Context: an optimization exercise on an open-source flow, tuned for small area. The choices shown serve that exercise and are no tape-out recipe.
At most, simulation tests tie the RTL to the original design; equivalence was not proved.
Some runs may be left out. An edit can pass the tests and still lose a function that they never use.
For runs 5, 11 and 12, only the layout was checked, not whether the RTL still works. No driver is modelled on the clock port, so clocking that relies on it looks cheaper here than on a real chip.

`flow/flow/run.sh`:
```
#!/bin/bash
# Standard layout with two changes: the port buffers are the smallest
# buffer, and the clock tree uses larger sink clusters and no dummy loads.
set -euo pipefail
export BUFFER_PORTS_ARGS="-buffer_cell sky130_fd_sc_hd__buf_1"
export CTS_ARGS="-sink_clustering_enable -repair_clock_nets -dont_use_dummy_load -buf_list sky130_fd_sc_hd__clkbuf_16 -sink_clustering_size 30 -sink_clustering_max_diameter 80"
bash standard.sh > standard.log 2>&1
```
`flow/standard.sh`:
```
#!/bin/bash
# synth_recipe.tcl (not shown) runs the flow's synth.tcl, then flattens the netlist and writes it again
# the make line also repeats each setting of config.mk as NAME=value (left out here)
make -C /OpenROAD-flow-scripts/flow DESIGN_CONFIG=/design/flow/config.mk WORK_HOME=/design/flow/orfs CLKGATE_MAP_FILE= SYNTH_SCRIPT=/design/flow/synth_recipe.tcl "${@:-finish}"
```
`flow/config.mk`:
```
export PLATFORM = sky130hd
export DESIGN_NAME = TOP_BRIDGE
export DESIGN_NICKNAME = TOP_BRIDGE
export VERILOG_FILES = /design/flow/design.v
export SDC_FILE = /design/flow/constraint.sdc
export NUM_CORES = 4
export LEC_CHECK = 0
export CAP_MARGIN = 0
export CORE_MARGIN = 2
export CORE_UTILIZATION = 35
export PLACE_DENSITY = 0.55
export SLEW_MARGIN = 0
```
`flow/constraint.sdc`:
```
create_clock -name core_clock -period 5.0 [get_ports {Hclk}]
set_input_delay 1.0000 -clock core_clock [delete_from_list [all_inputs] [get_ports {Hclk}]]
set_output_delay 1.0000 -clock core_clock [all_outputs]
set_load 0.01 [all_outputs]
```
`flow/design.v`:
```
module AHB_MASTER(
    input             Hclk,
    input             Hresetn,
    input      [1:0]  Htrans,
    input      [31:0] Haddr,
    input      [31:0] Hwdata,
    input      [1:0]  Hburst,
    input             Hwrite, Hsel, Hready,
    input             ph,
    output reg [31:0] Haddr_temp,
    output reg [31:0] Hwdata_temp,
    output reg        valid,
    output reg        valid_n,
    output reg        Hwrite_temp
);
localparam [1:0] IDLE     = 2'b00;
localparam [1:0] BUSY     = 2'b01;
localparam [1:0] ADDRESS  = 2'b10;
localparam [1:0] TRANSFER = 2'b11;
reg [1:0]  present_state, next_state;
reg [1:0]  state_n;
reg [31:0] addr;
reg [31:0] data;
reg [3:0]  count, count_next;
always @(posedge Hclk) begin
    if (!Hresetn)
        addr <= 32'b0;
    else if (present_state[1])
        addr <= Haddr;
end
always @(posedge Hclk) begin
    if (!Hresetn) begin
        present_state <= IDLE;
        state_n       <= ~IDLE;
        count         <= 4'd0;
    end else begin
        present_state <= next_state;
        state_n       <= ~next_state;
        count         <= count_next;
    end
end
wire data_ld   = present_state[1];
wire data_hold = state_n[1];
wire wd_ld     = present_state[1] && (present_state[0] || Hburst == 2'b00);
wire wd_hold   = state_n[1] || (state_n[0] && Hburst != 2'b00);
always @(posedge Hclk) begin
    data        <= ~(({32{data_hold}} | (Hwdata ^ {32{ph}})) & ({32{data_ld}} | data));
    Hwdata_temp <= ~(({32{wd_hold}} | data) & ({32{wd_ld}} | Hwdata_temp));
end
wire active = Hsel && Htrans[1];
wire busy   = Hsel && (Htrans == 2'b01);
always @* begin
    count_next = count;
    case (present_state)
        IDLE:
            if (busy)                 next_state = BUSY;
            else if (active && Hready) next_state = ADDRESS;
            else                      next_state = IDLE;
        BUSY:
            if (Hsel && Htrans == 2'b10 && Hready) next_state = ADDRESS;
            else if (busy || !Hready)              next_state = BUSY;
            else                                   next_state = IDLE;
        ADDRESS:
            if (active && Hready)     next_state = TRANSFER;
            else if (busy || !Hready) next_state = BUSY;
            else                      next_state = IDLE;
        default:  
            if (!Hsel || Htrans == 2'b00)        next_state = IDLE;
            else if (Htrans == 2'b01 || !Hready) next_state = BUSY;
            else if (Hburst == 2'b00)            next_state = ADDRESS;
            else if (Hburst == 2'b01)            next_state = TRANSFER;
            else if (count <= {1'b0, Hburst[0], 2'b11}) begin
                next_state = TRANSFER;
                count_next = count + 1'b1;
            end else begin
                next_state = ADDRESS;
                count_next = 4'd0;
            end
    endcase
end
wire [31:0] limit = Haddr + {28'b0, Hburst[0], ~Hburst[0], 2'b00};
wire        below = Haddr_temp < limit;
always @(posedge Hclk) begin
    case (present_state)
        IDLE: begin
            valid   <= 1'b0;
            valid_n <= 1'b1;
        end
        BUSY: ;
        ADDRESS: begin
            Haddr_temp <= addr;
            if (Hburst == 2'b00)
                Hwrite_temp <= Hwrite;
        end
        default: begin  
            valid       <= 1'b1;
            valid_n     <= 1'b0;
            Hwrite_temp <= Hwrite;
            if (Hburst != 2'b00)
                Haddr_temp <= (Hburst == 2'b01 || below) ? Haddr_temp + 1'b1 : addr;
        end
    endcase
end
endmodule
module APB_SLAVE(
    input             Presetn,
    input             Pclk,
    input      [31:0] addr_temp,
    input      [31:0] data_temp,
    input             popped,
    input      [31:0] Prdata,
    input             transfer,
    input             Pready,
    output reg        Psel,
    output     [31:0] Paddr,
    output     [31:0] Pdata,
    output     [31:0] rdata_temp,
    output reg        Pwrite,
    output reg        Penable
);
localparam [1:0] idle   = 2'b00;
localparam [1:0] setup  = 2'b01;
localparam [1:0] enable = 2'b10;
reg [1:0]  present_state;
reg        rmode;
reg [31:0] a_reg, d_reg;
wire load = (present_state == enable) && transfer && Pready;
always @(posedge Pclk) begin
    if (!Presetn)
        present_state <= idle;
    else case (present_state)
        idle:    present_state <= transfer ? setup : idle;
        setup:   present_state <= enable;
        default: present_state <= !transfer ? idle : Pready ? setup : enable;
    endcase
end
always @(posedge Pclk) begin
    Psel    <= Presetn;
    Penable <= Presetn && (present_state == enable);
    if (!Presetn) begin
        Pwrite <= 1'b0;
        rmode  <= 1'b0;
    end else if (load) begin
        Pwrite <= popped;
        rmode  <= !popped;
    end
    if (!Presetn)
        a_reg <= 32'b0;
    else if (load)
        a_reg <= addr_temp & {32{popped}};
    if (load)
        d_reg <= popped ? data_temp : Prdata;
end
assign Paddr      = a_reg;
assign Pdata      = d_reg & {32{Pwrite}};
assign rdata_temp = d_reg & {32{rmode}};
endmodule
module FIFO_SYNC #(
    parameter WIDTH = 64,
    parameter DEPTH = 16,
    parameter AW    = 4
)(
    input                  clk,
    input                  rst,
    input      [WIDTH-1:0] din,
    input                  wr_en,
    input                  wr_hold,
    input                  rd_en,
    output reg [WIDTH-1:0] dout,
    output                 full,
    output                 empty
);
reg [AW:0] count;
assign empty = (count == 0);
assign full  = count[AW];
wire do_wr   = wr_en && !full;
wire wr_keep = wr_hold || full;
wire do_rd   = rd_en && !empty;
reg  [WIDTH-1:0] mem [0:DEPTH-1];
reg  [WIDTH-1:0] rd_data;
integer k;
always @(posedge clk)
    mem[0] <= ~(({WIDTH{wr_keep}} | din) & ({WIDTH{do_wr}} | mem[0]));
genvar i;
generate
for (i = 1; i < DEPTH; i = i + 1) begin : row
    always @(posedge clk)
        mem[i] <= ~(({WIDTH{wr_keep}} | mem[i-1]) & ({WIDTH{do_wr}} | mem[i]));
end
endgenerate
wire keep = !do_rd;
always @* begin
    rd_data = {WIDTH{keep}} & dout;
    for (k = 0; k < DEPTH; k = k + 1)
        rd_data = rd_data | ({WIDTH{do_rd && count == k + 1}} & mem[k]);
end
always @(posedge clk)
    dout <= ~rd_data;
always @(posedge clk) begin
    if (rst)
        count <= {(AW+1){1'b0}};
    else if (do_wr != do_rd)
        count <= do_wr ? count + 1'b1 : count - 1'b1;
end
endmodule
module FIFO_CONTROL(
    input         Hclk,
    input         Hresetn,
    input  [31:0] Haddr_temp,
    input  [31:0] Hwdata_temp,
    input         valid,
    input         valid_n,
    input         Hwrite_temp,
    input         Pready,
    input         ph,
    output [31:0] data_temp,
    output [31:0] addr_temp,
    output reg    popped,
    output        transfer,
    output        full
);
wire        empty;
wire        rd = transfer && Pready;
wire [63:0] dout;
FIFO_SYNC #(.WIDTH(64)) F (
    .clk(Hclk),
    .rst(!Hresetn),
    .din({Haddr_temp ^ {32{ph}}, Hwdata_temp}),
    .wr_en(valid && Hwrite_temp),
    .wr_hold(valid_n || !Hwrite_temp),
    .rd_en(rd),
    .dout(dout),
    .full(full),
    .empty(empty)
);
assign {addr_temp, data_temp} = dout ^ {64{ph}};
assign transfer = !empty;
always @(posedge Hclk)
    popped <= Hresetn && (popped || rd);
endmodule
module TOP_BRIDGE(
    input         Hclk, Hresetn,
    input  [1:0]  Htrans,
    input  [31:0] Haddr,
    input  [31:0] Hwdata,
    input  [1:0]  Hburst,
    input         Hwrite,
    input         Hsel,
    input         Pready,
    input  [31:0] Prdata,
    output        Psel,
    output [31:0] Paddr,
    output [31:0] Pdata,
    output [31:0] rdata_temp,
    output        Pwrite,
    output        Penable
);
wire [31:0] Haddr_temp, Hwdata_temp, data_temp, addr_temp;
wire        valid, valid_n, Hwrite_temp, popped, transfer, full;
reg ph;
always @(posedge Hclk)
    ph <= Hresetn && !ph;
AHB_MASTER AS (
    .Hclk(Hclk), .Hresetn(Hresetn), .Htrans(Htrans), .Haddr(Haddr),
    .Hwdata(Hwdata), .Hburst(Hburst), .Hwrite(Hwrite), .Hsel(Hsel),
    .Hready(!full), .ph(ph),
    .Haddr_temp(Haddr_temp), .Hwdata_temp(Hwdata_temp), .valid(valid), .valid_n(valid_n),
    .Hwrite_temp(Hwrite_temp)
);
FIFO_CONTROL FC (
    .Hclk(Hclk), .Hresetn(Hresetn), .Haddr_temp(Haddr_temp),
    .Hwdata_temp(Hwdata_temp), .valid(valid), .valid_n(valid_n), .Hwrite_temp(Hwrite_temp),
    .Pready(Pready), .ph(ph),
    .data_temp(data_temp), .addr_temp(addr_temp), .popped(popped),
    .transfer(transfer), .full(full)
);
APB_SLAVE AM (
    .Presetn(Hresetn), .Pclk(Hclk), .addr_temp(addr_temp),
    .data_temp(data_temp), .popped(popped), .Prdata(Prdata),
    .transfer(transfer), .Pready(Pready),
    .Psel(Psel), .Paddr(Paddr), .Pdata(Pdata), .rdata_temp(rdata_temp),
    .Pwrite(Pwrite), .Penable(Penable)
);
endmodule
```
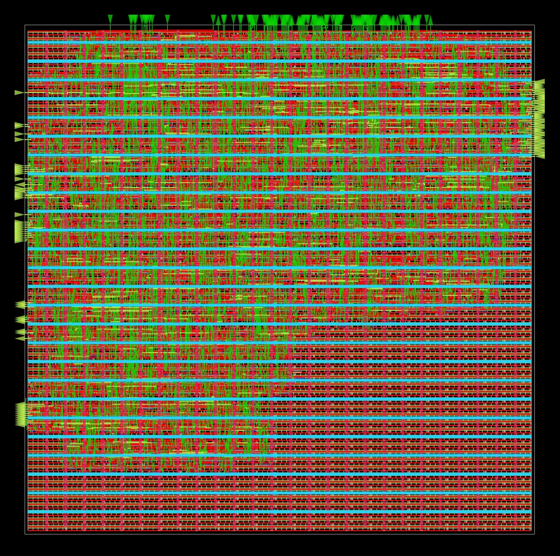
run_1/layout.png
Die Ht: 369 µm
die area: 136000 µm²

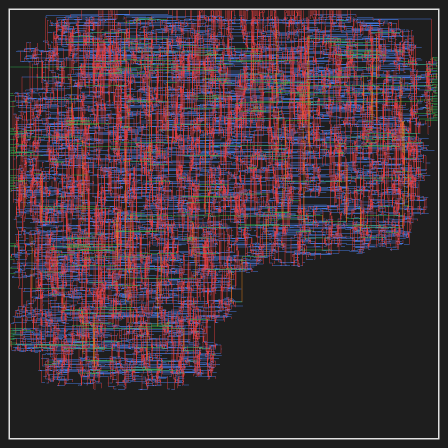
run_1/wires.png
[metal 3] green | wire length: 6840 µm
[metal 1] blue | wire length: 63.9 mm
[metal 2] red | wire length: 63.4 mm
[metal 4] orange | wire length: 2250 µm

==> reports/summary.txt, run 1 <==
status - complete, no violations
Crit. End Element - flop
Final Hold Vio Count - 0
post-synthesis net count - 4612
crit path kind - in -> reg
share of layout cells above drive strength 1 - 4.69%
most frequent cells in the layout - dfxtp_1 (1234), o22ai_1 (1089), a22oi_1 (452)
DR pass1 iterations - 6
fmax - 234 MHz
Post-CTS Hold Buffers - 0
RD Place Congestion - 0.801
DRC Markers - 0
synthesized area - 46600 µm²
Slew Limit Fails - 0
Finish-stage setup viols - 0
clock tree buffer depth - 3
final period utilization - 85.6%
Req. time, crit path - 5400 ps
CTS clk-pin slew, worst paths - 110 ps
first-pass GRT wire length - 208000 µm
initial DRC count - 3259
Crit path arrival time - 4680 ps
std cell rows - 133
number of warnings issued by yosys - 6
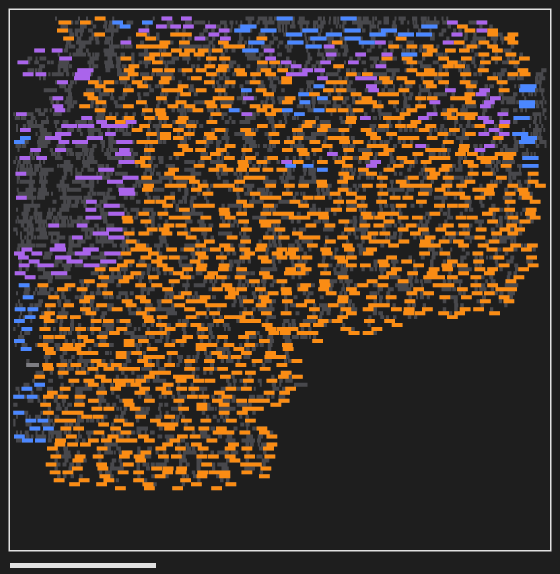
run_1/by_instance.png
Scale bar: 100 µm. Other sequential cells in the stronger gray, the rest of the logic in the fainter gray.
[`AM`] blue | sequential cells: 70 | where: spread over the die
[`AS`] purple | sequential cells: 139
[`FC`] orange | sequential cells: 1094 | where: spread over the die

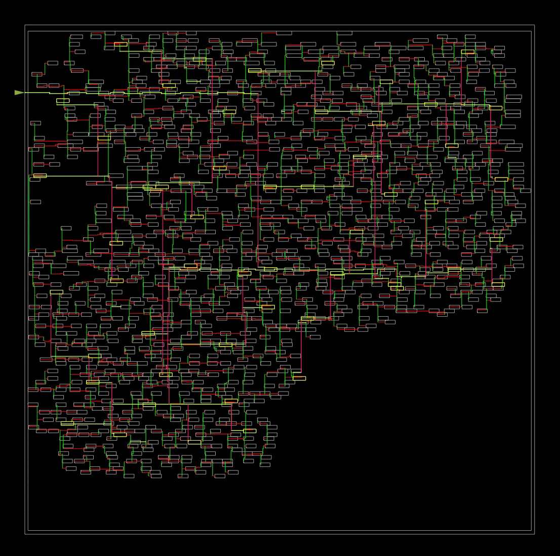
run_1/clocks.png
clk_skew: 145 ps
CTS Sinks: 1304
clock latency on the worst-skew pair: 710 ps
TritonCTS Buffers: 53

[run 1: worst max-delay path by stage]
stage,from,endpoint,slack (ps),cells past startpoint
CTS,Hburst[0],AS.Haddr_temp[1]$_DFFE_PP_,800,18
global placement,Hburst[0],AS.Haddr_temp[1]$_DFFE_PP_,90,18
global route,Hburst[0],AS.Haddr_temp[21]$_DFFE_PP_,420,18
detailed placement,Hburst[0],AS.Haddr_temp[31]$_DFFE_PP_,80,18
finish,Hburst[0],AS.Haddr_temp[1]$_DFFE_PP_,720,17
floorplan,Hburst[0],AS.Haddr_temp[10]$_DFFE_PP_,330,16
[run 1: worst max-delay path, cell delays in order]
cell       delay, ps
buf_1             90
buf_4            140
ha_1             270
a21oi_1          120
nor3_1           350
nand2_1          210
nor2_1           140
buf_4            170
nand3_1          100
xor2_1           170
ha_1             300
and3_1           170
a221oi_1         280
o21ai_0          210
a2111oi_4        290
buf_12           300
mux2_2           360
[run 1: stage by stage]
stage               setup WS, ps  hold slack (ps)  cells  cell area, µm²
floorplan                    330              412   4460           46600
global placement            91.0              416   6092           49100
detailed placement          83.8              423   6092           49100
CTS                          795              305   6145           50500
global route                 417              368   6147           50500
finish                       718              334   6148           50500
[run 1: Yosys cell counts (all sizes together), types with 3 or more instances]
library cell	n	share of area [%]
a22oi	452	7.3
nand3	109	1.2
o21a	3	0.048
edfxtp	67	4.3
xnor2	73	1.4
nand4	49	0.66
nor3	28	0.30
buf	119	1.1
and4	7	0.13
o22ai	1089	15
a21oi	51	0.55
nand2	225	1.8
nor2	72	0.58
ha	46	1.2
xor2	118	2.2
nor2b	36	0.48
mux2	28	0.89
a221o	4	0.086
mux2i	36	0.77
o21ai	10	0.11
and2	85	1.1
a221oi	27	0.51
nor4	4	0.054
and3	15	0.20
clkbuf	298	2.4
a211oi	11	0.18
a22o	30	0.56
nor3b	18	0.29
inv	24	0.19
a21boi	34	0.55
dfxtp	1237	53
nand2b	6	0.097
a2111oi	22	0.45
nand3b	3	0.048
[run 1: kinds of logic (layout without fill, tap and decap cells)]
kind of cell               Yosys count  after routing  synth area share (%)
xor gates and xnor gates           191            191                  3.59
AOI/OAI and AO/OA                 1747           1747                  25.2
other                                0              3                     0
adders and majority gates           47             47                  1.28
and+or+nand+nor                    665            665                  7.13
DFF                               1304           1304                  57.4
buffers and inverters              442            372                  3.70
muxes                               64             64                  1.66
[run 1: layer usage]
layer	GRT usage (%)	vias to the layer above	wire length (µm)
met5	0	-	0
li1	-	17000	-
met2	31.4	868	63400
met3	1.96	134	6840
met1	27.4	17900	63900
met4	3.88	0	2250
[run 1: final cells by class]
cell class | count | area (µm²)
Timing Repair Buffer | 294 | 1860
Inverter | 25 | 93.8
Sequential cell | 1304 | 26800
Multi-Input combinational cell | 2714 | 18200
Fill cell | 13200 | 81300
Antenna cell | 3 | 7.51
Tap cell | 1755 | 2200
Clock buffer | 53 | 1330
==> run 1 -> run 2 <==
--- a/flow/config.mk
+++ b/flow/config.mk
@@ -8,5 +8,5 @@
 export CAP_MARGIN = 0
-export CORE_MARGIN = 2
-export CORE_UTILIZATION = 35
-export PLACE_DENSITY = 0.55
+export CORE_AREA = 2.3 2.72 373.98 372.64
+export DIE_AREA = 0 0 376.425 376.425
+export PLACE_DENSITY = 0.6
 export SLEW_MARGIN = 0
==> run 2 against run 1 <==
Net effect:
- global-route usage decreased by 1.7 points
- sequential cell count unchanged
- wire length decreased by 4.7%
- worst hold slack improved by 78 ps
- synthesized area unchanged
- critical path type unchanged
- core utilization decreased by 1.7 points
- worst setup slack got worse by 33 ps
==> reports/summary.txt, run 2 <==
top post-synthesis cells by area - dfxtp_1 (53%), o22ai_1 (15%), a22oi_1 (7.3%)
Slew Limit Fails - 0
Post-Synth XOR/XNOR Area - 3.59%
fmax - 232 MHz
worst r2r src - FC.F.count[4]$_SDFFE_PN0P_
number of warnings issued by yosys - 6
DR pass1 iterations - 5
final period utilization - 86.3%
RD Place Congestion - 0.809
top-count cell post-synth - dfxtp_1
Crit. Startpoint - Hburst[0]
status - complete, no violations
Setup WS post-layout - 685 ps
CTS Sinks - 1304
Req. time, crit path - 5400 ps
CTS clk-pin slew, worst paths - 110 ps
clock tree buffer depth - 3
post-synth top area cell - dfxtp_1
post-synthesis mux area share - 1.66%
Crit. End Element - flop
Place WS - -6.42 ps
share of layout cells above drive strength 1 - 4.52%
fill cell count - 13700
Routed met1 length - 61400 µm
placed instance count - 6123
initial DRC count - 3328
synthesized area - 46600 µm²
Synth Area in Adders - 1.28%
Finish-stage setup viols - 0
non-filler cells, final - 6177
register area - 26800 µm²
Synth async-reset ratio - 0%
compound-cell area share of the yosys netlist - 25.2%
std cell rows - 136
Min Hold Slack - 412 ps
Met2 Routed Length - 59100 µm
DR WL met3 - 7410 µm
most instantiated cells after synthesis - dfxtp_1 (1237), o22ai_1 (1089), a22oi_1 (452)
area of the multi-input gates - 18200 µm²
highest routed layer - met5
TritonCTS Buffers - 53
-- run 2: cell types whose count changed in the layout (fill, tap and decap cells not counted), sizes merged --
cell	before	now
buf	293	285
diode	3	1
-- run 2: how the worst max path moves through the flow --
stage / depth (start not counted) / endpoint
4_1_cts: 18 / AS.Haddr_temp[31]$_DFFE_PP_
6_report: 18 / AS.Haddr_temp[31]$_DFFE_PP_
5_1_grt: 18 / AS.Haddr_temp[31]$_DFFE_PP_
2_1_floorplan: 16 / AS.Haddr_temp[10]$_DFFE_PP_
3_3_place_gp: 18 / AS.Haddr_temp[31]$_DFFE_PP_
3_5_place_dp: 18 / AS.Haddr_temp[31]$_DFFE_PP_
-- run 2: metal layers --
layer / track usage [%] / vias to the layer above
met5: 0 / -
met4: 3.25 / 4
met3: 2.14 / 131
met2: 28.0 / 954
met1: 25.4 / 17700
li1: - / 17000
-- run 2: cells by family (layout without fill, tap and decap cells) --
family / count (synthesis) / in the layout
muxes: 64 / 64
xor gates and xnor gates: 191 / 191
AOI/OAI and AO/OA: 1747 / 1747
other: 0 / 1
adders and majority gates: 47 / 47
and+or+nand+nor: 665 / 665
buffers and inverters: 442 / 364
DFF: 1304 / 1304
-- run 2: layout make-up --
class / instances / share of cell area (%)
antenna: 1 / 0.00497
clock buffer: 53 / 2.63
inverter: 25 / 0.186
multi-input combinational: 2714 / 36.1
sequential: 1304 / 53.2
tap: 1794 / 4.46
timing repair buffer: 286 / 3.40
-- run 2: worst max-delay path, stage by stage --
cell and delay, ps:
buf_1 90, inv_1 80, ha_1 160, inv_1 50, fa_1 390, nor3_1 320
nand2_1 120, nor2_1 120, buf_4 150, nand2_1 60, xor2_1 150, ha_1 290
and3_1 180, a221oi_1 290, o21ai_0 250, a2111oi_4 310, buf_12 300, mux2_2 370
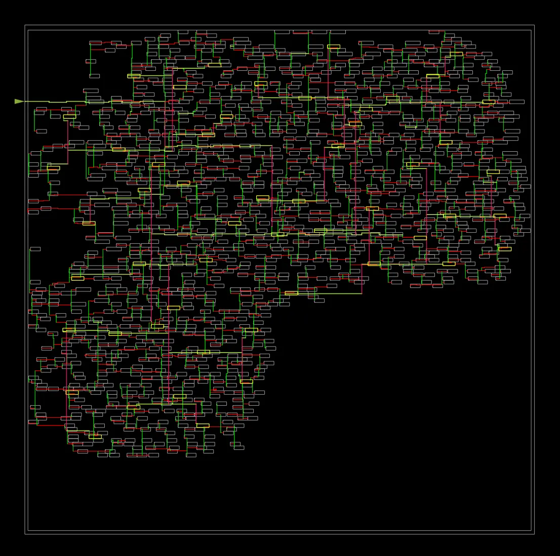
run_2/clocks.png
Seq cells: 1304
CLK BUF: 53
clk_skew: 73.0 ps

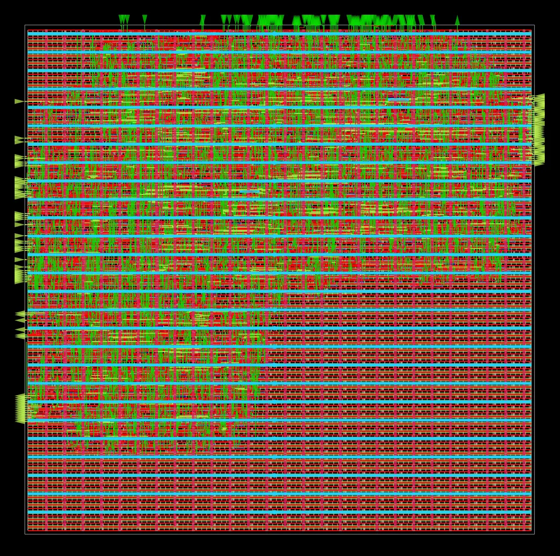
run_2/layout.png
final instance area: 50400 µm²
post-route core utilization: 36.6%
die span in x: 376 µm

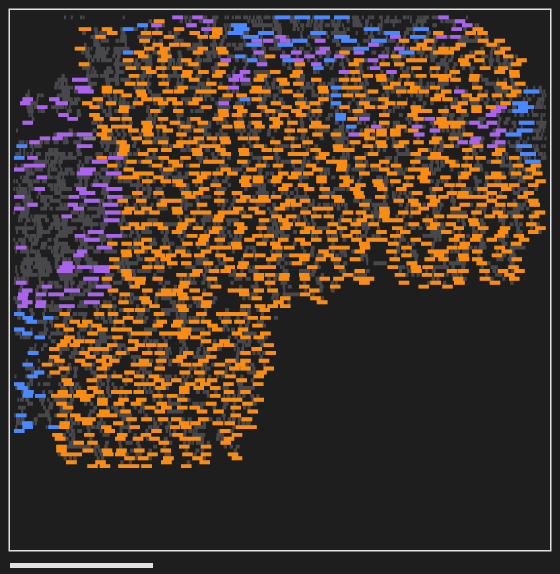
run_2/by_instance.png
Scale bar: 100 µm. Other sequential cells in the stronger gray, the rest of the logic in the fainter gray.
[`AM`] blue | sequential cells: 70 | where: spread over the die
[`FC`] orange | sequential cells: 1094
[`AS`] purple | sequential cells: 139
not colored: 1

==> run 2 -> run 3 <==
==> flow/flow/run.sh (replaced) <==
#!/bin/bash
# Standard layout with two changes: the port buffers are the smallest
# buffer, and the clock tree uses larger sink clusters (up to 25 flip-flops
# per leaf buffer) and no dummy loads.
set -euo pipefail
export BUFFER_PORTS_ARGS="-buffer_cell sky130_fd_sc_hd__buf_1"
export CTS_ARGS="-sink_clustering_enable -repair_clock_nets -dont_use_dummy_load -buf_list sky130_fd_sc_hd__clkbuf_16 -sink_clustering_size 25 -sink_clustering_max_diameter 100"
bash standard.sh > standard.log 2>&1
==> run 3 against run 2 <==
Net effect:
- still clean on timing, DRC and antenna
- wire length about the same
- clock skew increased by 29 ps
- cell count about the same
- synthesized area unchanged
- worst hold slack got worse by 10 ps
- synthesized cell count unchanged
- count of clock-buffer cells in the layout increased by 5
==> reports/summary.txt, run 3 <==
DR WL met3 - 7100 µm
register area - 26800 µm²
Setup WS post-layout - 728 ps
crit path max-delay cell type - fa_1
CTS Sinks - 1304
post-synth top area cell - dfxtp_1
top post-synthesis cells by area - dfxtp_1 (53%), o22ai_1 (15%), a22oi_1 (7.3%)
Crit. End Element - flop
Met2 Routed Length - 59200 µm
status - complete, no violations
initial DRC count - 3147
DR pass1 iterations - 6
final period utilization - 85.4%
simple-gate share of the synthesized area - 7.13%
fmax - 234 MHz
Post-CTS Hold Buffers - 0
critical-path cell list - buf_1 > inv_1 > ha_1 > inv_1 > fa_1 > nor3_1 > nand2_1 > nor2_1 > buf_4 > nand2_1 > xor2_1 > ha_1 > and3_1 > a221oi_1 > o21ai_0 > a2111oi_4 > buf_12 > mux2_2
clk_skew - 102 ps
final instance area - 50500 µm²
Routed met1 length - 61100 µm
clock latency on the worst-skew pair - 740 ps
CTS clk-pin slew, worst paths - 100 ps
run 3: cell types whose count changed in the layout (fill, tap and decap cells not counted), sizes merged:
cell	previous run	this run
clkbuf	54	59
run 3: cell type report:
cell class,instances,share of cell area [%]
inverter,25,0.186
tap,1794,4.45
antenna,1,0.00496
timing repair buffer,286,3.39
sequential,1304,53.1
clock buffer,58,2.87
multi-input combinational,2714,36.0
run 3: final timing paths:
| kind | startpoint | endpoint | slack, ps | depth (start not counted) |
|---|---|---|---|---|
| max | Hburst[0] | AS.Haddr_temp[31]$_DFFE_PP_ | 730 | 18 |
| min | FC.F.mem[14][34]$_DFF_P_ | FC.F.mem[15][34]$_DFF_P_ | 400 | 1 |
| max reg2reg | FC.F.count[4]$_SDFFE_PN0P_ | FC.F.mem[2][3]$_DFF_P_ | 1910 | 5 |
| min reg2reg | FC.F.mem[14][34]$_DFF_P_ | FC.F.mem[15][34]$_DFF_P_ | 400 | 1 |
run 3: per-layer routing:
| metal | global-route usage [%] | vias to the layer above |
|---|---|---|
| met5 | 0 | - |
| met4 | 3.85 | 2 |
| met3 | 2.10 | 151 |
| met2 | 28.0 | 960 |
| met1 | 25.4 | 17700 |
| li1 | - | 17000 |
run 3: cell families after synthesis:
logic type | after synthesis
fa+ha+maj | 47
buf+inv | 442
compound gates | 1747
simple gates | 665
mux | 64
xor+xnor | 191
flops | 1304
run 3: metrics by stage:
step	instances	util, %
after floorplan	4460	-
after global placement	6123	35.7
after detailed placement	6123	35.7
after CTS	6181	36.7
after global routing	6181	36.7
final	6182	36.7
run 3: worst reg2reg max path, delay by kind of cell (launching register included):
| kind | cells | cell delay [ps] |
|---|---|---|
| AO/OA/AOI/OAI | 1 | 430 |
| buffers and inverters | 3 | 1450 |
| flip-flops | 1 | 500 |
| AND/OR/NAND/NOR | 1 | 570 |
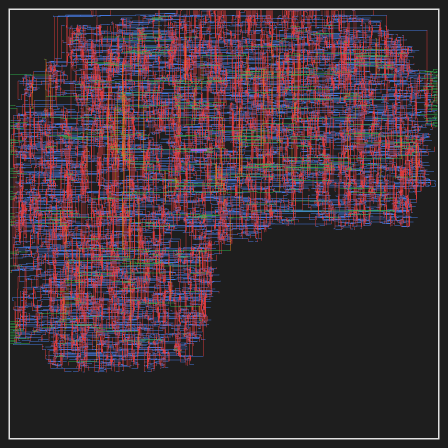
run_3/wires.png
[metal 5] purple | wire length: 12.9 µm
[metal 3] green | wire length: 7100 µm
[metal 2] red | wire length: 59.2 mm
[metal 4] orange | wire length: 2390 µm
[metal 1] blue | wire length: 61.1 mm

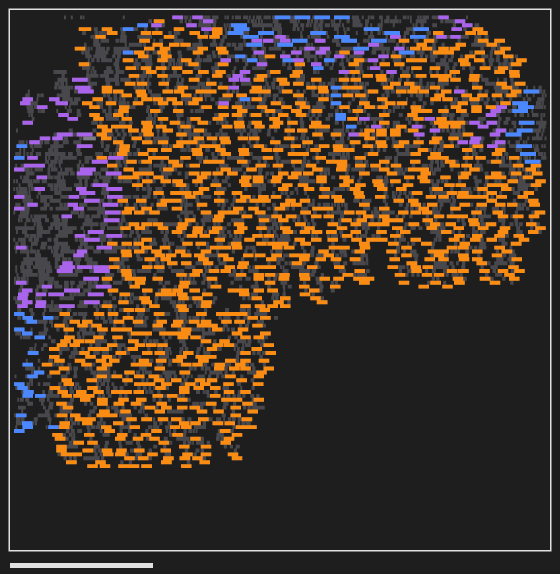
run_3/by_instance.png
Scale bar: 100 µm. Other sequential cells in the stronger gray, the rest of the logic in the fainter gray.
die area: 142000 µm²
post-route core utilization: 36.7%
non-filler cells, final: 6182

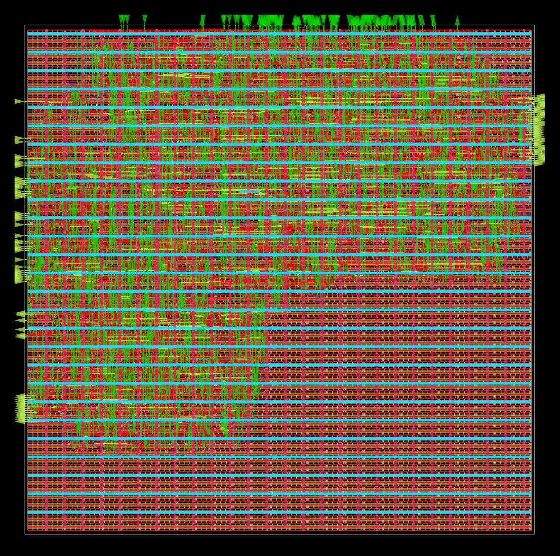
run_3/layout.png
I/O pin cnt: 204
WL final: 130000 µm
Die Ht: 376 µm

==> run 3 -> run 4 <==
==> flow/flow/run.sh (replaced) <==
#!/bin/bash
# The standard layout (standard.sh) with three changes:
# - synthesis is the standard flow's own script, except that Yosys's abc maps the
#   combinational logic with flow/area.abc, an area-oriented ABC script
#   (delay-relaxed &nf mapping); flip-flop mapping is unchanged, so the
#   registers are the standard synthesis's;
# - the port buffers are the smallest buffer;
# - the clock tree uses larger sink clusters (up to 25 flip-flops per leaf
#   buffer) and no dummy loads.
# Each tool's output goes to its log under orfs/logs; make's output goes to
# standard.log.
set -euo pipefail
W=$PWD
{
  echo "proc abc {args} {"
  echo "  set i [lsearch -exact \$args -script]"
  echo "  if {\$i >= 0} { lset args [expr {\$i + 1}] $W/flow/area.abc }"
  echo "  yosys abc {*}\$args"
  echo "}"
  cat synth_recipe.tcl
} > flow_synth.tcl
sed "s#SYNTH_SCRIPT=[^ ]*#SYNTH_SCRIPT=$W/flow_synth.tcl#" standard.sh > flow_standard.sh
grep -q "SYNTH_SCRIPT=$W/flow_synth.tcl" flow_standard.sh
export BUFFER_PORTS_ARGS="-buffer_cell sky130_fd_sc_hd__buf_1"
export CTS_ARGS="-sink_clustering_enable -repair_clock_nets -dont_use_dummy_load -buf_list sky130_fd_sc_hd__clkbuf_16 -sink_clustering_size 25 -sink_clustering_max_diameter 100"
bash flow_standard.sh > standard.log 2>&1
==> flow/flow/area.abc (new file) <==
&get -n
&st
&dch
&nf -R 1000 -p
&st
&dch
&nf -R 1000 -p
&put
topo
stime -c
==> run 4 against run 3 <==
Net effect:
- clock skew shrank 6.8 ps
- via count is essentially flat
- first-iteration DRC count grew 33%
- the layout now fails its checks (setup timing)
- maximum frequency shrank 17%
- core utilization shrank 0.21 points
- worst hold slack lost 36 ps
- critical path type unchanged
==> reports/summary.txt, run 4 <==
Yosys top cell area share - 56.5%
share of layout cells above drive strength 1 - 6.44%
status - finished with violations
Top cell by count, worst path - buf_4
post-synthesis net count - 4040
DRC Markers - 0
Finish-stage setup viols - 28
Final Hold Vio Count - 0
die area - 142000 µm²
CTS Sinks - 1304
CP bufs+invs - 10
first-pass GRT wire length - 204000 µm
area of the multi-input gates - 17200 µm²
fill cell count - 13800
Req. time, crit path - 5430 ps
DR pass1 iterations - 9
clock tree buffer depth - 3
RD Place Congestion - 0.803
post-place instance area - 48300 µm²
post-synth top area cell - dfxtp_1
Crit path arrival time - 5550 ps
non-filler cells, final - 6080
most frequent cells in the layout - dfxtp_1 (1230), o22ai_1 (1089), a222oi_1 (207)
Synth async-reset ratio - 0%
final period utilization - 102%
synthesized area - 43800 µm²
Setup WS post-layout - -123 ps
Min Hold Slack - 365 ps
register area - 26800 µm²
initial DRC count - 4181
most instantiated cells after synthesis - dfxtp_1 (1237), o22ai_1 (1089), a222oi_1 (207)
Place WS - -1290 ps
SO Faults - setup timing
Crit. End Element - flop
clk_skew - 94.8 ps
top-count cell post-synth - dfxtp_1
CP top delay family - simple AND/OR/NAND/NOR gates
[run 4: cell types whose count changed in the layout (fill, tap and decap cells not counted), moves of 34 or more]
| cell | delta |
|---|---|
| o21ai_0 | +40 |
| a22oi_1 | -349 |
| and2_1 | -70 |
| a222oi_1 | +207 |
| nand2_1 | -80 |
| clkinv_1 | +44 |
| buf_4 | +34 |
| a21oi_1 | +60 |
| mux2i_1 | -36 |
| a211oi_1 | +52 |
| and2_0 | +69 |
[run 4: timing repair]
action,CTS,global route
pin swaps,15,5
buffers inserted,13,0
hold buffers,0,0
resized for setup,68,14
endpoints found under the setup margin,32,32
gates cloned,3,0
[run 4: path summary, 6_finish.rpt]
path | startpoint | endpoint | slack (ps) | depth (start not counted)
max | Hburst[0] | AS.Haddr_temp[30]$_DFFE_PP_ | -120 | 30
min | AS.Hwdata_temp[29]$_DFF_P_ | FC.F.mem[0][29]$_DFF_P_ | 370 | 1
max reg2reg | AS.Haddr_temp[0]$_DFFE_PP_ | AS.Haddr_temp[30]$_DFFE_PP_ | 1270 | 12
min reg2reg | AS.Hwdata_temp[29]$_DFF_P_ | FC.F.mem[0][29]$_DFF_P_ | 370 | 1
[run 4: kinds of logic after synthesis]
kind of cell / count (synthesis) / share of synthesized area (%)
AO/OA/AOI/OAI: 1744 / 27.2
AND/OR/NAND/NOR: 568 / 6.38
flip-flops: 1304 / 61.1
XOR/XNOR: 176 / 3.52
adder cells (fa/ha/maj): 47 / 1.36
buffers and inverters: 48 / 0.411
multiplexers: 1 / 0.0257
[run 4: layer usage]
layer	track usage [%]	wire length, µm	vias to the layer above	part of all wire [%]
met5	0	0	-	0
met4	3.76	2420	0	1.8
met3	2.35	9110	128	6.7
met2	29.3	62200	1165	46
met1	25.9	61700	17700	46
li1	-	-	16800	-
[run 4: layout make-up]
type	instances	share of cell area [%]
multi-input cells	2537	34.3
inverters	48	0.389
clock buffers	61	3.04
repair buffers	335	4.39
flip-flops and latches	1304	53.4
well taps	1794	4.47
diodes	1	0.00499
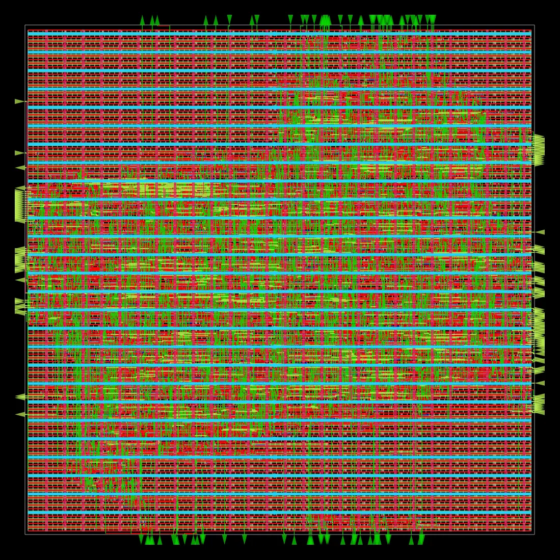
run_4/layout.png
std cell rows: 136
WL final: 135000 µm

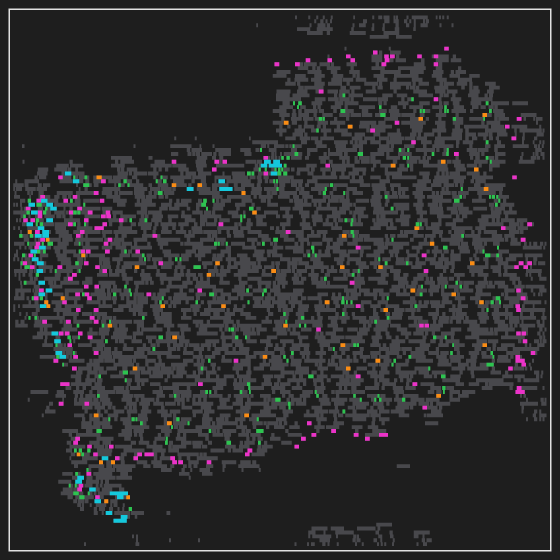
run_4/logic_types.png
[AND-OR and OR-AND gates] orange | cells: 54 | most used: a22o_1
[NAND gates] green | cells: 312 | most used: nand2_1
[adder and majority cells] cyan | cells: 47 | most used: ha_1
[XOR/XNOR gates] magenta | cells: 176 | most used: xor2_1 | where: spread over the die

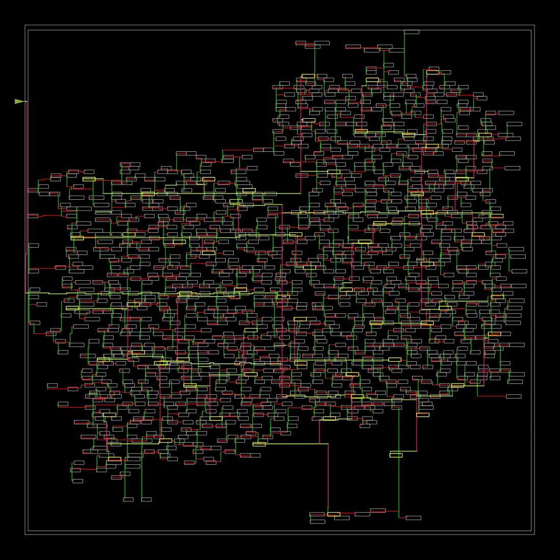
run_4/clocks.png
clock latency on the worst-skew pair: 740 ps
CLK BUF: 61
TritonCTS Buffers: 61

==> run 4 -> run 5 <==
--- a/flow/design.v
+++ b/flow/design.v
@@ -80,4 +80,58 @@
 end
-wire [31:0] limit = Haddr + {28'b0, Hburst[0], ~Hburst[0], 2'b00};
-wire        below = Haddr_temp < limit;
+wire [31:0] x = Haddr_temp ^ Haddr;
+wire [31:4] run;
+genvar b;
+generate
+for (b = 4; b < 32; b = b + 1) begin : runbit
+    assign run[b] = ~(x[b] ^ (x[b-1] & Haddr[b-1]));
+end
+endgenerate
+wire run_hi = &run;
+wire next8  = x[3] && run_hi;
+wire next4  = x[2] && !(x[3] ^ (x[2] & Haddr[2])) && run_hi;
+wire [31:0] g0, e0;
+generate
+for (b = 0; b < 32; b = b + 1) begin : leaf
+    if (b < 3) begin : pad
+        assign g0[b] = 1'b0;
+        assign e0[b] = 1'b1;
+    end else begin : cmp
+        assign g0[b] = Haddr_temp[b] & ~Haddr[b];
+        assign e0[b] = ~x[b];
+    end
+end
+endgenerate
+wire [15:0] g1, e1;
+wire [7:0]  g2, e2;
+wire [3:0]  g3, e3;
+wire [1:0]  g4, e4;
+generate
+for (b = 0; b < 16; b = b + 1) begin : l1
+    assign g1[b] = g0[2*b+1] | (e0[2*b+1] & g0[2*b]);
+    assign e1[b] = e0[2*b+1] & e0[2*b];
+end
+for (b = 0; b < 8; b = b + 1) begin : l2
+    assign g2[b] = g1[2*b+1] | (e1[2*b+1] & g1[2*b]);
+    assign e2[b] = e1[2*b+1] & e1[2*b];
+end
+for (b = 0; b < 4; b = b + 1) begin : l3
+    assign g3[b] = g2[2*b+1] | (e2[2*b+1] & g2[2*b]);
+    assign e3[b] = e2[2*b+1] & e2[2*b];
+end
+for (b = 0; b < 2; b = b + 1) begin : l4
+    assign g4[b] = g3[2*b+1] | (e3[2*b+1] & g3[2*b]);
+    assign e4[b] = e3[2*b+1] & e3[2*b];
+end
+endgenerate
+wire gt_hi = g4[1] | (e4[1] & g4[0]);
+wire eq_hi = e4[1] & e4[0];
+wire all1_8 = &Haddr[31:3];
+wire all1_4 = all1_8 && Haddr[2];
+wire le_8   = !gt_hi;
+wire le_4   = !gt_hi && (!eq_hi || !Haddr_temp[2] || Haddr[2]);
+wire lo_8   = Haddr_temp[2:0] < Haddr[2:0];
+wire lo_4   = Haddr_temp[1:0] < Haddr[1:0];
+wire below8 = (le_8 && !all1_8) || (next8 && lo_8);
+wire below4 = (le_4 && !all1_4) || (next4 && lo_4);
+wire below  = Hburst[0] ? below8 : below4;
 always @(posedge Hclk) begin
==> flow/flow/area.abc (replaced) <==
strash
dch
amap
&get -n
&st
&dch
&nf -R 1000 -p
&put
topo
stime -c
==> run 5 against run 4 <==
Net effect:
- now clean on timing, DRC and antenna
- non-clock buffer count is 55 lower
- cell count rose by 0.49%
- critical path type unchanged
- global-route usage decreased by 0.69 points
- core utilization is 0.35 points lower
- cell area is 0.96% lower
==> reports/summary.txt, run 5 <==
first-pass GRT wire length - 197000 µm
status - complete, no violations
CTS H-tree lvls - 2
Req. time, crit path - 5480 ps
post-place instance area - 48200 µm²
final period utilization - 80.2%
post-route core utilization - 36.2%
Die Ht - 376 µm
CTS Sinks - 1304
most instantiated cells after synthesis - dfxtp_1 (1237), o22ai_1 (1088), nand2_1 (235)
max reg flops - 1024
# resized after CTS - 0
WL final - 129000 µm
commonest non-fill, non-tap cell in the layout - dfxtp_1
Post-CTS Hold Buffers - 0
register area - 26800 µm²
Crit. End Element - flop
synthesized area - 44100 µm²
Crit path arrival time - 4490 ps
DR pass1 iterations - 7
I/O pin cnt - 204
Finish-stage setup viols - 0
most frequent cells in the layout - dfxtp_1 (1231), o22ai_1 (1088), nand2_1 (234)
Synth async-reset ratio - 0%
Yosys top cell area share - 56.2%
die area - 142000 µm²
CTS clk-pin slew, worst paths - 90 ps
WL per Instance - 21.2 µm
std cell rows - 136
#FFs+latches synth - 1304
clk_skew - 126 ps
number of warnings issued by yosys - 6
area of the multi-input gates - 17200 µm²
top post-synthesis cells by area - dfxtp_1 (56%), o22ai_1 (15%), edfxtp_1 (4.6%)
Slew Limit Fails - 0
die span in x - 376 µm
crit path kind - in -> reg
setup bufs post-CTS - 0
final instance area - 49700 µm²
initial DRC count - 3890
post-synthesis net count - 4152
post-synth top area cell - dfxtp_1
fill cell count - 13800
-- run 5: critical path, stage by stage --
cell and delay (ps):
buf_1 190, clkinv_1 130, ha_1 350, xor2_1 140
o21ai_0 90, a2111oi_0 590, buf_4 220, nand4_1 80
nor4_1 490, nand2_1 110, a41oi_1 320, o21ai_4 250
buf_4 250, o31ai_1 260
-- run 5: final timing paths --
kind	from	end	slack, ps	depth (start not counted)
max	Haddr[25]	AS.Haddr_temp[24]$_DFFE_PP_	990	14
min	FC.F.mem[9][63]$_DFF_P_	FC.F.mem[10][63]$_DFF_P_	370	1
max reg2reg	AS.Haddr_temp[20]$_DFFE_PP_	AS.Haddr_temp[24]$_DFFE_PP_	1090	12
min reg2reg	FC.F.mem[9][63]$_DFF_P_	FC.F.mem[10][63]$_DFF_P_	370	1
-- run 5: final cells by class --
cell class	count	share of cell area, %
Antenna cell	2	0.0101
Clock buffer	60	3.02
Inverter	74	0.559
Multi-Input combinational cell	2596	34.6
Sequential cell	1304	53.9
Tap cell	1794	4.52
Timing Repair Buffer	280	3.43
-- run 5: per-stage QoR --
step / instances / hold slack [ps] / setup WS, ps
3_3_place_gp: 6048 / 417 / 328
6_report: 6110 / 369 / 989
2_1_floorplan: 3974 / 412 / -15940
3_5_place_dp: 6048 / 422 / 294
5_1_grt: 6109 / 386 / 763
4_1_cts: 6108 / 365 / 968
-- run 5: per-layer routing --
metal | global-route usage (%) | vias up | routed length, µm
met5 | 0 | - | 0
li1 | - | 17000 | -
met2 | 28.2 | 956 | 59400
met3 | 2.11 | 147 | 7380
met4 | 4.68 | 0 | 3090
met1 | 24.6 | 17400 | 59300
-- run 5: cell families (layout without fill, tap and decap cells) --
family,Yosys count,count (layout),synth area share (%)
XOR/XNOR,146,146,2.90
AO/OA/AOI/OAI,1767,1767,26.9
other,0,2,0
flip-flops,1304,1304,60.7
multiplexers,3,3,0.0738
adder cells (fa/ha/maj),73,73,2.07
AND/OR/NAND/NOR,607,607,6.67
buffers and inverters,74,414,0.630
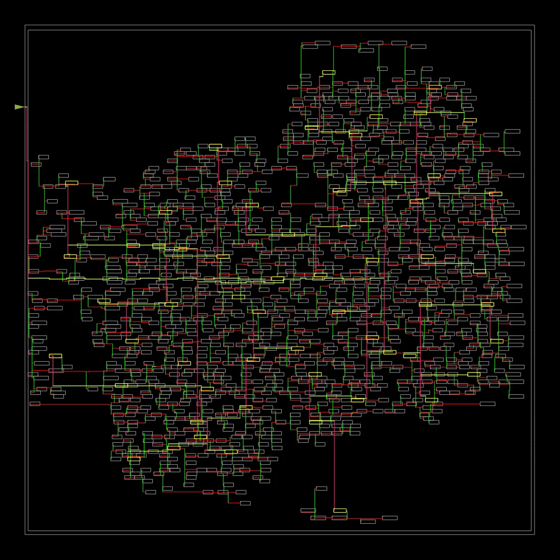
run_5/clocks.png
clock latency on the worst-skew pair: 760 ps
TritonCTS Buffers: 60
CLK BUF: 60

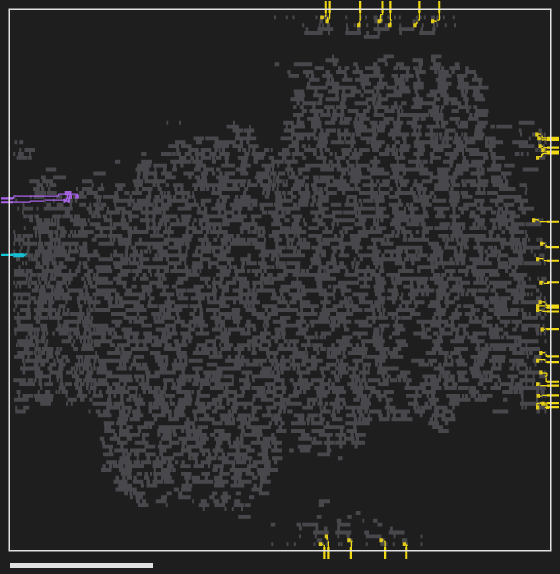
run_5/io_fan.png
Scale bar: 100 µm.
[`Htrans`] purple | bits: 2 | direction: input | edge: left | end cells: 6 | buffers: 2 | wire: 101 µm
[`Psel`] cyan | bits: 1 | direction: output | edge: left | end cells: 1 | buffers: 1 | wire: 13.8 µm
[`rdata_temp`] yellow | bits: 32 | direction: output | edge: 20 right, 7 top, 5 bottom | end cells: 32 | buffers: 32 | wire: 227 µm

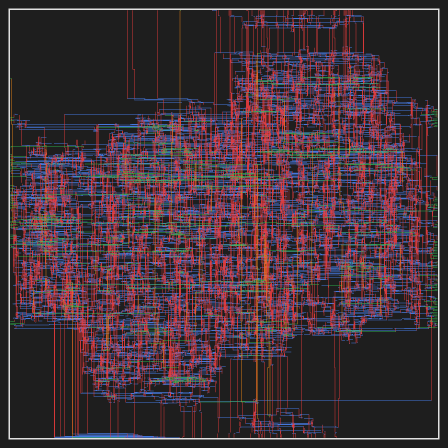
run_5/wires.png
[metal 4] orange | wire length: 3090 µm
[metal 2] red | wire length: 59.4 mm
[metal 1] blue | wire length: 59.3 mm
[metal 3] green | wire length: 7380 µm

==> run 5 -> run 6 <==
--- a/flow/design.v
+++ b/flow/design.v
@@ -8,3 +8,2 @@
     input             Hwrite, Hsel, Hready,
-    input             ph,
     output reg [31:0] Haddr_temp,
@@ -20,3 +19,2 @@
 reg [1:0]  present_state, next_state;
-reg [1:0]  state_n;
 reg [31:0] addr;
@@ -33,3 +31,2 @@
         present_state <= IDLE;
-        state_n       <= ~IDLE;
         count         <= 4'd0;
@@ -37,3 +34,2 @@
         present_state <= next_state;
-        state_n       <= ~next_state;
         count         <= count_next;
@@ -41,10 +37,5 @@
 end
-wire data_ld   = present_state[1];
-wire data_hold = state_n[1];
-wire wd_ld     = present_state[1] && (present_state[0] || Hburst == 2'b00);
-wire wd_hold   = state_n[1] || (state_n[0] && Hburst != 2'b00);
-always @(posedge Hclk) begin
-    data        <= ~(({32{data_hold}} | (Hwdata ^ {32{ph}})) & ({32{data_ld}} | data));
-    Hwdata_temp <= ~(({32{wd_hold}} | data) & ({32{wd_ld}} | Hwdata_temp));
-end
+always @(posedge Hclk)
+    if (present_state[1])
+        data <= Hwdata;
 wire active = Hsel && Htrans[1];
@@ -145,4 +136,6 @@
             Haddr_temp <= addr;
-            if (Hburst == 2'b00)
+            if (Hburst == 2'b00) begin
+                Hwdata_temp <= data;
                 Hwrite_temp <= Hwrite;
+            end
         end
@@ -151,2 +144,3 @@
             valid_n     <= 1'b0;
+            Hwdata_temp <= data;
             Hwrite_temp <= Hwrite;
@@ -281,3 +275,3 @@
     .rst(!Hresetn),
-    .din({Haddr_temp ^ {32{ph}}, Hwdata_temp}),
+    .din({Haddr_temp, Hwdata_temp} ^ {64{ph}}),
     .wr_en(valid && Hwrite_temp),
@@ -319,3 +313,3 @@
     .Hwdata(Hwdata), .Hburst(Hburst), .Hwrite(Hwrite), .Hsel(Hsel),
-    .Hready(!full), .ph(ph),
+    .Hready(!full),
     .Haddr_temp(Haddr_temp), .Hwdata_temp(Hwdata_temp), .valid(valid), .valid_n(valid_n),
--- a/flow/config.mk
+++ b/flow/config.mk
@@ -10,3 +10,3 @@
 export DIE_AREA = 0 0 376.425 376.425
-export PLACE_DENSITY = 0.6
+export PLACE_DENSITY = 0.88
 export SLEW_MARGIN = 0
==> run 6 against run 5 <==
Net effect:
- still clean on timing, DRC and antenna
- clock skew fell by 21 ps
- first-iteration DRC count is 37% higher
- cell count fell by 1.5%
- worst hold slack better by 7.8 ps
- wire length is 1.2% lower
- die area is the same
- largest cell class unchanged
==> reports/summary.txt, run 6 <==
status - complete, no violations
Routed met1 length - 53000 µm
initial DRC count - 5323
clock tree buffer depth - 3
Final Hold Vio Count - 0
first-pass GRT wire length - 194000 µm
Max stage delay on crit path - 420 ps
DR WL met3 - 12900 µm
highest routed layer - met5
fmax - 241 MHz
CTS clk-pin slew, worst paths - 100 ps
std cell rows - 136
final period utilization - 82.9%
Synth async-reset ratio - 0%
top-count cell post-synth - dfxtp_1
#FFs+latches synth - 1302
overall routing resource usage - 17.0%
Met2 Routed Length - 57500 µm
# resized after CTS - 0
die area - 142000 µm²
post-synthesis net count - 4068
top post-synthesis cells by area - dfxtp_1 (53%), o22ai_1 (14%), edfxtp_1 (8.9%)
setup bufs post-CTS - 0
Min Hold Slack - 377 ps
max reg flops - 1024
share of layout cells above drive strength 1 - 3.81%
most frequent cells in the layout - dfxtp_1 (1166), o22ai_1 (1024), a222oi_1 (253)
WL final - 128000 µm
Crit path arrival time - 4540 ps
fill cell count - 13300
DR pass1 iterations - 8
hold depth - 0
crit path max-delay cell type - or4_1
crit path kind - in -> reg
Slew Limit Fails - 0
Crit. End Element - flop
post-route core utilization - 36.2%
clock latency on the worst-skew pair - 700 ps
Req. time, crit path - 5400 ps
Die Ht - 376 µm
Yosys top cell area share - 53.0%
commonest non-fill, non-tap cell in the layout - dfxtp_1
synthesized area - 44300 µm²
number of warnings issued by yosys - 6
I/O pin cnt - 204
worst reg2reg path depth - 14
critical-path cell list - buf_1 > clkinv_1 > ha_1 > a221oi_1 > o221ai_1 > a2111oi_0 > nand4_1 > nor4_1 > nand4_1 > or4_1 > nand3_1 > a21oi_1 > or3_1 > buf_4 > mux2_1
Finish-stage setup viols - 0
-- run 6: cell type report --
cell class / count / area, µm² / share of cell area (%)
inverters: 71 / 272 / 0.546
flip-flops and latches: 1302 / 27400 / 55.1
multi-input cells: 2517 / 16800 / 33.7
well taps: 1794 / 2240 / 4.51
diodes: 1 / 2.50 / 0.00503
clock buffers: 59 / 1480 / 2.97
repair buffers: 275 / 1580 / 3.18
-- run 6: per-stage QoR --
step / setup slack [ps] / cell area (µm²) / std cells
floorplan: -15900 / 44300 / 3890
global placement: 252 / 48200 / 5959
detailed placement: 287 / 48200 / 5959
CTS: 937 / 49700 / 6018
global route: 635 / 49700 / 6018
finish: 857 / 49700 / 6019
-- run 6: cell families (layout without fill, tap and decap cells) --
family | after synthesis | count (layout) | share of synthesized area (%)
muxes | 7 | 7 | 0.175
buffers and inverters | 71 | 405 | 0.602
and+or+nand+nor | 619 | 619 | 6.76
AOI/OAI and AO/OA | 1679 | 1679 | 25.8
xor gates and xnor gates | 139 | 139 | 2.75
other | 0 | 1 | 0
adders and majority gates | 73 | 73 | 2.06
DFF | 1302 | 1302 | 61.8
-- run 6: critical path: cells and delay by family --
| kind | cells | cell delay [ps] |
|---|---|---|
| AOI/OAI and AO/OA | 4 | 850 |
| adders and majority gates | 1 | 350 |
| buffers and inverters | 3 | 520 |
| muxes | 1 | 330 |
| and+or+nand+nor | 6 | 1480 |
-- run 6: layer usage --
layer / track usage (%) / up-vias
met5: 0 / -
met4: 6.09 / 2
met3: 3.24 / 298
met2: 26.8 / 1873
met1: 23.2 / 17300
li1: - / 16700
-- run 6: path summary, 6_finish.rpt --
kind	slack (ps)	start	end
setup / recovery	860	Haddr[11]	AS.Haddr_temp[11]$_DFFE_PP_
hold / removal	380	AS.data[0]$_DFFE_PP_	AS.Hwdata_temp[0]$_DFFE_PP_
setup reg to reg	920	AS.Haddr_temp[10]$_DFFE_PP_	AS.Haddr_temp[11]$_DFFE_PP_
hold reg to reg	380	AS.data[0]$_DFFE_PP_	AS.Hwdata_temp[0]$_DFFE_PP_
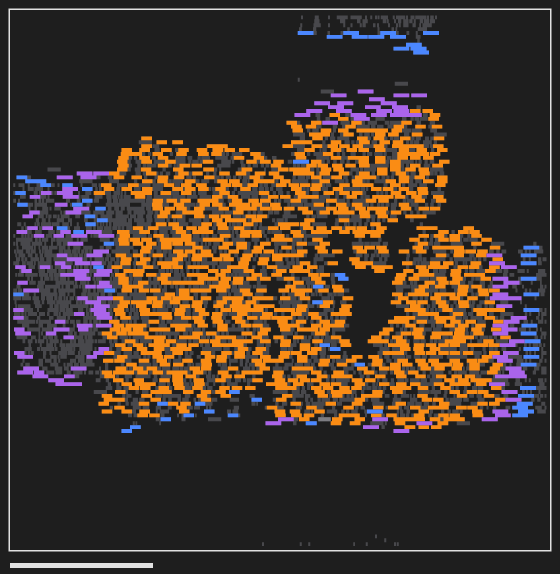
run_6/by_instance.png
Scale bar: 100 µm. Other sequential cells in the stronger gray, the rest of the logic in the fainter gray.
[`AS`] purple | sequential cells: 137
[`AM`] blue | sequential cells: 70 | where: spread over the die
[`FC`] orange | sequential cells: 1094

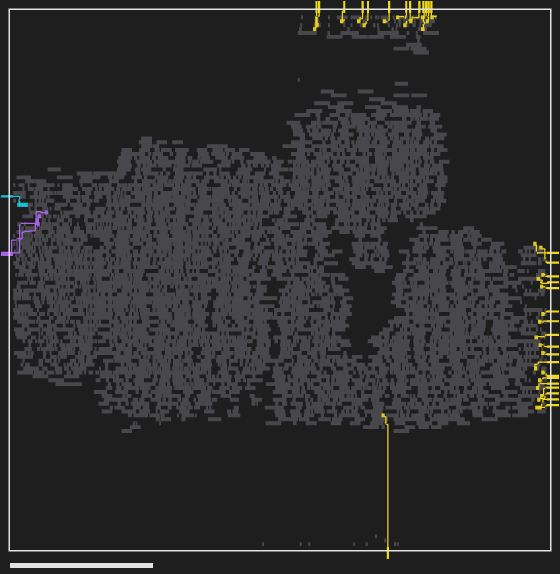
run_6/io_fan.png
Scale bar: 100 µm.
[`rdata_temp`] yellow | bits: 32 | direction: output | edge: 18 right, 13 top, 1 bottom | end cells: 32 | buffers: 32 | wire: 354 µm
[`Htrans`] purple | bits: 2 | direction: input | edge: left | end cells: 4 | buffers: 2 | wire: 100 µm
[`Psel`] cyan | bits: 1 | direction: output | edge: left | end cells: 1 | buffers: 1 | wire: 18.3 µm

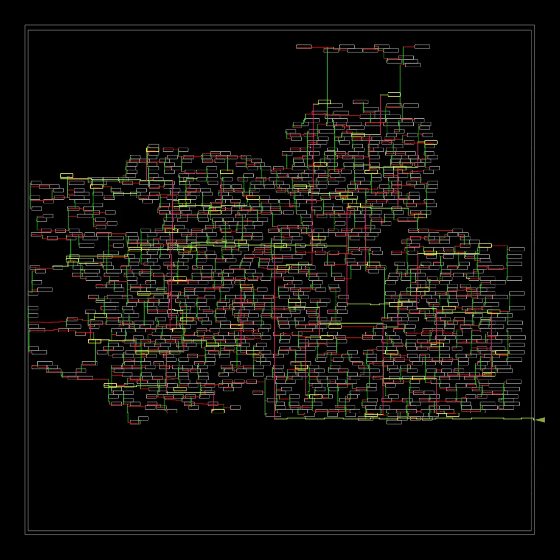
run_6/clocks.png
Seq cells: 1302
TritonCTS Buffers: 59

==> run 6 -> run 7 <==
--- a/flow/config.mk
+++ b/flow/config.mk
@@ -10,3 +10,3 @@
 export DIE_AREA = 0 0 376.425 376.425
-export PLACE_DENSITY = 0.88
+export PLACE_DENSITY = 0.6
 export SLEW_MARGIN = 0
==> run 7 against run 6 <==
Net effect:
- global-route usage rose by 0.57 points
- cell count rose by 0.40%
- first-iteration DRC count fell by 21%
- count of clock-buffer cells in the layout rose by 2
- critical endpoint is now AS.Haddr_temp[1]$_DFFE_PP_
- largest cell class unchanged
==> reports/summary.txt, run 7 <==
top-count cell post-synth - dfxtp_1
I/O pin cnt - 204
worst reg2reg path depth - 14
share of layout cells above drive strength 1 - 4.40%
number of antenna diodes - 0
die span in x - 376 µm
Finish-stage setup viols - 0
critical-path cell list - buf_1 > clkinv_1 > ha_1 > a221oi_1 > o221ai_1 > a2111oi_0 > nand4_1 > nor4_1 > nand4_1 > or4_1 > nand3_1 > a21oi_1 > or3_1 > buf_12 > mux2_1
Top cell by count, worst path - nand4_1
placed instance count - 5982
worst r2r src - AS.Haddr_temp[10]$_DFFE_PP_
Crit path arrival time - 4560 ps
post-synthesis net count - 4068
first-pass GRT wire length - 198000 µm
max reg flops - 1024
# resized after CTS - 0
top post-synthesis cells by area - dfxtp_1 (53%), o22ai_1 (14%), edfxtp_1 (8.9%)
overall routing resource usage - 17.6%
clock tree buffer depth - 3
post-synth top area cell - dfxtp_1
setup bufs post-CTS - 0
Die Ht - 376 µm
die area - 142000 µm²
synthesized area - 44300 µm²
DRC Markers - 0
initial DRC count - 4189
Yosys top cell area share - 53.0%
Post-CTS Hold Buffers - 0
clock latency on the worst-skew pair - 720 ps
hold depth - 0
WL per Instance - 21.6 µm
CTS clk-pin slew, worst paths - 100 ps
status - complete, no violations
setup slack, reg-to-reg - 850 ps
met3 usage - 2.61%
CTS Sinks - 1302
run 7: metrics by stage:
stage / setup slack (ps) / hold WS [ps] / cell area [µm²]
6_report: 845 / 360 / 50100
5_1_grt: 618 / 387 / 50100
4_1_cts: 917 / 366 / 50100
3_5_place_dp: 224 / 405 / 48600
3_3_place_gp: 309 / 406 / 48600
2_1_floorplan: -15900 / 400 / 44300
run 7: logic make-up after synthesis:
family | Yosys count | share of synthesized area (%)
XOR/XNOR | 139 | 2.75
multiplexers | 7 | 0.175
buffers and inverters | 71 | 0.602
AO/OA/AOI/OAI | 1679 | 25.8
flip-flops | 1302 | 61.8
adder cells (fa/ha/maj) | 73 | 2.06
AND/OR/NAND/NOR | 619 | 6.76
run 7: area by class of cell:
| type | instances | area [µm²] |
|---|---|---|
| Clock buffer | 61 | 1530 |
| Fill cell | 13700 | 87400 |
| Inverter | 71 | 272 |
| Multi-Input combinational cell | 2517 | 16800 |
| Sequential cell | 1302 | 27400 |
| Tap cell | 1794 | 2240 |
| Timing Repair Buffer | 298 | 1930 |
run 7: how the worst max path moves through the flow:
stage          slack, ps  cells past startpoint                          to
5_1_grt              620                     14  AS.Haddr_temp[1]$_DFFE_PP_
2_1_floorplan     -15900                      2      FC.F.mem[0][0]$_DFF_P_
4_1_cts              920                     14  AS.Haddr_temp[1]$_DFFE_PP_
3_5_place_dp         220                     15  AS.Haddr_temp[5]$_DFFE_PP_
3_3_place_gp         310                     15  AS.Haddr_temp[3]$_DFFE_PP_
6_report             840                     15  AS.Haddr_temp[1]$_DFFE_PP_
run 7: per-layer routing:
metal	share of wire [%]	vias up	routed length (µm)
met1	47	17300	61000
met5	0.018	-	23
met2	44	1193	57900
met4	1.9	4	2430
met3	7.1	151	9250
li1	-	16700	-
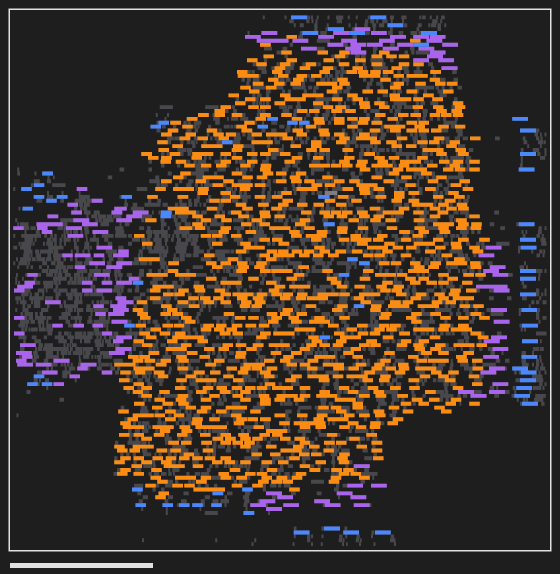
run_7/by_instance.png
Scale bar: 100 µm. Other sequential cells in the stronger gray, the rest of the logic in the fainter gray.
[`FC`] orange | sequential cells: 1094
[`AS`] purple | sequential cells: 137 | where: spread over the die
[`AM`] blue | sequential cells: 70 | where: spread over the die
not colored: 1

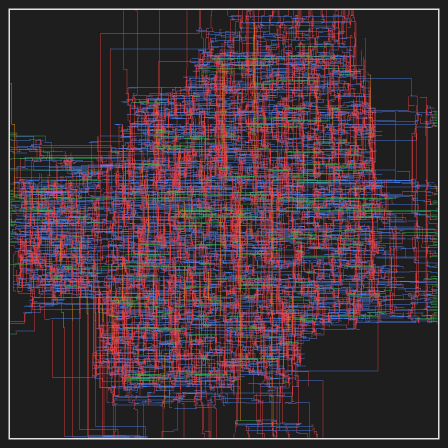
run_7/wires.png
[metal 4] orange | wire length: 2430 µm
[metal 3] green | wire length: 9250 µm
[metal 5] purple | wire length: 23.0 µm
[metal 2] red | wire length: 57.9 mm
[metal 1] blue | wire length: 61.0 mm

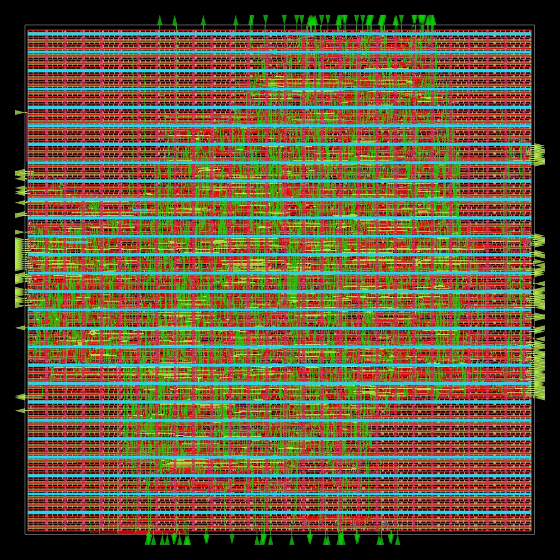
run_7/layout.png
final instance area: 50100 µm²
post-route core utilization: 36.5%
WL final: 131000 µm

==> run 7 -> run 8 <==
--- a/flow/config.mk
+++ b/flow/config.mk
@@ -10,3 +10,3 @@
 export DIE_AREA = 0 0 376.425 376.425
-export PLACE_DENSITY = 0.6
+export PLACE_DENSITY = 0.75
 export SLEW_MARGIN = 0
==> run 8 against run 7 <==
Net effect:
- critical endpoint is now AS.Haddr_temp[26]$_DFFE_PP_
- core utilization shrank 0.25 points
- die area unchanged
- critical path type unchanged
- worst setup slack better by 23 ps
==> reports/summary.txt, run 8 <==
commonest non-fill, non-tap cell in the layout - dfxtp_1
overall routing resource usage - 17.0%
clock tree buffer depth - 3
fill cell count - 13500
synthesized area - 44300 µm²
clk_skew - 85.4 ps
Crit. End Element - flop
Synth async-reset ratio - 0%
status - complete, no violations
hold depth - 1
Die Ht - 376 µm
DR pass1 iterations - 14
# resized after CTS - 0
crit path kind - in -> reg
I/O pin cnt - 204
initial DRC count - 5033
Min Hold Slack - 381 ps
Req. time, crit path - 5380 ps
die area - 142000 µm²
Post-CTS Hold Buffers - 0
fmax - 242 MHz
final period utilization - 82.7%
Max stage delay on crit path - 430 ps
top post-synthesis cells by area - dfxtp_1 (53%), o22ai_1 (14%), edfxtp_1 (8.9%)
Setup WS post-layout - 867 ps
WL per Instance - 21.2 µm
RD Place Congestion - 0.891
Yosys top cell area share - 53.0%
WL final - 127000 µm
number of warnings issued by yosys - 6
CTS H-tree lvls - 2
CTS clk-pin slew, worst paths - 90 ps
Slew Limit Fails - 0
## run 8: cell counts after synthesis
Identical to the previous run, type by type.
## run 8: worst max-delay path, delay by kind of cell
kind                     cells  cell delay (ps)
multiplexers                 1              320
AO/OA/AOI/OAI                4              780
AND/OR/NAND/NOR              6             1560
buffers and inverters        3              490
adder cells (fa/ha/maj)      1              360
## run 8: cell families after synthesis
kind of cell / share of synthesized area (%)
flops: 61.8
buf+inv: 0.602
simple gates: 6.76
fa+ha+maj: 2.06
mux: 0.175
compound gates: 25.8
xor+xnor: 2.75
## run 8: final timing paths
path | slack, ps | endpoint | from
max | 870 | AS.Haddr_temp[26]$_DFFE_PP_ | Haddr[12]
min | 380 | FC.F.mem[11][37]$_DFF_P_ | FC.F.mem[10][37]$_DFF_P_
max reg2reg | 940 | AS.Haddr_temp[26]$_DFFE_PP_ | AS.Haddr_temp[10]$_DFFE_PP_
min reg2reg | 380 | FC.F.mem[11][37]$_DFF_P_ | FC.F.mem[10][37]$_DFF_P_
## run 8: layout make-up
cell class | instances | area [µm²] | share of cell area [%]
Clock buffer | 60 | 1500 | 3.02
Tap cell | 1794 | 2240 | 4.51
Sequential cell | 1302 | 27400 | 55.0
Inverter | 71 | 272 | 0.545
Timing Repair Buffer | 277 | 1610 | 3.23
Multi-Input combinational cell | 2517 | 16800 | 33.7
Antenna cell | 1 | 2.50 | 0.00503
## run 8: through the flow
stage                     cell area (µm²)  util (%)  std cells
after detailed placement            48300      35.1       5961
after floorplan                     44300         -       3890
after global placement              48300      35.1       5961
final                               49800      36.2       6022
after global routing                49800      36.2       6021
after CTS                           49800      36.2       6021
## run 8: layer usage
layer / up-vias / GRT usage, % / wire, µm
met5: - / 0 / 61
met4: 10 / 4.17 / 2670
met1: 17100 / 24.2 / 56100
met3: 203 / 3.29 / 11500
met2: 1490 / 26.5 / 57100
li1: 16700 / - / -
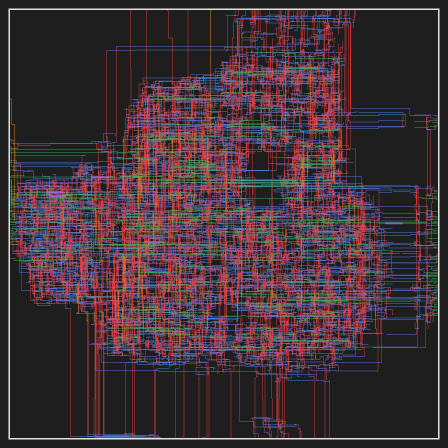
run_8/wires.png
[metal 2] red | wire length: 57.1 mm
[metal 1] blue | wire length: 56.1 mm
[metal 3] green | wire length: 11500 µm
[metal 5] purple | wire length: 61.6 µm
[metal 4] orange | wire length: 2670 µm

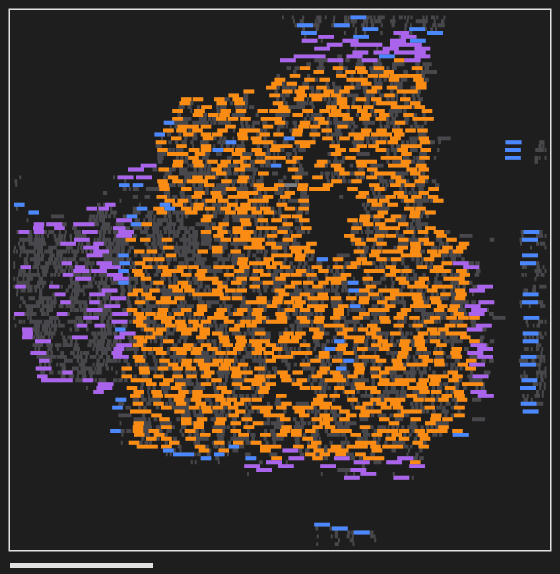
run_8/by_instance.png
Scale bar: 100 µm. Other sequential cells in the stronger gray, the rest of the logic in the fainter gray.
post-route core utilization: 36.2%
non-filler cells, final: 6022

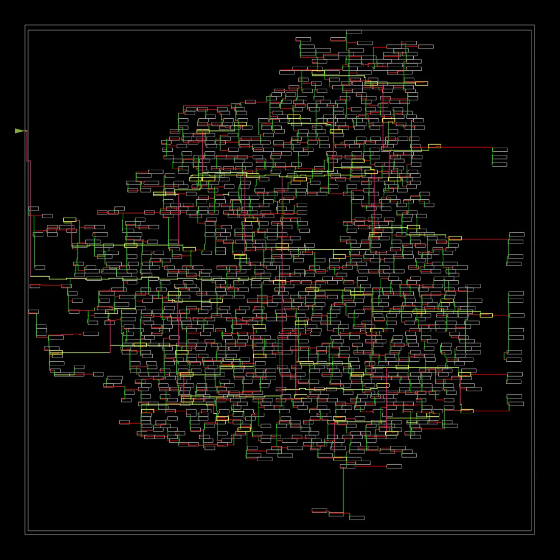
run_8/clocks.png
clock latency on the worst-skew pair: 720 ps
CTS Sinks: 1302

==> run 8 -> run 9 <==
--- a/flow/flow/run.sh
+++ b/flow/flow/run.sh
@@ -7,2 +7,4 @@
 # - the port buffers are the smallest buffer;
+# - after global routing, cells on paths with timing slack are downsized
+#   (RECOVER_POWER=100);
 # - the clock tree uses larger sink clusters (up to 25 flip-flops per leaf
@@ -24,2 +26,3 @@
 export BUFFER_PORTS_ARGS="-buffer_cell sky130_fd_sc_hd__buf_1"
+export RECOVER_POWER=100
 export CTS_ARGS="-sink_clustering_enable -repair_clock_nets -dont_use_dummy_load -buf_list sky130_fd_sc_hd__clkbuf_16 -sink_clustering_size 25 -sink_clustering_max_diameter 100"
==> run 9 against run 8 <==
Net effect:
- sequential cell count unchanged
- first-iteration DRC count fell by 4.0%
- now fails the layout checks on capacitance limit, slew limit
- die area is the same
- global-route usage did not move
- synthesized cell count is the same
- wire length hardly changed
==> reports/summary.txt, run 9 <==
share of layout cells above drive strength 1 - 3.34%
# Max-Cap Violations - 13
Min Hold Slack - 377 ps
die span in x - 376 µm
setup bufs post-CTS - 0
status - finished with violations
Worst Min Path Start - FC.F.mem[10][37]$_DFF_P_
area of the multi-input gates - 16700 µm²
Yosys top cell area share - 53.0%
initial DRC count - 4832
first-pass GRT wire length - 193000 µm
Worst Setup EP - FC.F.dout[6]$_DFF_P_
synthesized area - 44300 µm²
DRC Markers - 0
top-count cell post-synth - dfxtp_1
clock tree buffer depth - 3
Crit. Startpoint - FC.F.count[4]$_SDFFE_PN0P_
CP top delay family - simple AND/OR/NAND/NOR gates
RD Place Congestion - 0.891
overall routing resource usage - 17.0%
Req. time, crit path - 5540 ps
critical-path cell list - clkinvlp_2 > nand2_1 > nand3_1 > nor2_1 > clkbuf_1 > a222oi_1 > nand4_1 > a221oi_1 > nand4_1 > a221oi_1
most instantiated cells after synthesis - dfxtp_1 (1171), o22ai_1 (1024), a222oi_1 (253)
Post-CTS Hold Buffers - 0
number of warnings issued by yosys - 6
CTS clk-pin slew, worst paths - 100 ps
fmax - 223 MHz
CTS Sinks - 1302
Slew Limit Fails - 1065
fill cell count - 13500
Crit path arrival time - 5040 ps
CP bufs+invs - 2
worst reg2reg path depth - 10
Die Ht - 376 µm
post-synth top area cell - dfxtp_1
most frequent cells in the layout - dfxtp_1 (1170), o22ai_1 (1024), a222oi_1 (253)
Crit path depth - 10
SO Faults - capacitance limit, slew limit
Final Hold Vio Count - 0
Crit. End Element - flop
register area - 27400 µm²
max reg flops - 1024
final period utilization - 89.9%
setup slack, reg-to-reg - 510 ps
# resized after CTS - 0
Finish-stage setup viols - 0
CTS H-tree lvls - 2
WL per Instance - 21.2 µm
#FFs+latches synth - 1302
I/O pin cnt - 204
R2R Path End - FC.F.dout[6]$_DFF_P_
commonest non-fill, non-tap cell in the layout - dfxtp_1
crit path kind - reg -> reg
std cell rows - 136
DR pass1 iterations - 10
Synth async-reset ratio - 0%
==> run 9: changes by cell type in the layout (fill, tap and decap cells not counted), moves of 2 or more <==
cell / delta
dfxtp_1: +4
nor3_2: -2
buf_1: -10
dfxtp_4: -2
clkbuf_2: +6
clkbuf_1: +24
clkbuf_4: +4
buf_12: -6
dfxtp_2: -2
nor3_1: +2
buf_4: -17
==> run 9: worst min path at each step <==
stage | end | depth (start not counted)
floorplan | AS.Hwdata_temp[0]$_DFFE_PP_ | 0
global placement | AS.Hwdata_temp[9]$_DFFE_PP_ | 0
detailed placement | AS.Hwdata_temp[5]$_DFFE_PP_ | 0
CTS | FC.F.mem[11][37]$_DFF_P_ | 1
global route | FC.F.mem[11][37]$_DFF_P_ | 1
finish | FC.F.mem[11][37]$_DFF_P_ | 1
==> run 9: cell families after synthesis <==
group                    share of synthesized area (%)
AO/OA/AOI/OAI                                     25.8
flip-flops                                        61.8
AND/OR/NAND/NOR                                   6.76
XOR/XNOR                                          2.75
adder cells (fa/ha/maj)                           2.06
buffers and inverters                            0.602
multiplexers                                     0.175
==> run 9: area by class of cell <==
class / count / share of cell area (%)
inverters: 71 / 0.540
repair buffers: 277 / 2.96
clock buffers: 60 / 3.03
flip-flops and latches: 1302 / 55.2
well taps: 1794 / 4.53
multi-input cells: 2517 / 33.7
diodes: 1 / 0.00505
==> run 9: metal layers <==
layer / share of wire, % / routed length (µm) / global-route usage, %
met5: 0.048 / 61 / 0
met2: 45 / 57100 / 26.5
met4: 2.3 / 2900 / 4.17
met1: 43 / 55300 / 24.2
met3: 9.5 / 12000 / 3.29
==> run 9: worst reg2reg max path, cell delays in order (launching register included) <==
cell,delay (ps)
dfxtp_1,580
clkinvlp_2,430
nand2_1,310
nand3_1,360
nor2_1,1200
clkbuf_1,920
a222oi_1,220
nand4_1,160
a221oi_1,60
nand4_1,110
a221oi_1,50
==> run 9: metrics by stage <==
stage	setup WS (ps)	cell area (µm²)	cells	utilization [%]
floorplan	-15900	44300	3890	-
global placement	228	48300	5961	35.1
detailed placement	212	48300	5961	35.1
CTS	909	49800	6021	36.2
global route	289	49600	6021	36.1
finish	506	49600	6022	36.1
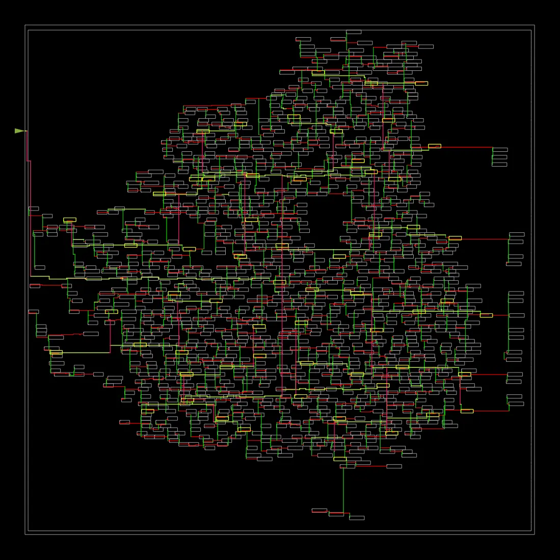
run_9/clocks.png
clock latency on the worst-skew pair: 730 ps
TritonCTS Buffers: 60
clk_skew: 91.2 ps

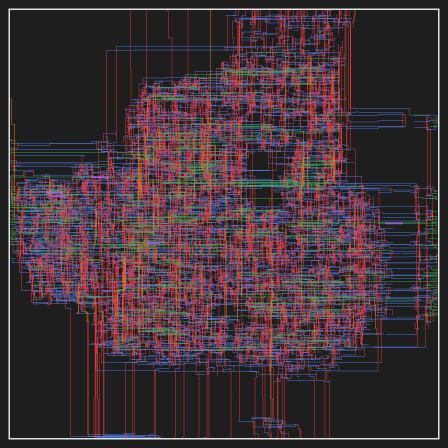
run_9/wires.png
[metal 2] red | wire length: 57.1 mm
[metal 1] blue | wire length: 55.3 mm
[metal 3] green | wire length: 12000 µm
[metal 5] purple | wire length: 61.6 µm
[metal 4] orange | wire length: 2900 µm

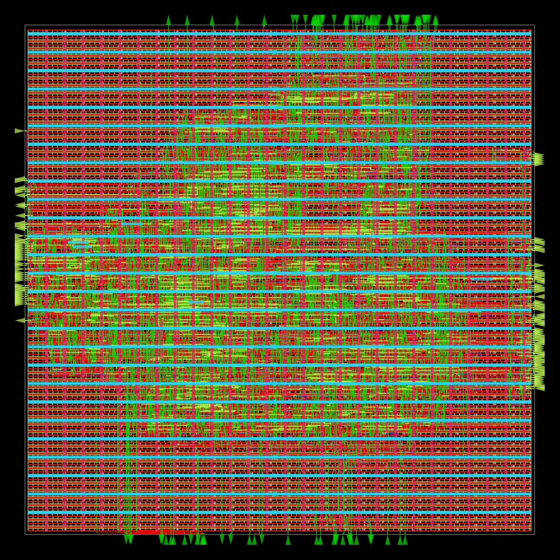
run_9/layout.png
WL final: 127000 µm
final instance area: 49600 µm²
post-route core utilization: 36.1%

==> run 9 -> run 10 <==
--- a/flow/flow/run.sh
+++ b/flow/flow/run.sh
@@ -7,5 +7,3 @@
 # - the port buffers are the smallest buffer;
-# - after global routing, cells on paths with timing slack are downsized
-#   (RECOVER_POWER=100);
-# - the clock tree uses larger sink clusters (up to 25 flip-flops per leaf
+# - the clock tree uses larger sink clusters (up to 30 flip-flops per leaf
 #   buffer) and no dummy loads.
@@ -26,4 +24,3 @@
 export BUFFER_PORTS_ARGS="-buffer_cell sky130_fd_sc_hd__buf_1"
-export RECOVER_POWER=100
-export CTS_ARGS="-sink_clustering_enable -repair_clock_nets -dont_use_dummy_load -buf_list sky130_fd_sc_hd__clkbuf_16 -sink_clustering_size 25 -sink_clustering_max_diameter 100"
+export CTS_ARGS="-sink_clustering_enable -repair_clock_nets -dont_use_dummy_load -buf_list sky130_fd_sc_hd__clkbuf_16 -sink_clustering_size 30 -sink_clustering_max_diameter 100"
 bash flow_standard.sh > standard.log 2>&1
--- a/flow/config.mk
+++ b/flow/config.mk
@@ -10,3 +10,3 @@
 export DIE_AREA = 0 0 376.425 376.425
-export PLACE_DENSITY = 0.75
+export PLACE_DENSITY = 0.88
 export SLEW_MARGIN = 0
==> run 10 against run 9 <==
Net effect:
- now clean on timing, DRC and antenna
- critical path depth grew 5
- register-to-register slack improved by 410 ps
- count of clock-buffer cells in the layout is 9 lower
- highest routed layer unchanged
- worst hold slack improved by 38 ps
- core utilization fell by 0.057 points
- worst setup slack gained 310 ps
- via count increased by 2.1%
==> reports/summary.txt, run 10 <==
status - complete, no violations
crit path max-delay cell type - or4_1
setup slack, reg-to-reg - 920 ps
post-place instance area - 48200 µm²
Finish-stage setup viols - 0
CP top delay family - simple AND/OR/NAND/NOR gates
DR pass1 iterations - 9
clk_skew - 104 ps
Crit. End Element - flop
synthesized area - 44300 µm²
WL final - 127000 µm
commonest non-fill, non-tap cell in the layout - dfxtp_1
Req. time, crit path - 5370 ps
Slew Limit Fails - 0
share of layout cells above drive strength 1 - 3.63%
critical-path cell list - buf_1 > clkinv_1 > ha_1 > a221oi_1 > o221ai_1 > a2111oi_0 > nand4_1 > nor4_1 > nand4_1 > or4_1 > nand3_1 > a21oi_1 > or3_1 > buf_4 > mux2_1
Max stage delay on crit path - 430 ps
Crit path arrival time - 4550 ps
WL per Instance - 21.1 µm
fmax - 239 MHz
Global Route met2 Usage - 26.7%
std cell rows - 136
Post-CTS Hold Buffers - 0
Die Ht - 376 µm
# resized after CTS - 0
Hold EP - AS.Hwdata_temp[0]$_DFFE_PP_
final period utilization - 83.7%
top post-synthesis cells by area - dfxtp_1 (53%), o22ai_1 (14%), edfxtp_1 (8.9%)
initial DRC count - 5645
RD Place Congestion - 0.892
GRT busiest layer - met2
die span in x - 376 µm
setup bufs post-CTS - 0
met3 usage - 3.18%
CP bufs+invs - 3
GR Util met1 - 23.2%
most frequent cells in the layout - dfxtp_1 (1166), o22ai_1 (1024), a222oi_1 (253)
#FFs+latches synth - 1302
CTS Sinks - 1302
R2R Path End - AS.Haddr_temp[11]$_DFFE_PP_
I/O pin cnt - 204
[run 10: cell counts after synthesis]
Identical to the previous run, type by type.
[run 10: final cells by class]
class / count / area [µm²]
inverters: 71 / 272
multi-input cells: 2517 / 16800
repair buffers: 275 / 1580
well taps: 1794 / 2240
fillers: 13300 / 88000
diodes: 1 / 2.50
clock buffers: 51 / 1280
flip-flops and latches: 1302 / 27400
[run 10: stage by stage]
step	setup WS, ps	hold WS [ps]	instances
floorplan	-15900	400	3890
global route	600	418	6010
CTS	912	407	6010
finish	815	415	6011
detailed placement	287	405	5959
global placement	252	404	5959
[run 10: worst max path at each step]
| stage | end | slack (ps) | cells after the start |
|---|---|---|---|
| floorplan | FC.F.mem[0][0]$_DFF_P_ | -15900 | 2 |
| global placement | AS.Haddr_temp[11]$_DFFE_PP_ | 250 | 15 |
| detailed placement | AS.Haddr_temp[11]$_DFFE_PP_ | 290 | 15 |
| CTS | AS.Haddr_temp[11]$_DFFE_PP_ | 910 | 15 |
| global route | AS.Haddr_temp[11]$_DFFE_PP_ | 600 | 15 |
| finish | AS.Haddr_temp[11]$_DFFE_PP_ | 820 | 15 |
[run 10: kinds of logic after synthesis]
kind of cell | after synthesis | share of synthesized area, %
AND/OR/NAND/NOR | 619 | 6.76
flip-flops | 1302 | 61.8
adder cells (fa/ha/maj) | 73 | 2.06
multiplexers | 7 | 0.175
buffers and inverters | 71 | 0.602
XOR/XNOR | 139 | 2.75
AO/OA/AOI/OAI | 1679 | 25.8
[run 10: routing by layer]
metal | vias to the layer above | wire length [µm]
met3 | 288 | 12900
li1 | 16700 | -
met1 | 17300 | 52500
met5 | - | 31
met4 | 4 | 3790
met2 | 1860 | 57500
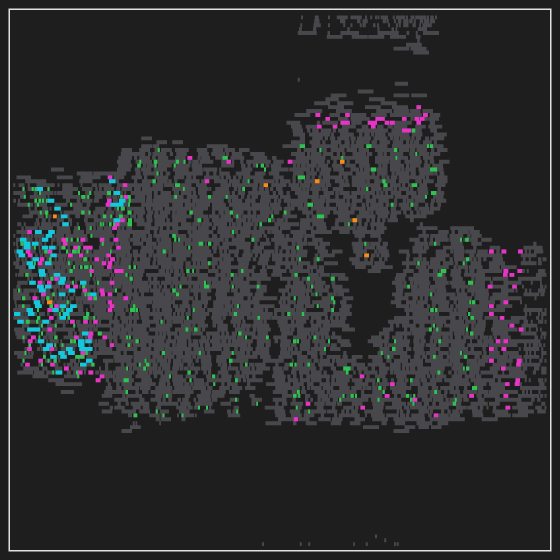
run_10/logic_types.png
[XOR/XNOR gates] magenta | cells: 139 | most used: xor2_1
[NAND gates] green | cells: 363 | most used: nand2_1
[adder and majority cells] cyan | cells: 73 | most used: ha_1 | where: middle left
[AND-OR and OR-AND gates] orange | cells: 7 | most used: a22o_1

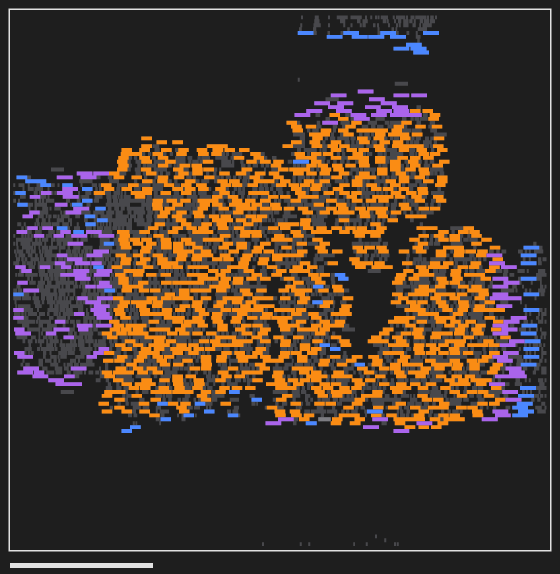
run_10/by_instance.png
Scale bar: 100 µm. Other sequential cells in the stronger gray, the rest of the logic in the fainter gray.
[`AS`] purple | sequential cells: 137
[`AM`] blue | sequential cells: 70 | where: spread over the die
[`FC`] orange | sequential cells: 1094
not colored: 1

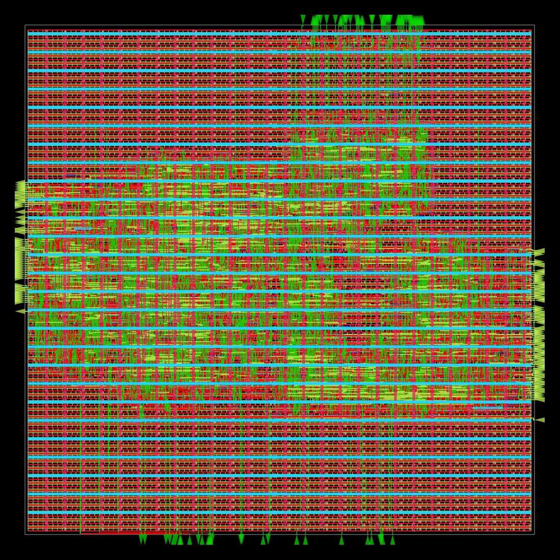
run_10/layout.png
final instance area: 49500 µm²
non-filler cells, final: 6011

## Run 11: files that changed since run 10, shown whole
removed: flow/flow/run.sh
removed: flow/flow/area.abc
removed: flow/standard.sh
==> flow/design.v <==
module AHB_MASTER(
    input             Hclk,
    input             Hresetn,
    input      [1:0]  Htrans,
    input      [31:0] Haddr,
    input      [31:0] Hwdata,
    input      [1:0]  Hburst,
    input             Hwrite, Hsel, Hready,
    output reg [31:0] Haddr_temp,
    output reg [31:0] Hwdata_temp,
    output reg        valid,
    output reg        Hwrite_temp
);
localparam [1:0] IDLE     = 2'b00;
localparam [1:0] BUSY     = 2'b01;
localparam [1:0] ADDRESS  = 2'b10;
localparam [1:0] TRANSFER = 2'b11;
reg [1:0]  present_state, next_state;
reg [31:0] addr;
reg [31:0] data;
reg [3:0]  count, count_next;
always @(posedge Hclk) begin
    if (!Hresetn)
        addr <= 32'b0;
    else if (present_state[1])
        addr <= Haddr;
    if (present_state[1])
        data <= Hwdata;
end
always @(posedge Hclk) begin
    if (!Hresetn) begin
        present_state <= IDLE;
        count         <= 4'd0;
    end else begin
        present_state <= next_state;
        count         <= count_next;
    end
end
wire active = Hsel && Htrans[1];
wire busy   = Hsel && (Htrans == 2'b01);
always @* begin
    count_next = count;
    case (present_state)
        IDLE:
            if (busy)                 next_state = BUSY;
            else if (active && Hready) next_state = ADDRESS;
            else                      next_state = IDLE;
        BUSY:
            if (Hsel && Htrans == 2'b10 && Hready) next_state = ADDRESS;
            else if (busy || !Hready)              next_state = BUSY;
            else                                   next_state = IDLE;
        ADDRESS:
            if (active && Hready)     next_state = TRANSFER;
            else if (busy || !Hready) next_state = BUSY;
            else                      next_state = IDLE;
        default:  
            if (!Hsel || Htrans == 2'b00)        next_state = IDLE;
            else if (Htrans == 2'b01 || !Hready) next_state = BUSY;
            else if (Hburst == 2'b00)            next_state = ADDRESS;
            else if (Hburst == 2'b01)            next_state = TRANSFER;
            else if (count <= {1'b0, Hburst[0], 2'b11}) begin
                next_state = TRANSFER;
                count_next = count + 1'b1;
            end else begin
                next_state = ADDRESS;
                count_next = 4'd0;
            end
    endcase
end
wire [31:0] limit = Haddr + {28'b0, Hburst[0], ~Hburst[0], 2'b00};
wire        below = Haddr_temp < limit;
always @(posedge Hclk) begin
    case (present_state)
        IDLE:
            valid <= 1'b0;
        BUSY: ;
        ADDRESS: begin
            Haddr_temp <= addr;
            if (Hburst == 2'b00) begin
                Hwdata_temp <= data;
                Hwrite_temp <= Hwrite;
            end
        end
        default: begin  
            valid       <= 1'b1;
            Hwdata_temp <= data;
            Hwrite_temp <= Hwrite;
            if (Hburst != 2'b00)
                Haddr_temp <= (Hburst == 2'b01 || below) ? Haddr_temp + 1'b1 : addr;
        end
    endcase
end
endmodule
module APB_SLAVE(
    input             Presetn,
    input             Pclk,
    input      [31:0] addr_temp,
    input      [31:0] data_temp,
    input             popped,
    input      [31:0] Prdata,
    input             transfer,
    input             Pready,
    output reg        Psel,
    output     [31:0] Paddr,
    output     [31:0] Pdata,
    output     [31:0] rdata_temp,
    output reg        Pwrite,
    output reg        Penable
);
localparam [1:0] idle   = 2'b00;
localparam [1:0] setup  = 2'b01;
localparam [1:0] enable = 2'b10;
reg [1:0]  present_state;
reg        rmode;
reg [31:0] a_reg, d_reg;
wire load = (present_state == enable) && transfer && Pready;
always @(posedge Pclk) begin
    if (!Presetn)
        present_state <= idle;
    else case (present_state)
        idle:    present_state <= transfer ? setup : idle;
        setup:   present_state <= enable;
        default: present_state <= !transfer ? idle : Pready ? setup : enable;
    endcase
end
always @(posedge Pclk) begin
    Psel    <= Presetn;
    Penable <= Presetn && (present_state == enable);
    if (!Presetn) begin
        Pwrite <= 1'b0;
        rmode  <= 1'b0;
    end else if (load) begin
        Pwrite <= popped;
        rmode  <= !popped;
    end
    if (load) begin
        a_reg <= addr_temp;
        d_reg <= popped ? data_temp : Prdata;
    end
end
assign Paddr      = a_reg & {32{Pwrite}};
assign Pdata      = d_reg & {32{Pwrite}};
assign rdata_temp = d_reg & {32{rmode}};
endmodule
module FIFO_SYNC #(
    parameter WIDTH = 64,
    parameter DEPTH = 16,
    parameter AW    = 4
)(
    input                  clk,
    input                  rst,
    input      [WIDTH-1:0] din,
    input                  wr_en,
    input                  rd_en,
    output reg [WIDTH-1:0] dout,
    output                 full,
    output                 empty
);
reg [AW:0]   wptr;
reg [AW:0]   rptr;
reg [AW-1:0] wptr_n;
assign empty = (wptr == rptr);
assign full  = (wptr == {~rptr[AW], rptr[AW-1:0]});
wire do_wr = wr_en && !full;
wire do_rd = rd_en && !empty;
reg  [WIDTH-1:0] mem [0:DEPTH-1];
reg  [WIDTH-1:0] rd_data;
integer k;
genvar i;
generate
for (i = 0; i < DEPTH; i = i + 1) begin : row
    wire we   = do_wr && (wptr[AW-1:0] == i);
    wire hold = !do_wr || (wptr_n != ~i[AW-1:0]);
    always @(posedge clk)
        mem[i] <= ({WIDTH{we}} & din) | ({WIDTH{hold}} & mem[i]);
end
endgenerate
always @* begin
    rd_data = {WIDTH{1'b0}};
    for (k = 0; k < DEPTH; k = k + 1)
        rd_data = rd_data | ({WIDTH{rptr[AW-1:0] == k}} & mem[k]);
end
always @(posedge clk)
    if (do_rd)
        dout <= rd_data;
always @(posedge clk) begin
    if (rst) begin
        wptr   <= {(AW+1){1'b0}};
        wptr_n <= {AW{1'b1}};
        rptr   <= {(AW+1){1'b0}};
    end else begin
        if (do_wr) begin
            wptr   <= wptr + 1'b1;
            wptr_n <= wptr_n - 1'b1;
        end
        if (do_rd)
            rptr <= rptr + 1'b1;
    end
end
endmodule
module FIFO_CONTROL(
    input         Hclk,
    input         Hresetn,
    input  [31:0] Haddr_temp,
    input  [31:0] Hwdata_temp,
    input         valid,
    input         Hwrite_temp,
    input         Pready,
    output [31:0] data_temp,
    output [31:0] addr_temp,
    output reg    popped,
    output        transfer,
    output        full
);
wire empty;
wire rd = transfer && Pready;
FIFO_SYNC #(.WIDTH(64)) F (
    .clk(Hclk),
    .rst(!Hresetn),
    .din({Haddr_temp, Hwdata_temp}),
    .wr_en(valid && Hwrite_temp),
    .rd_en(rd),
    .dout({addr_temp, data_temp}),
    .full(full),
    .empty(empty)
);
assign transfer = !empty;
always @(posedge Hclk)
    popped <= Hresetn && (popped || rd);
endmodule
module TOP_BRIDGE(
    input         Hclk, Hresetn,
    input  [1:0]  Htrans,
    input  [31:0] Haddr,
    input  [31:0] Hwdata,
    input  [1:0]  Hburst,
    input         Hwrite,
    input         Hsel,
    input         Pready,
    input  [31:0] Prdata,
    output        Psel,
    output [31:0] Paddr,
    output [31:0] Pdata,
    output [31:0] rdata_temp,
    output        Pwrite,
    output        Penable
);
wire [31:0] Haddr_temp, Hwdata_temp, data_temp, addr_temp;
wire        valid, Hwrite_temp, popped, transfer, full;
AHB_MASTER AS (
    .Hclk(Hclk), .Hresetn(Hresetn), .Htrans(Htrans), .Haddr(Haddr),
    .Hwdata(Hwdata), .Hburst(Hburst), .Hwrite(Hwrite), .Hsel(Hsel),
    .Hready(!full),
    .Haddr_temp(Haddr_temp), .Hwdata_temp(Hwdata_temp), .valid(valid),
    .Hwrite_temp(Hwrite_temp)
);
FIFO_CONTROL FC (
    .Hclk(Hclk), .Hresetn(Hresetn), .Haddr_temp(Haddr_temp),
    .Hwdata_temp(Hwdata_temp), .valid(valid), .Hwrite_temp(Hwrite_temp),
    .Pready(Pready),
    .data_temp(data_temp), .addr_temp(addr_temp), .popped(popped),
    .transfer(transfer), .full(full)
);
APB_SLAVE AM (
    .Presetn(Hresetn), .Pclk(Hclk), .addr_temp(addr_temp),
    .data_temp(data_temp), .popped(popped), .Prdata(Prdata),
    .transfer(transfer), .Pready(Pready),
    .Psel(Psel), .Paddr(Paddr), .Pdata(Pdata), .rdata_temp(rdata_temp),
    .Pwrite(Pwrite), .Penable(Penable)
);
endmodule
==> flow/run.sh <==
#!/bin/bash
# synth_recipe.tcl (not shown) runs the flow's synth.tcl, then flattens the netlist and writes it again
# the make line also repeats each setting of config.mk as NAME=value (left out here)
make -C /OpenROAD-flow-scripts/flow DESIGN_CONFIG=/design/flow/config.mk WORK_HOME=/design/flow/orfs CLKGATE_MAP_FILE= SYNTH_SCRIPT=/design/flow/synth_recipe.tcl finish
==> flow/config.mk <==
export PLATFORM = sky130hd
export DESIGN_NAME = TOP_BRIDGE
export DESIGN_NICKNAME = TOP_BRIDGE
export VERILOG_FILES = /design/flow/design.v
export SDC_FILE = /design/flow/constraint.sdc
export NUM_CORES = 4
export LEC_CHECK = 0
export CAP_MARGIN = 0
export CORE_MARGIN = 2
export CORE_UTILIZATION = 40
export CTS_BUF_LIST = sky130_fd_sc_hd__clkbuf_8
export CTS_CLUSTER_SIZE = 40
export PLACE_DENSITY = 0.6
export SLEW_MARGIN = 0
==> run 11 against run 10 <==
Net effect:
- die area decreased by 9.3%
- critical endpoint is now AS.Haddr_temp[8]$_DFFE_PP_
- worst hold slack got worse by 23 ps
- cell count increased by 2.8%
- highest routed layer unchanged
- global-route usage increased by 12 points
==> reports/summary.txt, run 11 <==
Final Hold Vio Count - 0
share of layout cells above drive strength 1 - 13.2%
synthesized area - 50300 µm²
overall routing resource usage - 28.7%
Crit. End Element - flop
Slew Limit Fails - 0
status - complete, no violations
CTS H-tree lvls - 4
top post-synthesis cells by area - dfxtp_1 (43%), a22o_1 (19%), edfxtp_1 (13%)
crit path max-delay cell type - clkdlybuf4s50_1
Max stage delay on crit path - 490 ps
fmax - 232 MHz
Req. time, crit path - 5640 ps
max reg flops - 1024
Synth async-reset ratio - 0%
Crit path arrival time - 4950 ps
CP bufs+invs - 2
clock tree buffer depth - 3
WL per Instance - 30.7 µm
post-synthesis net count - 4442
initial DRC count - 5178
Yosys top cell area share - 43.1%
fill cell count - 11400
critical-path cell list - clkdlybuf4s50_1 > ha_1 > fa_1 > nand3_1 > nor2_1 > nand4_1 > nor2_1 > xnor2_1 > ha_1 > a21oi_1 > nand2_1 > a2111oi_0 > a21oi_1 > a41oi_4 > buf_12 > mux2_1
number of warnings issued by yosys - 5
top-count cell post-synth - a22o_1
crit path kind - in -> reg
WL final - 189000 µm
CTS clk-pin slew, worst paths - 60 ps
CP top delay family - compound AO/OA/AOI/OAI gates
DR pass1 iterations - 8
most instantiated cells after synthesis - a22o_1 (1109), dfxtp_1 (1083), clkbuf_1 (282)
final period utilization - 86.3%
RD Place Congestion - 0.820
first-pass GRT wire length - 272000 µm
DRC Markers - 0
# resized after CTS - 0
I/O pin cnt - 204
CTS Sinks - 1309
setup bufs post-CTS - 0
## run 11: worst paths after layout
check / from / end / slack (ps) / cells after the start
setup reg to reg: FC.F.rptr[3]$_SDFFE_PN0P_ / FC.F.mem[9][41]$_DFF_P_ / 910 / 7
setup / recovery: Haddr[2] / AS.Haddr_temp[8]$_DFFE_PP_ / 690 / 16
hold / removal: AS.data[29]$_DFFE_PP_ / AS.Hwdata_temp[29]$_DFFE_PP_ / 390 / 0
hold reg to reg: AS.data[29]$_DFFE_PP_ / AS.Hwdata_temp[29]$_DFFE_PP_ / 390 / 0
## run 11: worst register-to-register path, cell delays in order, from the launching register on
cell,delay [ps]
dfxtp_4,760
xor2_1,320
nor4_4,140
a21oi_4,630
buf_4,460
nand3_4,800
buf_4,590
a22o_1,260
## run 11: cell families (layout without fill, tap and decap cells)
| group | after synthesis | count (layout) | synth area share (%) |
|---|---|---|---|
| buf+inv | 530 | 775 | 4.40 |
| compound gates | 1594 | 1594 | 26.7 |
| other cells | 0 | 1 | 0 |
| xor+xnor | 74 | 74 | 1.29 |
| simple gates | 554 | 554 | 6.07 |
| mux | 166 | 166 | 3.54 |
| flops | 1309 | 1309 | 56.6 |
| fa+ha+maj | 55 | 55 | 1.38 |
## run 11: layout make-up
| cell class | instances | area (µm²) | area share [%] |
|---|---|---|---|
| inverters | 23 | 87.6 | 0.150 |
| flip-flops and latches | 1309 | 28500 | 48.7 |
| clock inverters | 135 | 795 | 1.36 |
| clock buffers | 267 | 3670 | 6.28 |
| repair buffers | 350 | 3510 | 5.99 |
| diodes | 1 | 2.50 | 0.00428 |
| multi-input cells | 2443 | 19900 | 34.0 |
| well taps | 1650 | 2060 | 3.53 |
## run 11: stage by stage
step | util (%) | std cells | area [µm²] | setup slack, ps
finish | 46.7 | 6178 | 58500 | 687
detailed placement | 43.1 | 5775 | 54000 | -243
CTS | 46.7 | 6177 | 58500 | 703
global placement | 43.1 | 5775 | 54000 | -247
floorplan | - | 4282 | 50300 | 26.6
global route | 46.7 | 6178 | 58500 | 408
## run 11: metal layers
metal	part of all wire [%]	up-vias	global-route usage (%)
met2	44	2455	44.4
met1	42	20000	39.3
met4	4.0	4	11.3
met5	0.014	-	0
li1	-	16800	-
met3	10	491	5.79
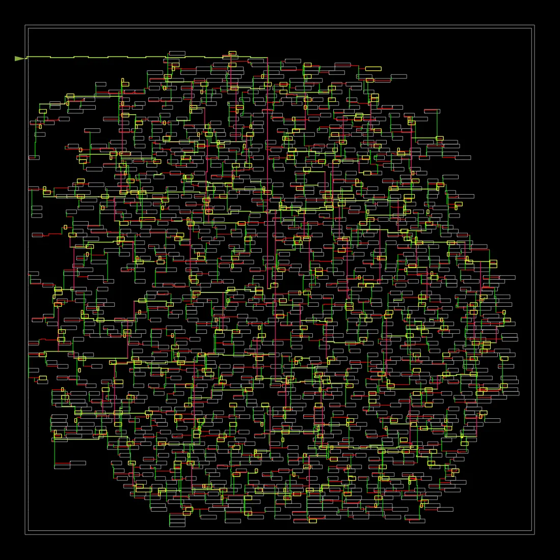
run_11/clocks.png
CLK BUF: 267
TritonCTS Buffers: 213
clock latency on the worst-skew pair: 920 ps
clk_skew: 53.8 ps

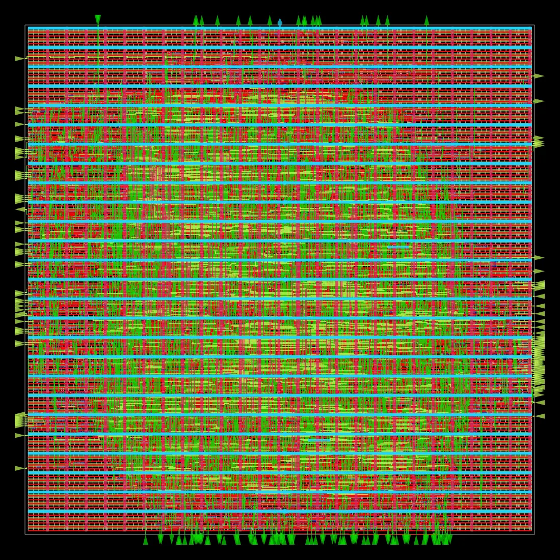
run_11/layout.png
die span in x: 359 µm
post-route core utilization: 46.7%
final instance area: 58500 µm²
std cell rows: 130

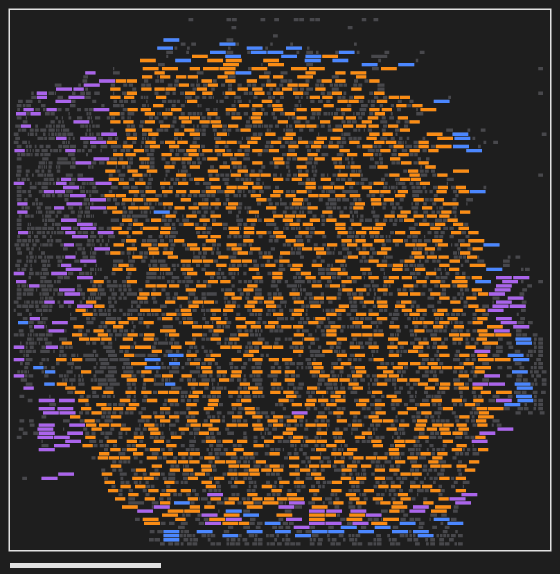
run_11/by_instance.png
Scale bar: 100 µm. Other cells in gray.
[`FC`] orange | sequential cells: 1103
[`AS`] purple | sequential cells: 136 | where: spread over the die
[`AM`] blue | sequential cells: 70 | where: spread over the die

## Run 12: large edit since run 11, in outline
flow/design.v: 271 -> 466 lines; modules unchanged: 0
  AHB_MASTER: edited, 93 -> 195 lines
  APB_SLAVE: edited, 51 -> 107 lines
  FIFO_SYNC: edited, 56 -> 47 lines
  FIFO_CONTROL: edited, 30 -> 42 lines
  TOP_BRIDGE: edited, 41 -> 71 lines
==> module FIFO_CONTROL as of run 12 <==
module FIFO_CONTROL(
                     input Hclk,
                     input Hresetn,
                     input[31:0]  Haddr_temp,
                     input[31:0]  Hwdata_temp,
                     input       valid,
                     input       Hwrite_temp,
                     input       Pready,
                     output [31:0] data_temp,
                     output [32:0] addr_temp,
                     output transfer,
                     output full
    );
    wire resetn,empty_data, wr_en,rd_en,full_data,full_addr,empty_addr;
    wire [32:0] addr_in;
    FIFO_SYNC #(.WIDTH(32)) F1(
  .rst(resetn),                   
  .clk(Hclk),                
  .din(Hwdata_temp),                   
  .wr_en(wr_en),               
  .rd_en(rd_en),               
  .dout(data_temp),                 
  .full(full_data),                 
  .empty(empty_data)               
);
FIFO_SYNC #(.WIDTH(33)) F2 (
  .rst(resetn),                   
  .clk(Hclk),                
  .din(addr_in),                   
  .wr_en(wr_en),               
  .rd_en(rd_en),               
  .dout(addr_temp),                 
  .full(full_addr),                 
  .empty(empty_addr)               
);
assign full     =  full_data || full_addr;
assign transfer = (!empty_data && !empty_addr);
assign wr_en    =  valid && Hwrite_temp;
assign rd_en    =  transfer && Pready ;
assign addr_in  =  {Hwrite_temp, Haddr_temp};
assign resetn   = !Hresetn;
endmodule
==> module FIFO_SYNC as of run 12 <==
module FIFO_SYNC #(
    parameter WIDTH = 32,
    parameter DEPTH = 16,
    parameter AW    = 4
)(
    input                  clk,
    input                  rst,
    input      [WIDTH-1:0] din,
    input                  wr_en,
    input                  rd_en,
    output reg [WIDTH-1:0] dout,
    output                 full,
    output                 empty
);
reg [WIDTH-1:0] mem [0:DEPTH-1];
reg [AW-1:0]    wptr;
reg [AW-1:0]    rptr;
reg [AW:0]      count;
wire do_wr = wr_en && !full;
wire do_rd = rd_en && !empty;
assign full  = (count == DEPTH);
assign empty = (count == 0);
always @(posedge clk) begin
    if (do_wr)
        mem[wptr] <= din;
end
always @(posedge clk) begin
    if (rst) begin
        wptr  <= {AW{1'b0}};
        rptr  <= {AW{1'b0}};
        count <= {(AW+1){1'b0}};
        dout  <= {WIDTH{1'b0}};
    end else begin
        if (do_wr)
            wptr <= wptr + 1'b1;
        if (do_rd) begin
            rptr <= rptr + 1'b1;
            dout <= mem[rptr];
        end
        case ({do_wr, do_rd})
            2'b10:   count <= count + 1'b1;
            2'b01:   count <= count - 1'b1;
            default: count <= count;
        endcase
    end
end
endmodule
==> module APB_SLAVE as of run 12 <==
module APB_SLAVE(
input Presetn,
input Pclk,
input [32:0] addr_temp,
input [31:0] data_temp,
input [31:0] Prdata,
input transfer,
input Pready,
output reg    Psel,
output reg [31:0] Paddr,
output reg [31:0] Pdata,
output reg [31:0] rdata_temp,
output reg Pwrite,
output reg Penable
);
reg [2:0] present_state, next_state;
parameter idle  = 2'b01;
parameter setup  = 2'b10;
parameter enable = 2'b11;
always@(posedge Pclk)
begin
  if(!Presetn)
     present_state <= idle;
  else
     present_state <= next_state;
end
always@(*)
begin
next_state = idle;
case(present_state)
idle:
   begin
     if(!transfer)
        next_state = idle;
     else
        next_state = setup;
   end
setup:
    begin      
     if(Psel)
     next_state = enable;
     else
     next_state = idle;
    end
enable:
    begin
     if(Psel)
       if(transfer)
         begin
           if(Pready)
             begin
             next_state = setup;
             end
           else 
             next_state = enable;
         end
     else
       next_state = idle;
   end    
endcase
end
always @(posedge Pclk)
begin
if(!Presetn)
begin
 Psel       <= 1'b0;
 Penable    <= 1'b0;
 Paddr      <= 32'b0;
 Pdata      <= 32'b0;
 rdata_temp <= 32'b0;
 Pwrite     <= 1'b0;
end
else
case(present_state)
idle:
begin
 Psel    <= 1'b1;
 Penable <= 1'b0;
end 
setup:
 Penable <= 1'b0;
enable:
     begin
     if(Psel)
       Penable <= 1'b1;
       if(transfer)
         begin
           if(Pready)
             begin
             Paddr <= addr_temp[31:0];
             Pwrite <= addr_temp[32];
              if(addr_temp[32])
               begin
                 Pdata  <= data_temp;
                 rdata_temp  <= 'b0;
               end
               else
               begin
                 Pdata  <= Pdata;
                 rdata_temp  <= Prdata;
               end  
             end 
             end
end
endcase
end
endmodule
==> flow/config.mk (replaced) <==
export PLATFORM = sky130hd
export DESIGN_NAME = TOP_BRIDGE
export DESIGN_NICKNAME = TOP_BRIDGE
export VERILOG_FILES = /design/flow/design.v
export SDC_FILE = /design/flow/constraint.sdc
export NUM_CORES = 4
export LEC_CHECK = 0
export CAP_MARGIN = 20
export CORE_MARGIN = 2
export CORE_UTILIZATION = 40
export PLACE_DENSITY = 0.6
export SLEW_MARGIN = 20
==> run 12 against run 11 <==
Net effect:
- die area up 10%
- worst setup slack worse by 43 ps
- critical path depth up 2
- still clean
- synthesized cell count is 23% lower
- first-iteration DRC count is 49% lower
==> reports/summary.txt, run 12 <==
status - complete, no violations
post-synth top area cell - edfxtp_1
hold depth - 2
commonest non-fill, non-tap cell in the layout - edfxtp_1
crit path kind - in -> reg
post-synthesis net count - 3478
area of the multi-input gates - 16200 µm²
# resized after CTS - 0
die span in x - 376 µm
TritonCTS Buffers - 144
Crit path arrival time - 4860 ps
CTS clk-pin slew, worst paths - 60 ps
RD Place Congestion - 0.816
top post-synthesis cells by area - edfxtp_1 (60%), mux4_2 (13%), dfxtp_1 (9.5%)
std cell rows - 136
top-count cell post-synth - edfxtp_1
worst reg2reg path depth - 12
synthesized area - 55500 µm²
Finish-stage setup viols - 0
#FFs+latches synth - 1368
I/O pin cnt - 204
Final Hold Vio Count - 0
share of layout cells above drive strength 1 - 20.0%
clock latency on the worst-skew pair - 760 ps
initial DRC count - 2631
WL final - 135000 µm
register area - 38500 µm²
most instantiated cells after synthesis - edfxtp_1 (1106), nand2_1 (499), mux4_2 (325)
Min Hold Slack - 447 ps
number of antenna diodes - 0
WL per Instance - 24.7 µm
fmax - 230 MHz
clk_skew - 24.0 ps
clock tree buffer depth - 3
max reg flops - 528
Req. time, crit path - 5500 ps
Slew Limit Fails - 0
Yosys top cell area share - 59.9%
Synth async-reset ratio - 0%
Crit. End Element - flop
overall routing resource usage - 19.3%
Post-CTS Hold Buffers - 0
number of warnings issued by yosys - 4
Die Ht - 376 µm
most frequent cells in the layout - edfxtp_1 (1106), nand2_1 (497), mux4_2 (325)
run 12: cell count changes after synthesis, sizes merged, moves of 61 or more:
| cell | previous run | this run |
|---|---|---|
| a21boi | 6 | 235 |
| a221oi | 74 | 0 |
| a22o | 1109 | 0 |
| a22oi | 177 | 3 |
| and2 | 119 | 58 |
| buf | 223 | 96 |
| clkbuf | 284 | 93 |
| dfxtp | 1083 | 262 |
| edfxtp | 226 | 1106 |
| mux2 | 93 | 0 |
| mux2i | 73 | 3 |
| mux4 | 0 | 325 |
| nand2 | 115 | 499 |
run 12: layout make-up:
class	instances	share of cell area (%)
Clock buffer	189	5.98
Multi-Input combinational cell	1682	25.0
Sequential cell	1368	59.4
Timing Repair Buffer	321	4.87
Clock inverter	77	1.10
Inverter	40	0.234
Tap cell	1794	3.46
run 12: critical path: stages:
cell and delay (ps):
clkdlybuf4s50_1 480, ha_1 170, and3_1 180, and2_1 240, nor3b_4 380, nand2_1 120
nor2_1 160, nand3_1 120, xor2_1 170, ha_1 310, nand2_1 60, or3_4 400
nand2b_1 180, nand4_1 140, a21oi_2 80, o31ai_4 270, buf_12 280, o2bb2ai_1 100
run 12: through the flow:
step	worst slack (ps)	cells	instance area (µm²)	util [%]
3_3_place_gp	-86.6	5204	60200	43.8
5_1_grt	397	5471	64800	47.1
3_5_place_dp	-159	5204	60200	43.8
6_report	644	5471	64800	47.1
2_1_floorplan	658	3279	55500	-
4_1_cts	676	5470	64800	47.1
run 12: kinds of logic after synthesis:
| family | count (synthesis) | synth area share (%) |
|---|---|---|
| buffers and inverters | 229 | 2.00 |
| AOI/OAI and AO/OA | 365 | 5.18 |
| and+or+nand+nor | 790 | 6.45 |
| muxes | 328 | 13.2 |
| DFF | 1368 | 69.3 |
| xor gates and xnor gates | 105 | 1.66 |
| adders and majority gates | 94 | 2.15 |
run 12: layer usage:
layer | GRT usage, % | part of all wire [%] | vias up
met3 | 2.83 | 4.2 | 181
met2 | 34.3 | 53 | 687
met5 | 0 | 0 | -
li1 | - | - | 13200
met4 | 4.66 | 1.9 | 0
met1 | 24.9 | 41 | 15300
run 12: path summary, 6_finish.rpt:
path	startpoint	end	slack, ps
setup / recovery	Haddr[3]	AS.Haddr_temp[31]$_DFFE_PP_	640
hold / removal	AM.rdata_temp[17]$_SDFFE_PN0P_	AM.rdata_temp[17]$_SDFFE_PN0P_	450
setup reg to reg	AS.Hwrite_temp$_SDFFCE_PN0P_	FC.F2.count[4]$_SDFFE_PN0P_	1420
hold reg to reg	AM.rdata_temp[17]$_SDFFE_PN0P_	AM.rdata_temp[17]$_SDFFE_PN0P_	450
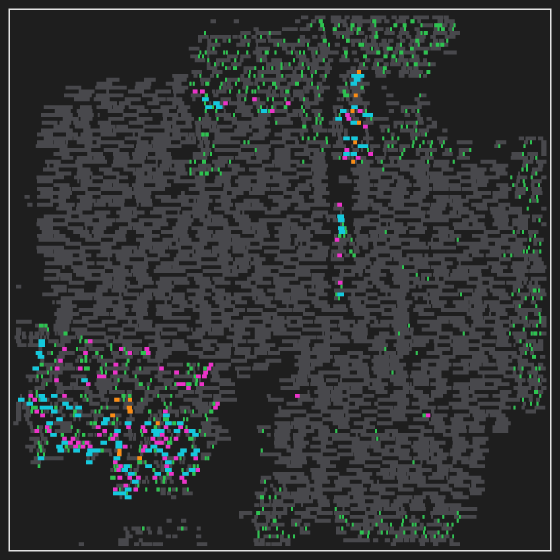
run_12/logic_types.png
[AND-OR and OR-AND gates] orange | cells: 15 | most used: a21o_1
[XOR/XNOR gates] magenta | cells: 105 | most used: xnor2_1
[NAND gates] green | cells: 600 | most used: nand2_1 | where: spread over the die
[adder and majority cells] cyan | cells: 94 | most used: ha_1

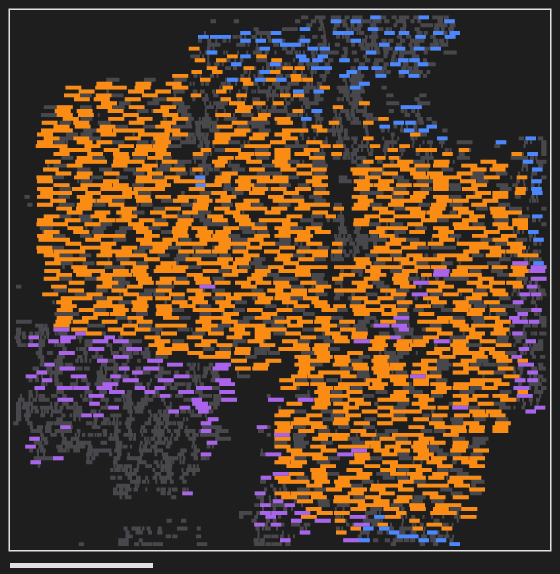
run_12/by_instance.png
Scale bar: 100 µm. Other cells in gray.
post-route core utilization: 47.1%
non-filler cells, final: 5471

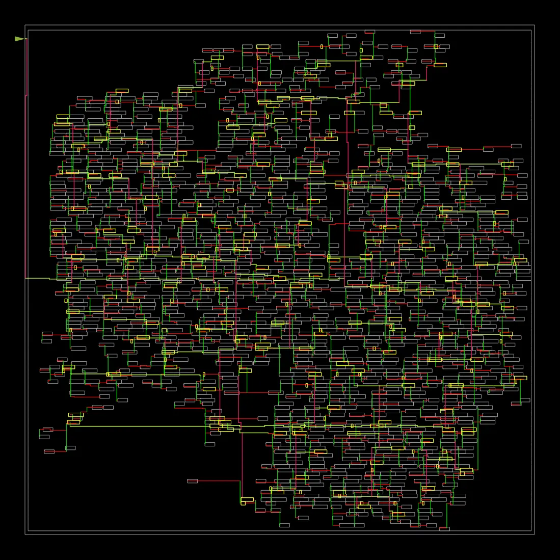
run_12/clocks.png
CTS Sinks: 1368


==> notes/layouts.md <==
Pictures saved along the way, in no particular order.

Metal layers overlaid.
picture 1
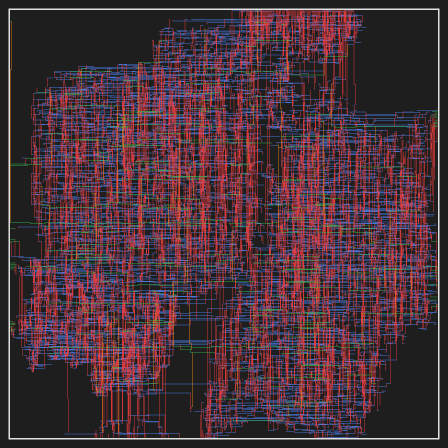
picture 2
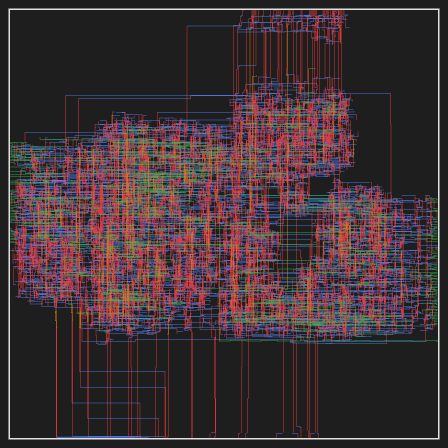
picture 3
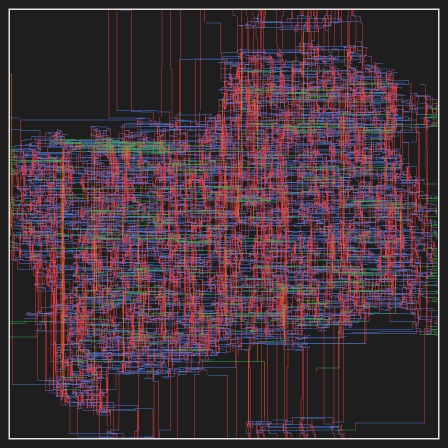
picture 4
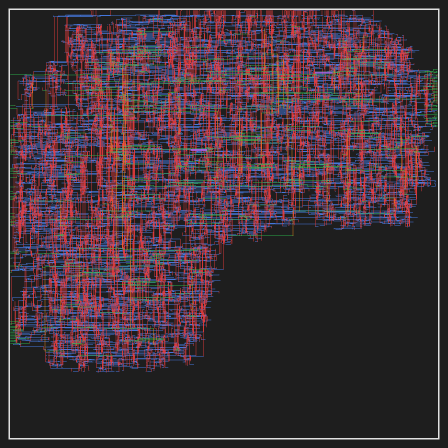
picture 5
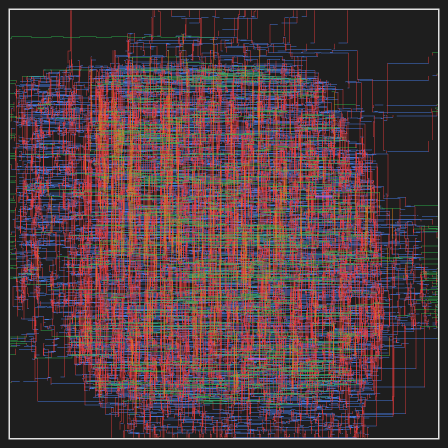
Picture 4 is run 2.
Picture 3 is run 4.
Picture 2 is run 6.
Picture 1 is run 12.
Picture 5 is run 11.
Of these, most wire: picture 5

Key to picture 1:
[metal 1] blue | wire length: 56.0 mm
[metal 3] green | wire length: 5690 µm
[metal 2] red | wire length: 71.1 mm
[metal 4] orange | wire length: 2550 µm

## afterwards: timing with drivers on the ports
The flow's constraints put no driver on any port. The routed layouts listed below were extracted and timed again, unchanged, in two steps. Step 1 assumes that a clkbuf_16 drives the clock port and a buf_2 every other input. Step 2, shift: input delay + t, output delay - t, t = (earliest + latest rising clock arrival at the registers) / 2. This alone moves slack from input paths to output paths. a / b / c = ideal ports / drivers / drivers and shift; a / b = the first two.
run	t, ns	slack for setup (ns)	pins driven straight from the clock port
run 1	0.717	0.718 / 0.718 / 0.002	1
run 2	0.721	0.685 / 0.733 / 0.013	1
run 3	0.758	0.728 / 0.778 / 0.020	1
run 4	0.750	-0.123 / -0.164 / -0.914	1
run 5	0.763	0.989 / 0.878 / 0.114	1
run 6	0.731	0.857 / 0.785 / 0.054	1
run 7	0.732	0.845 / 0.777 / 0.045	1
run 8	0.745	0.867 / 0.787 / 0.042	1
run 9	0.749	0.506 / 0.506 / -0.186	1
run 10	0.699	0.815 / 0.742 / 0.044	1
run 11	0.970	0.687 / 0.739 / -0.230	1
run 12	0.818	0.644 / 0.690 / -0.128	1
The setup slack of run 11, which loses most, moves by +0.052 ns with the drivers and by -0.917 ns with both steps.
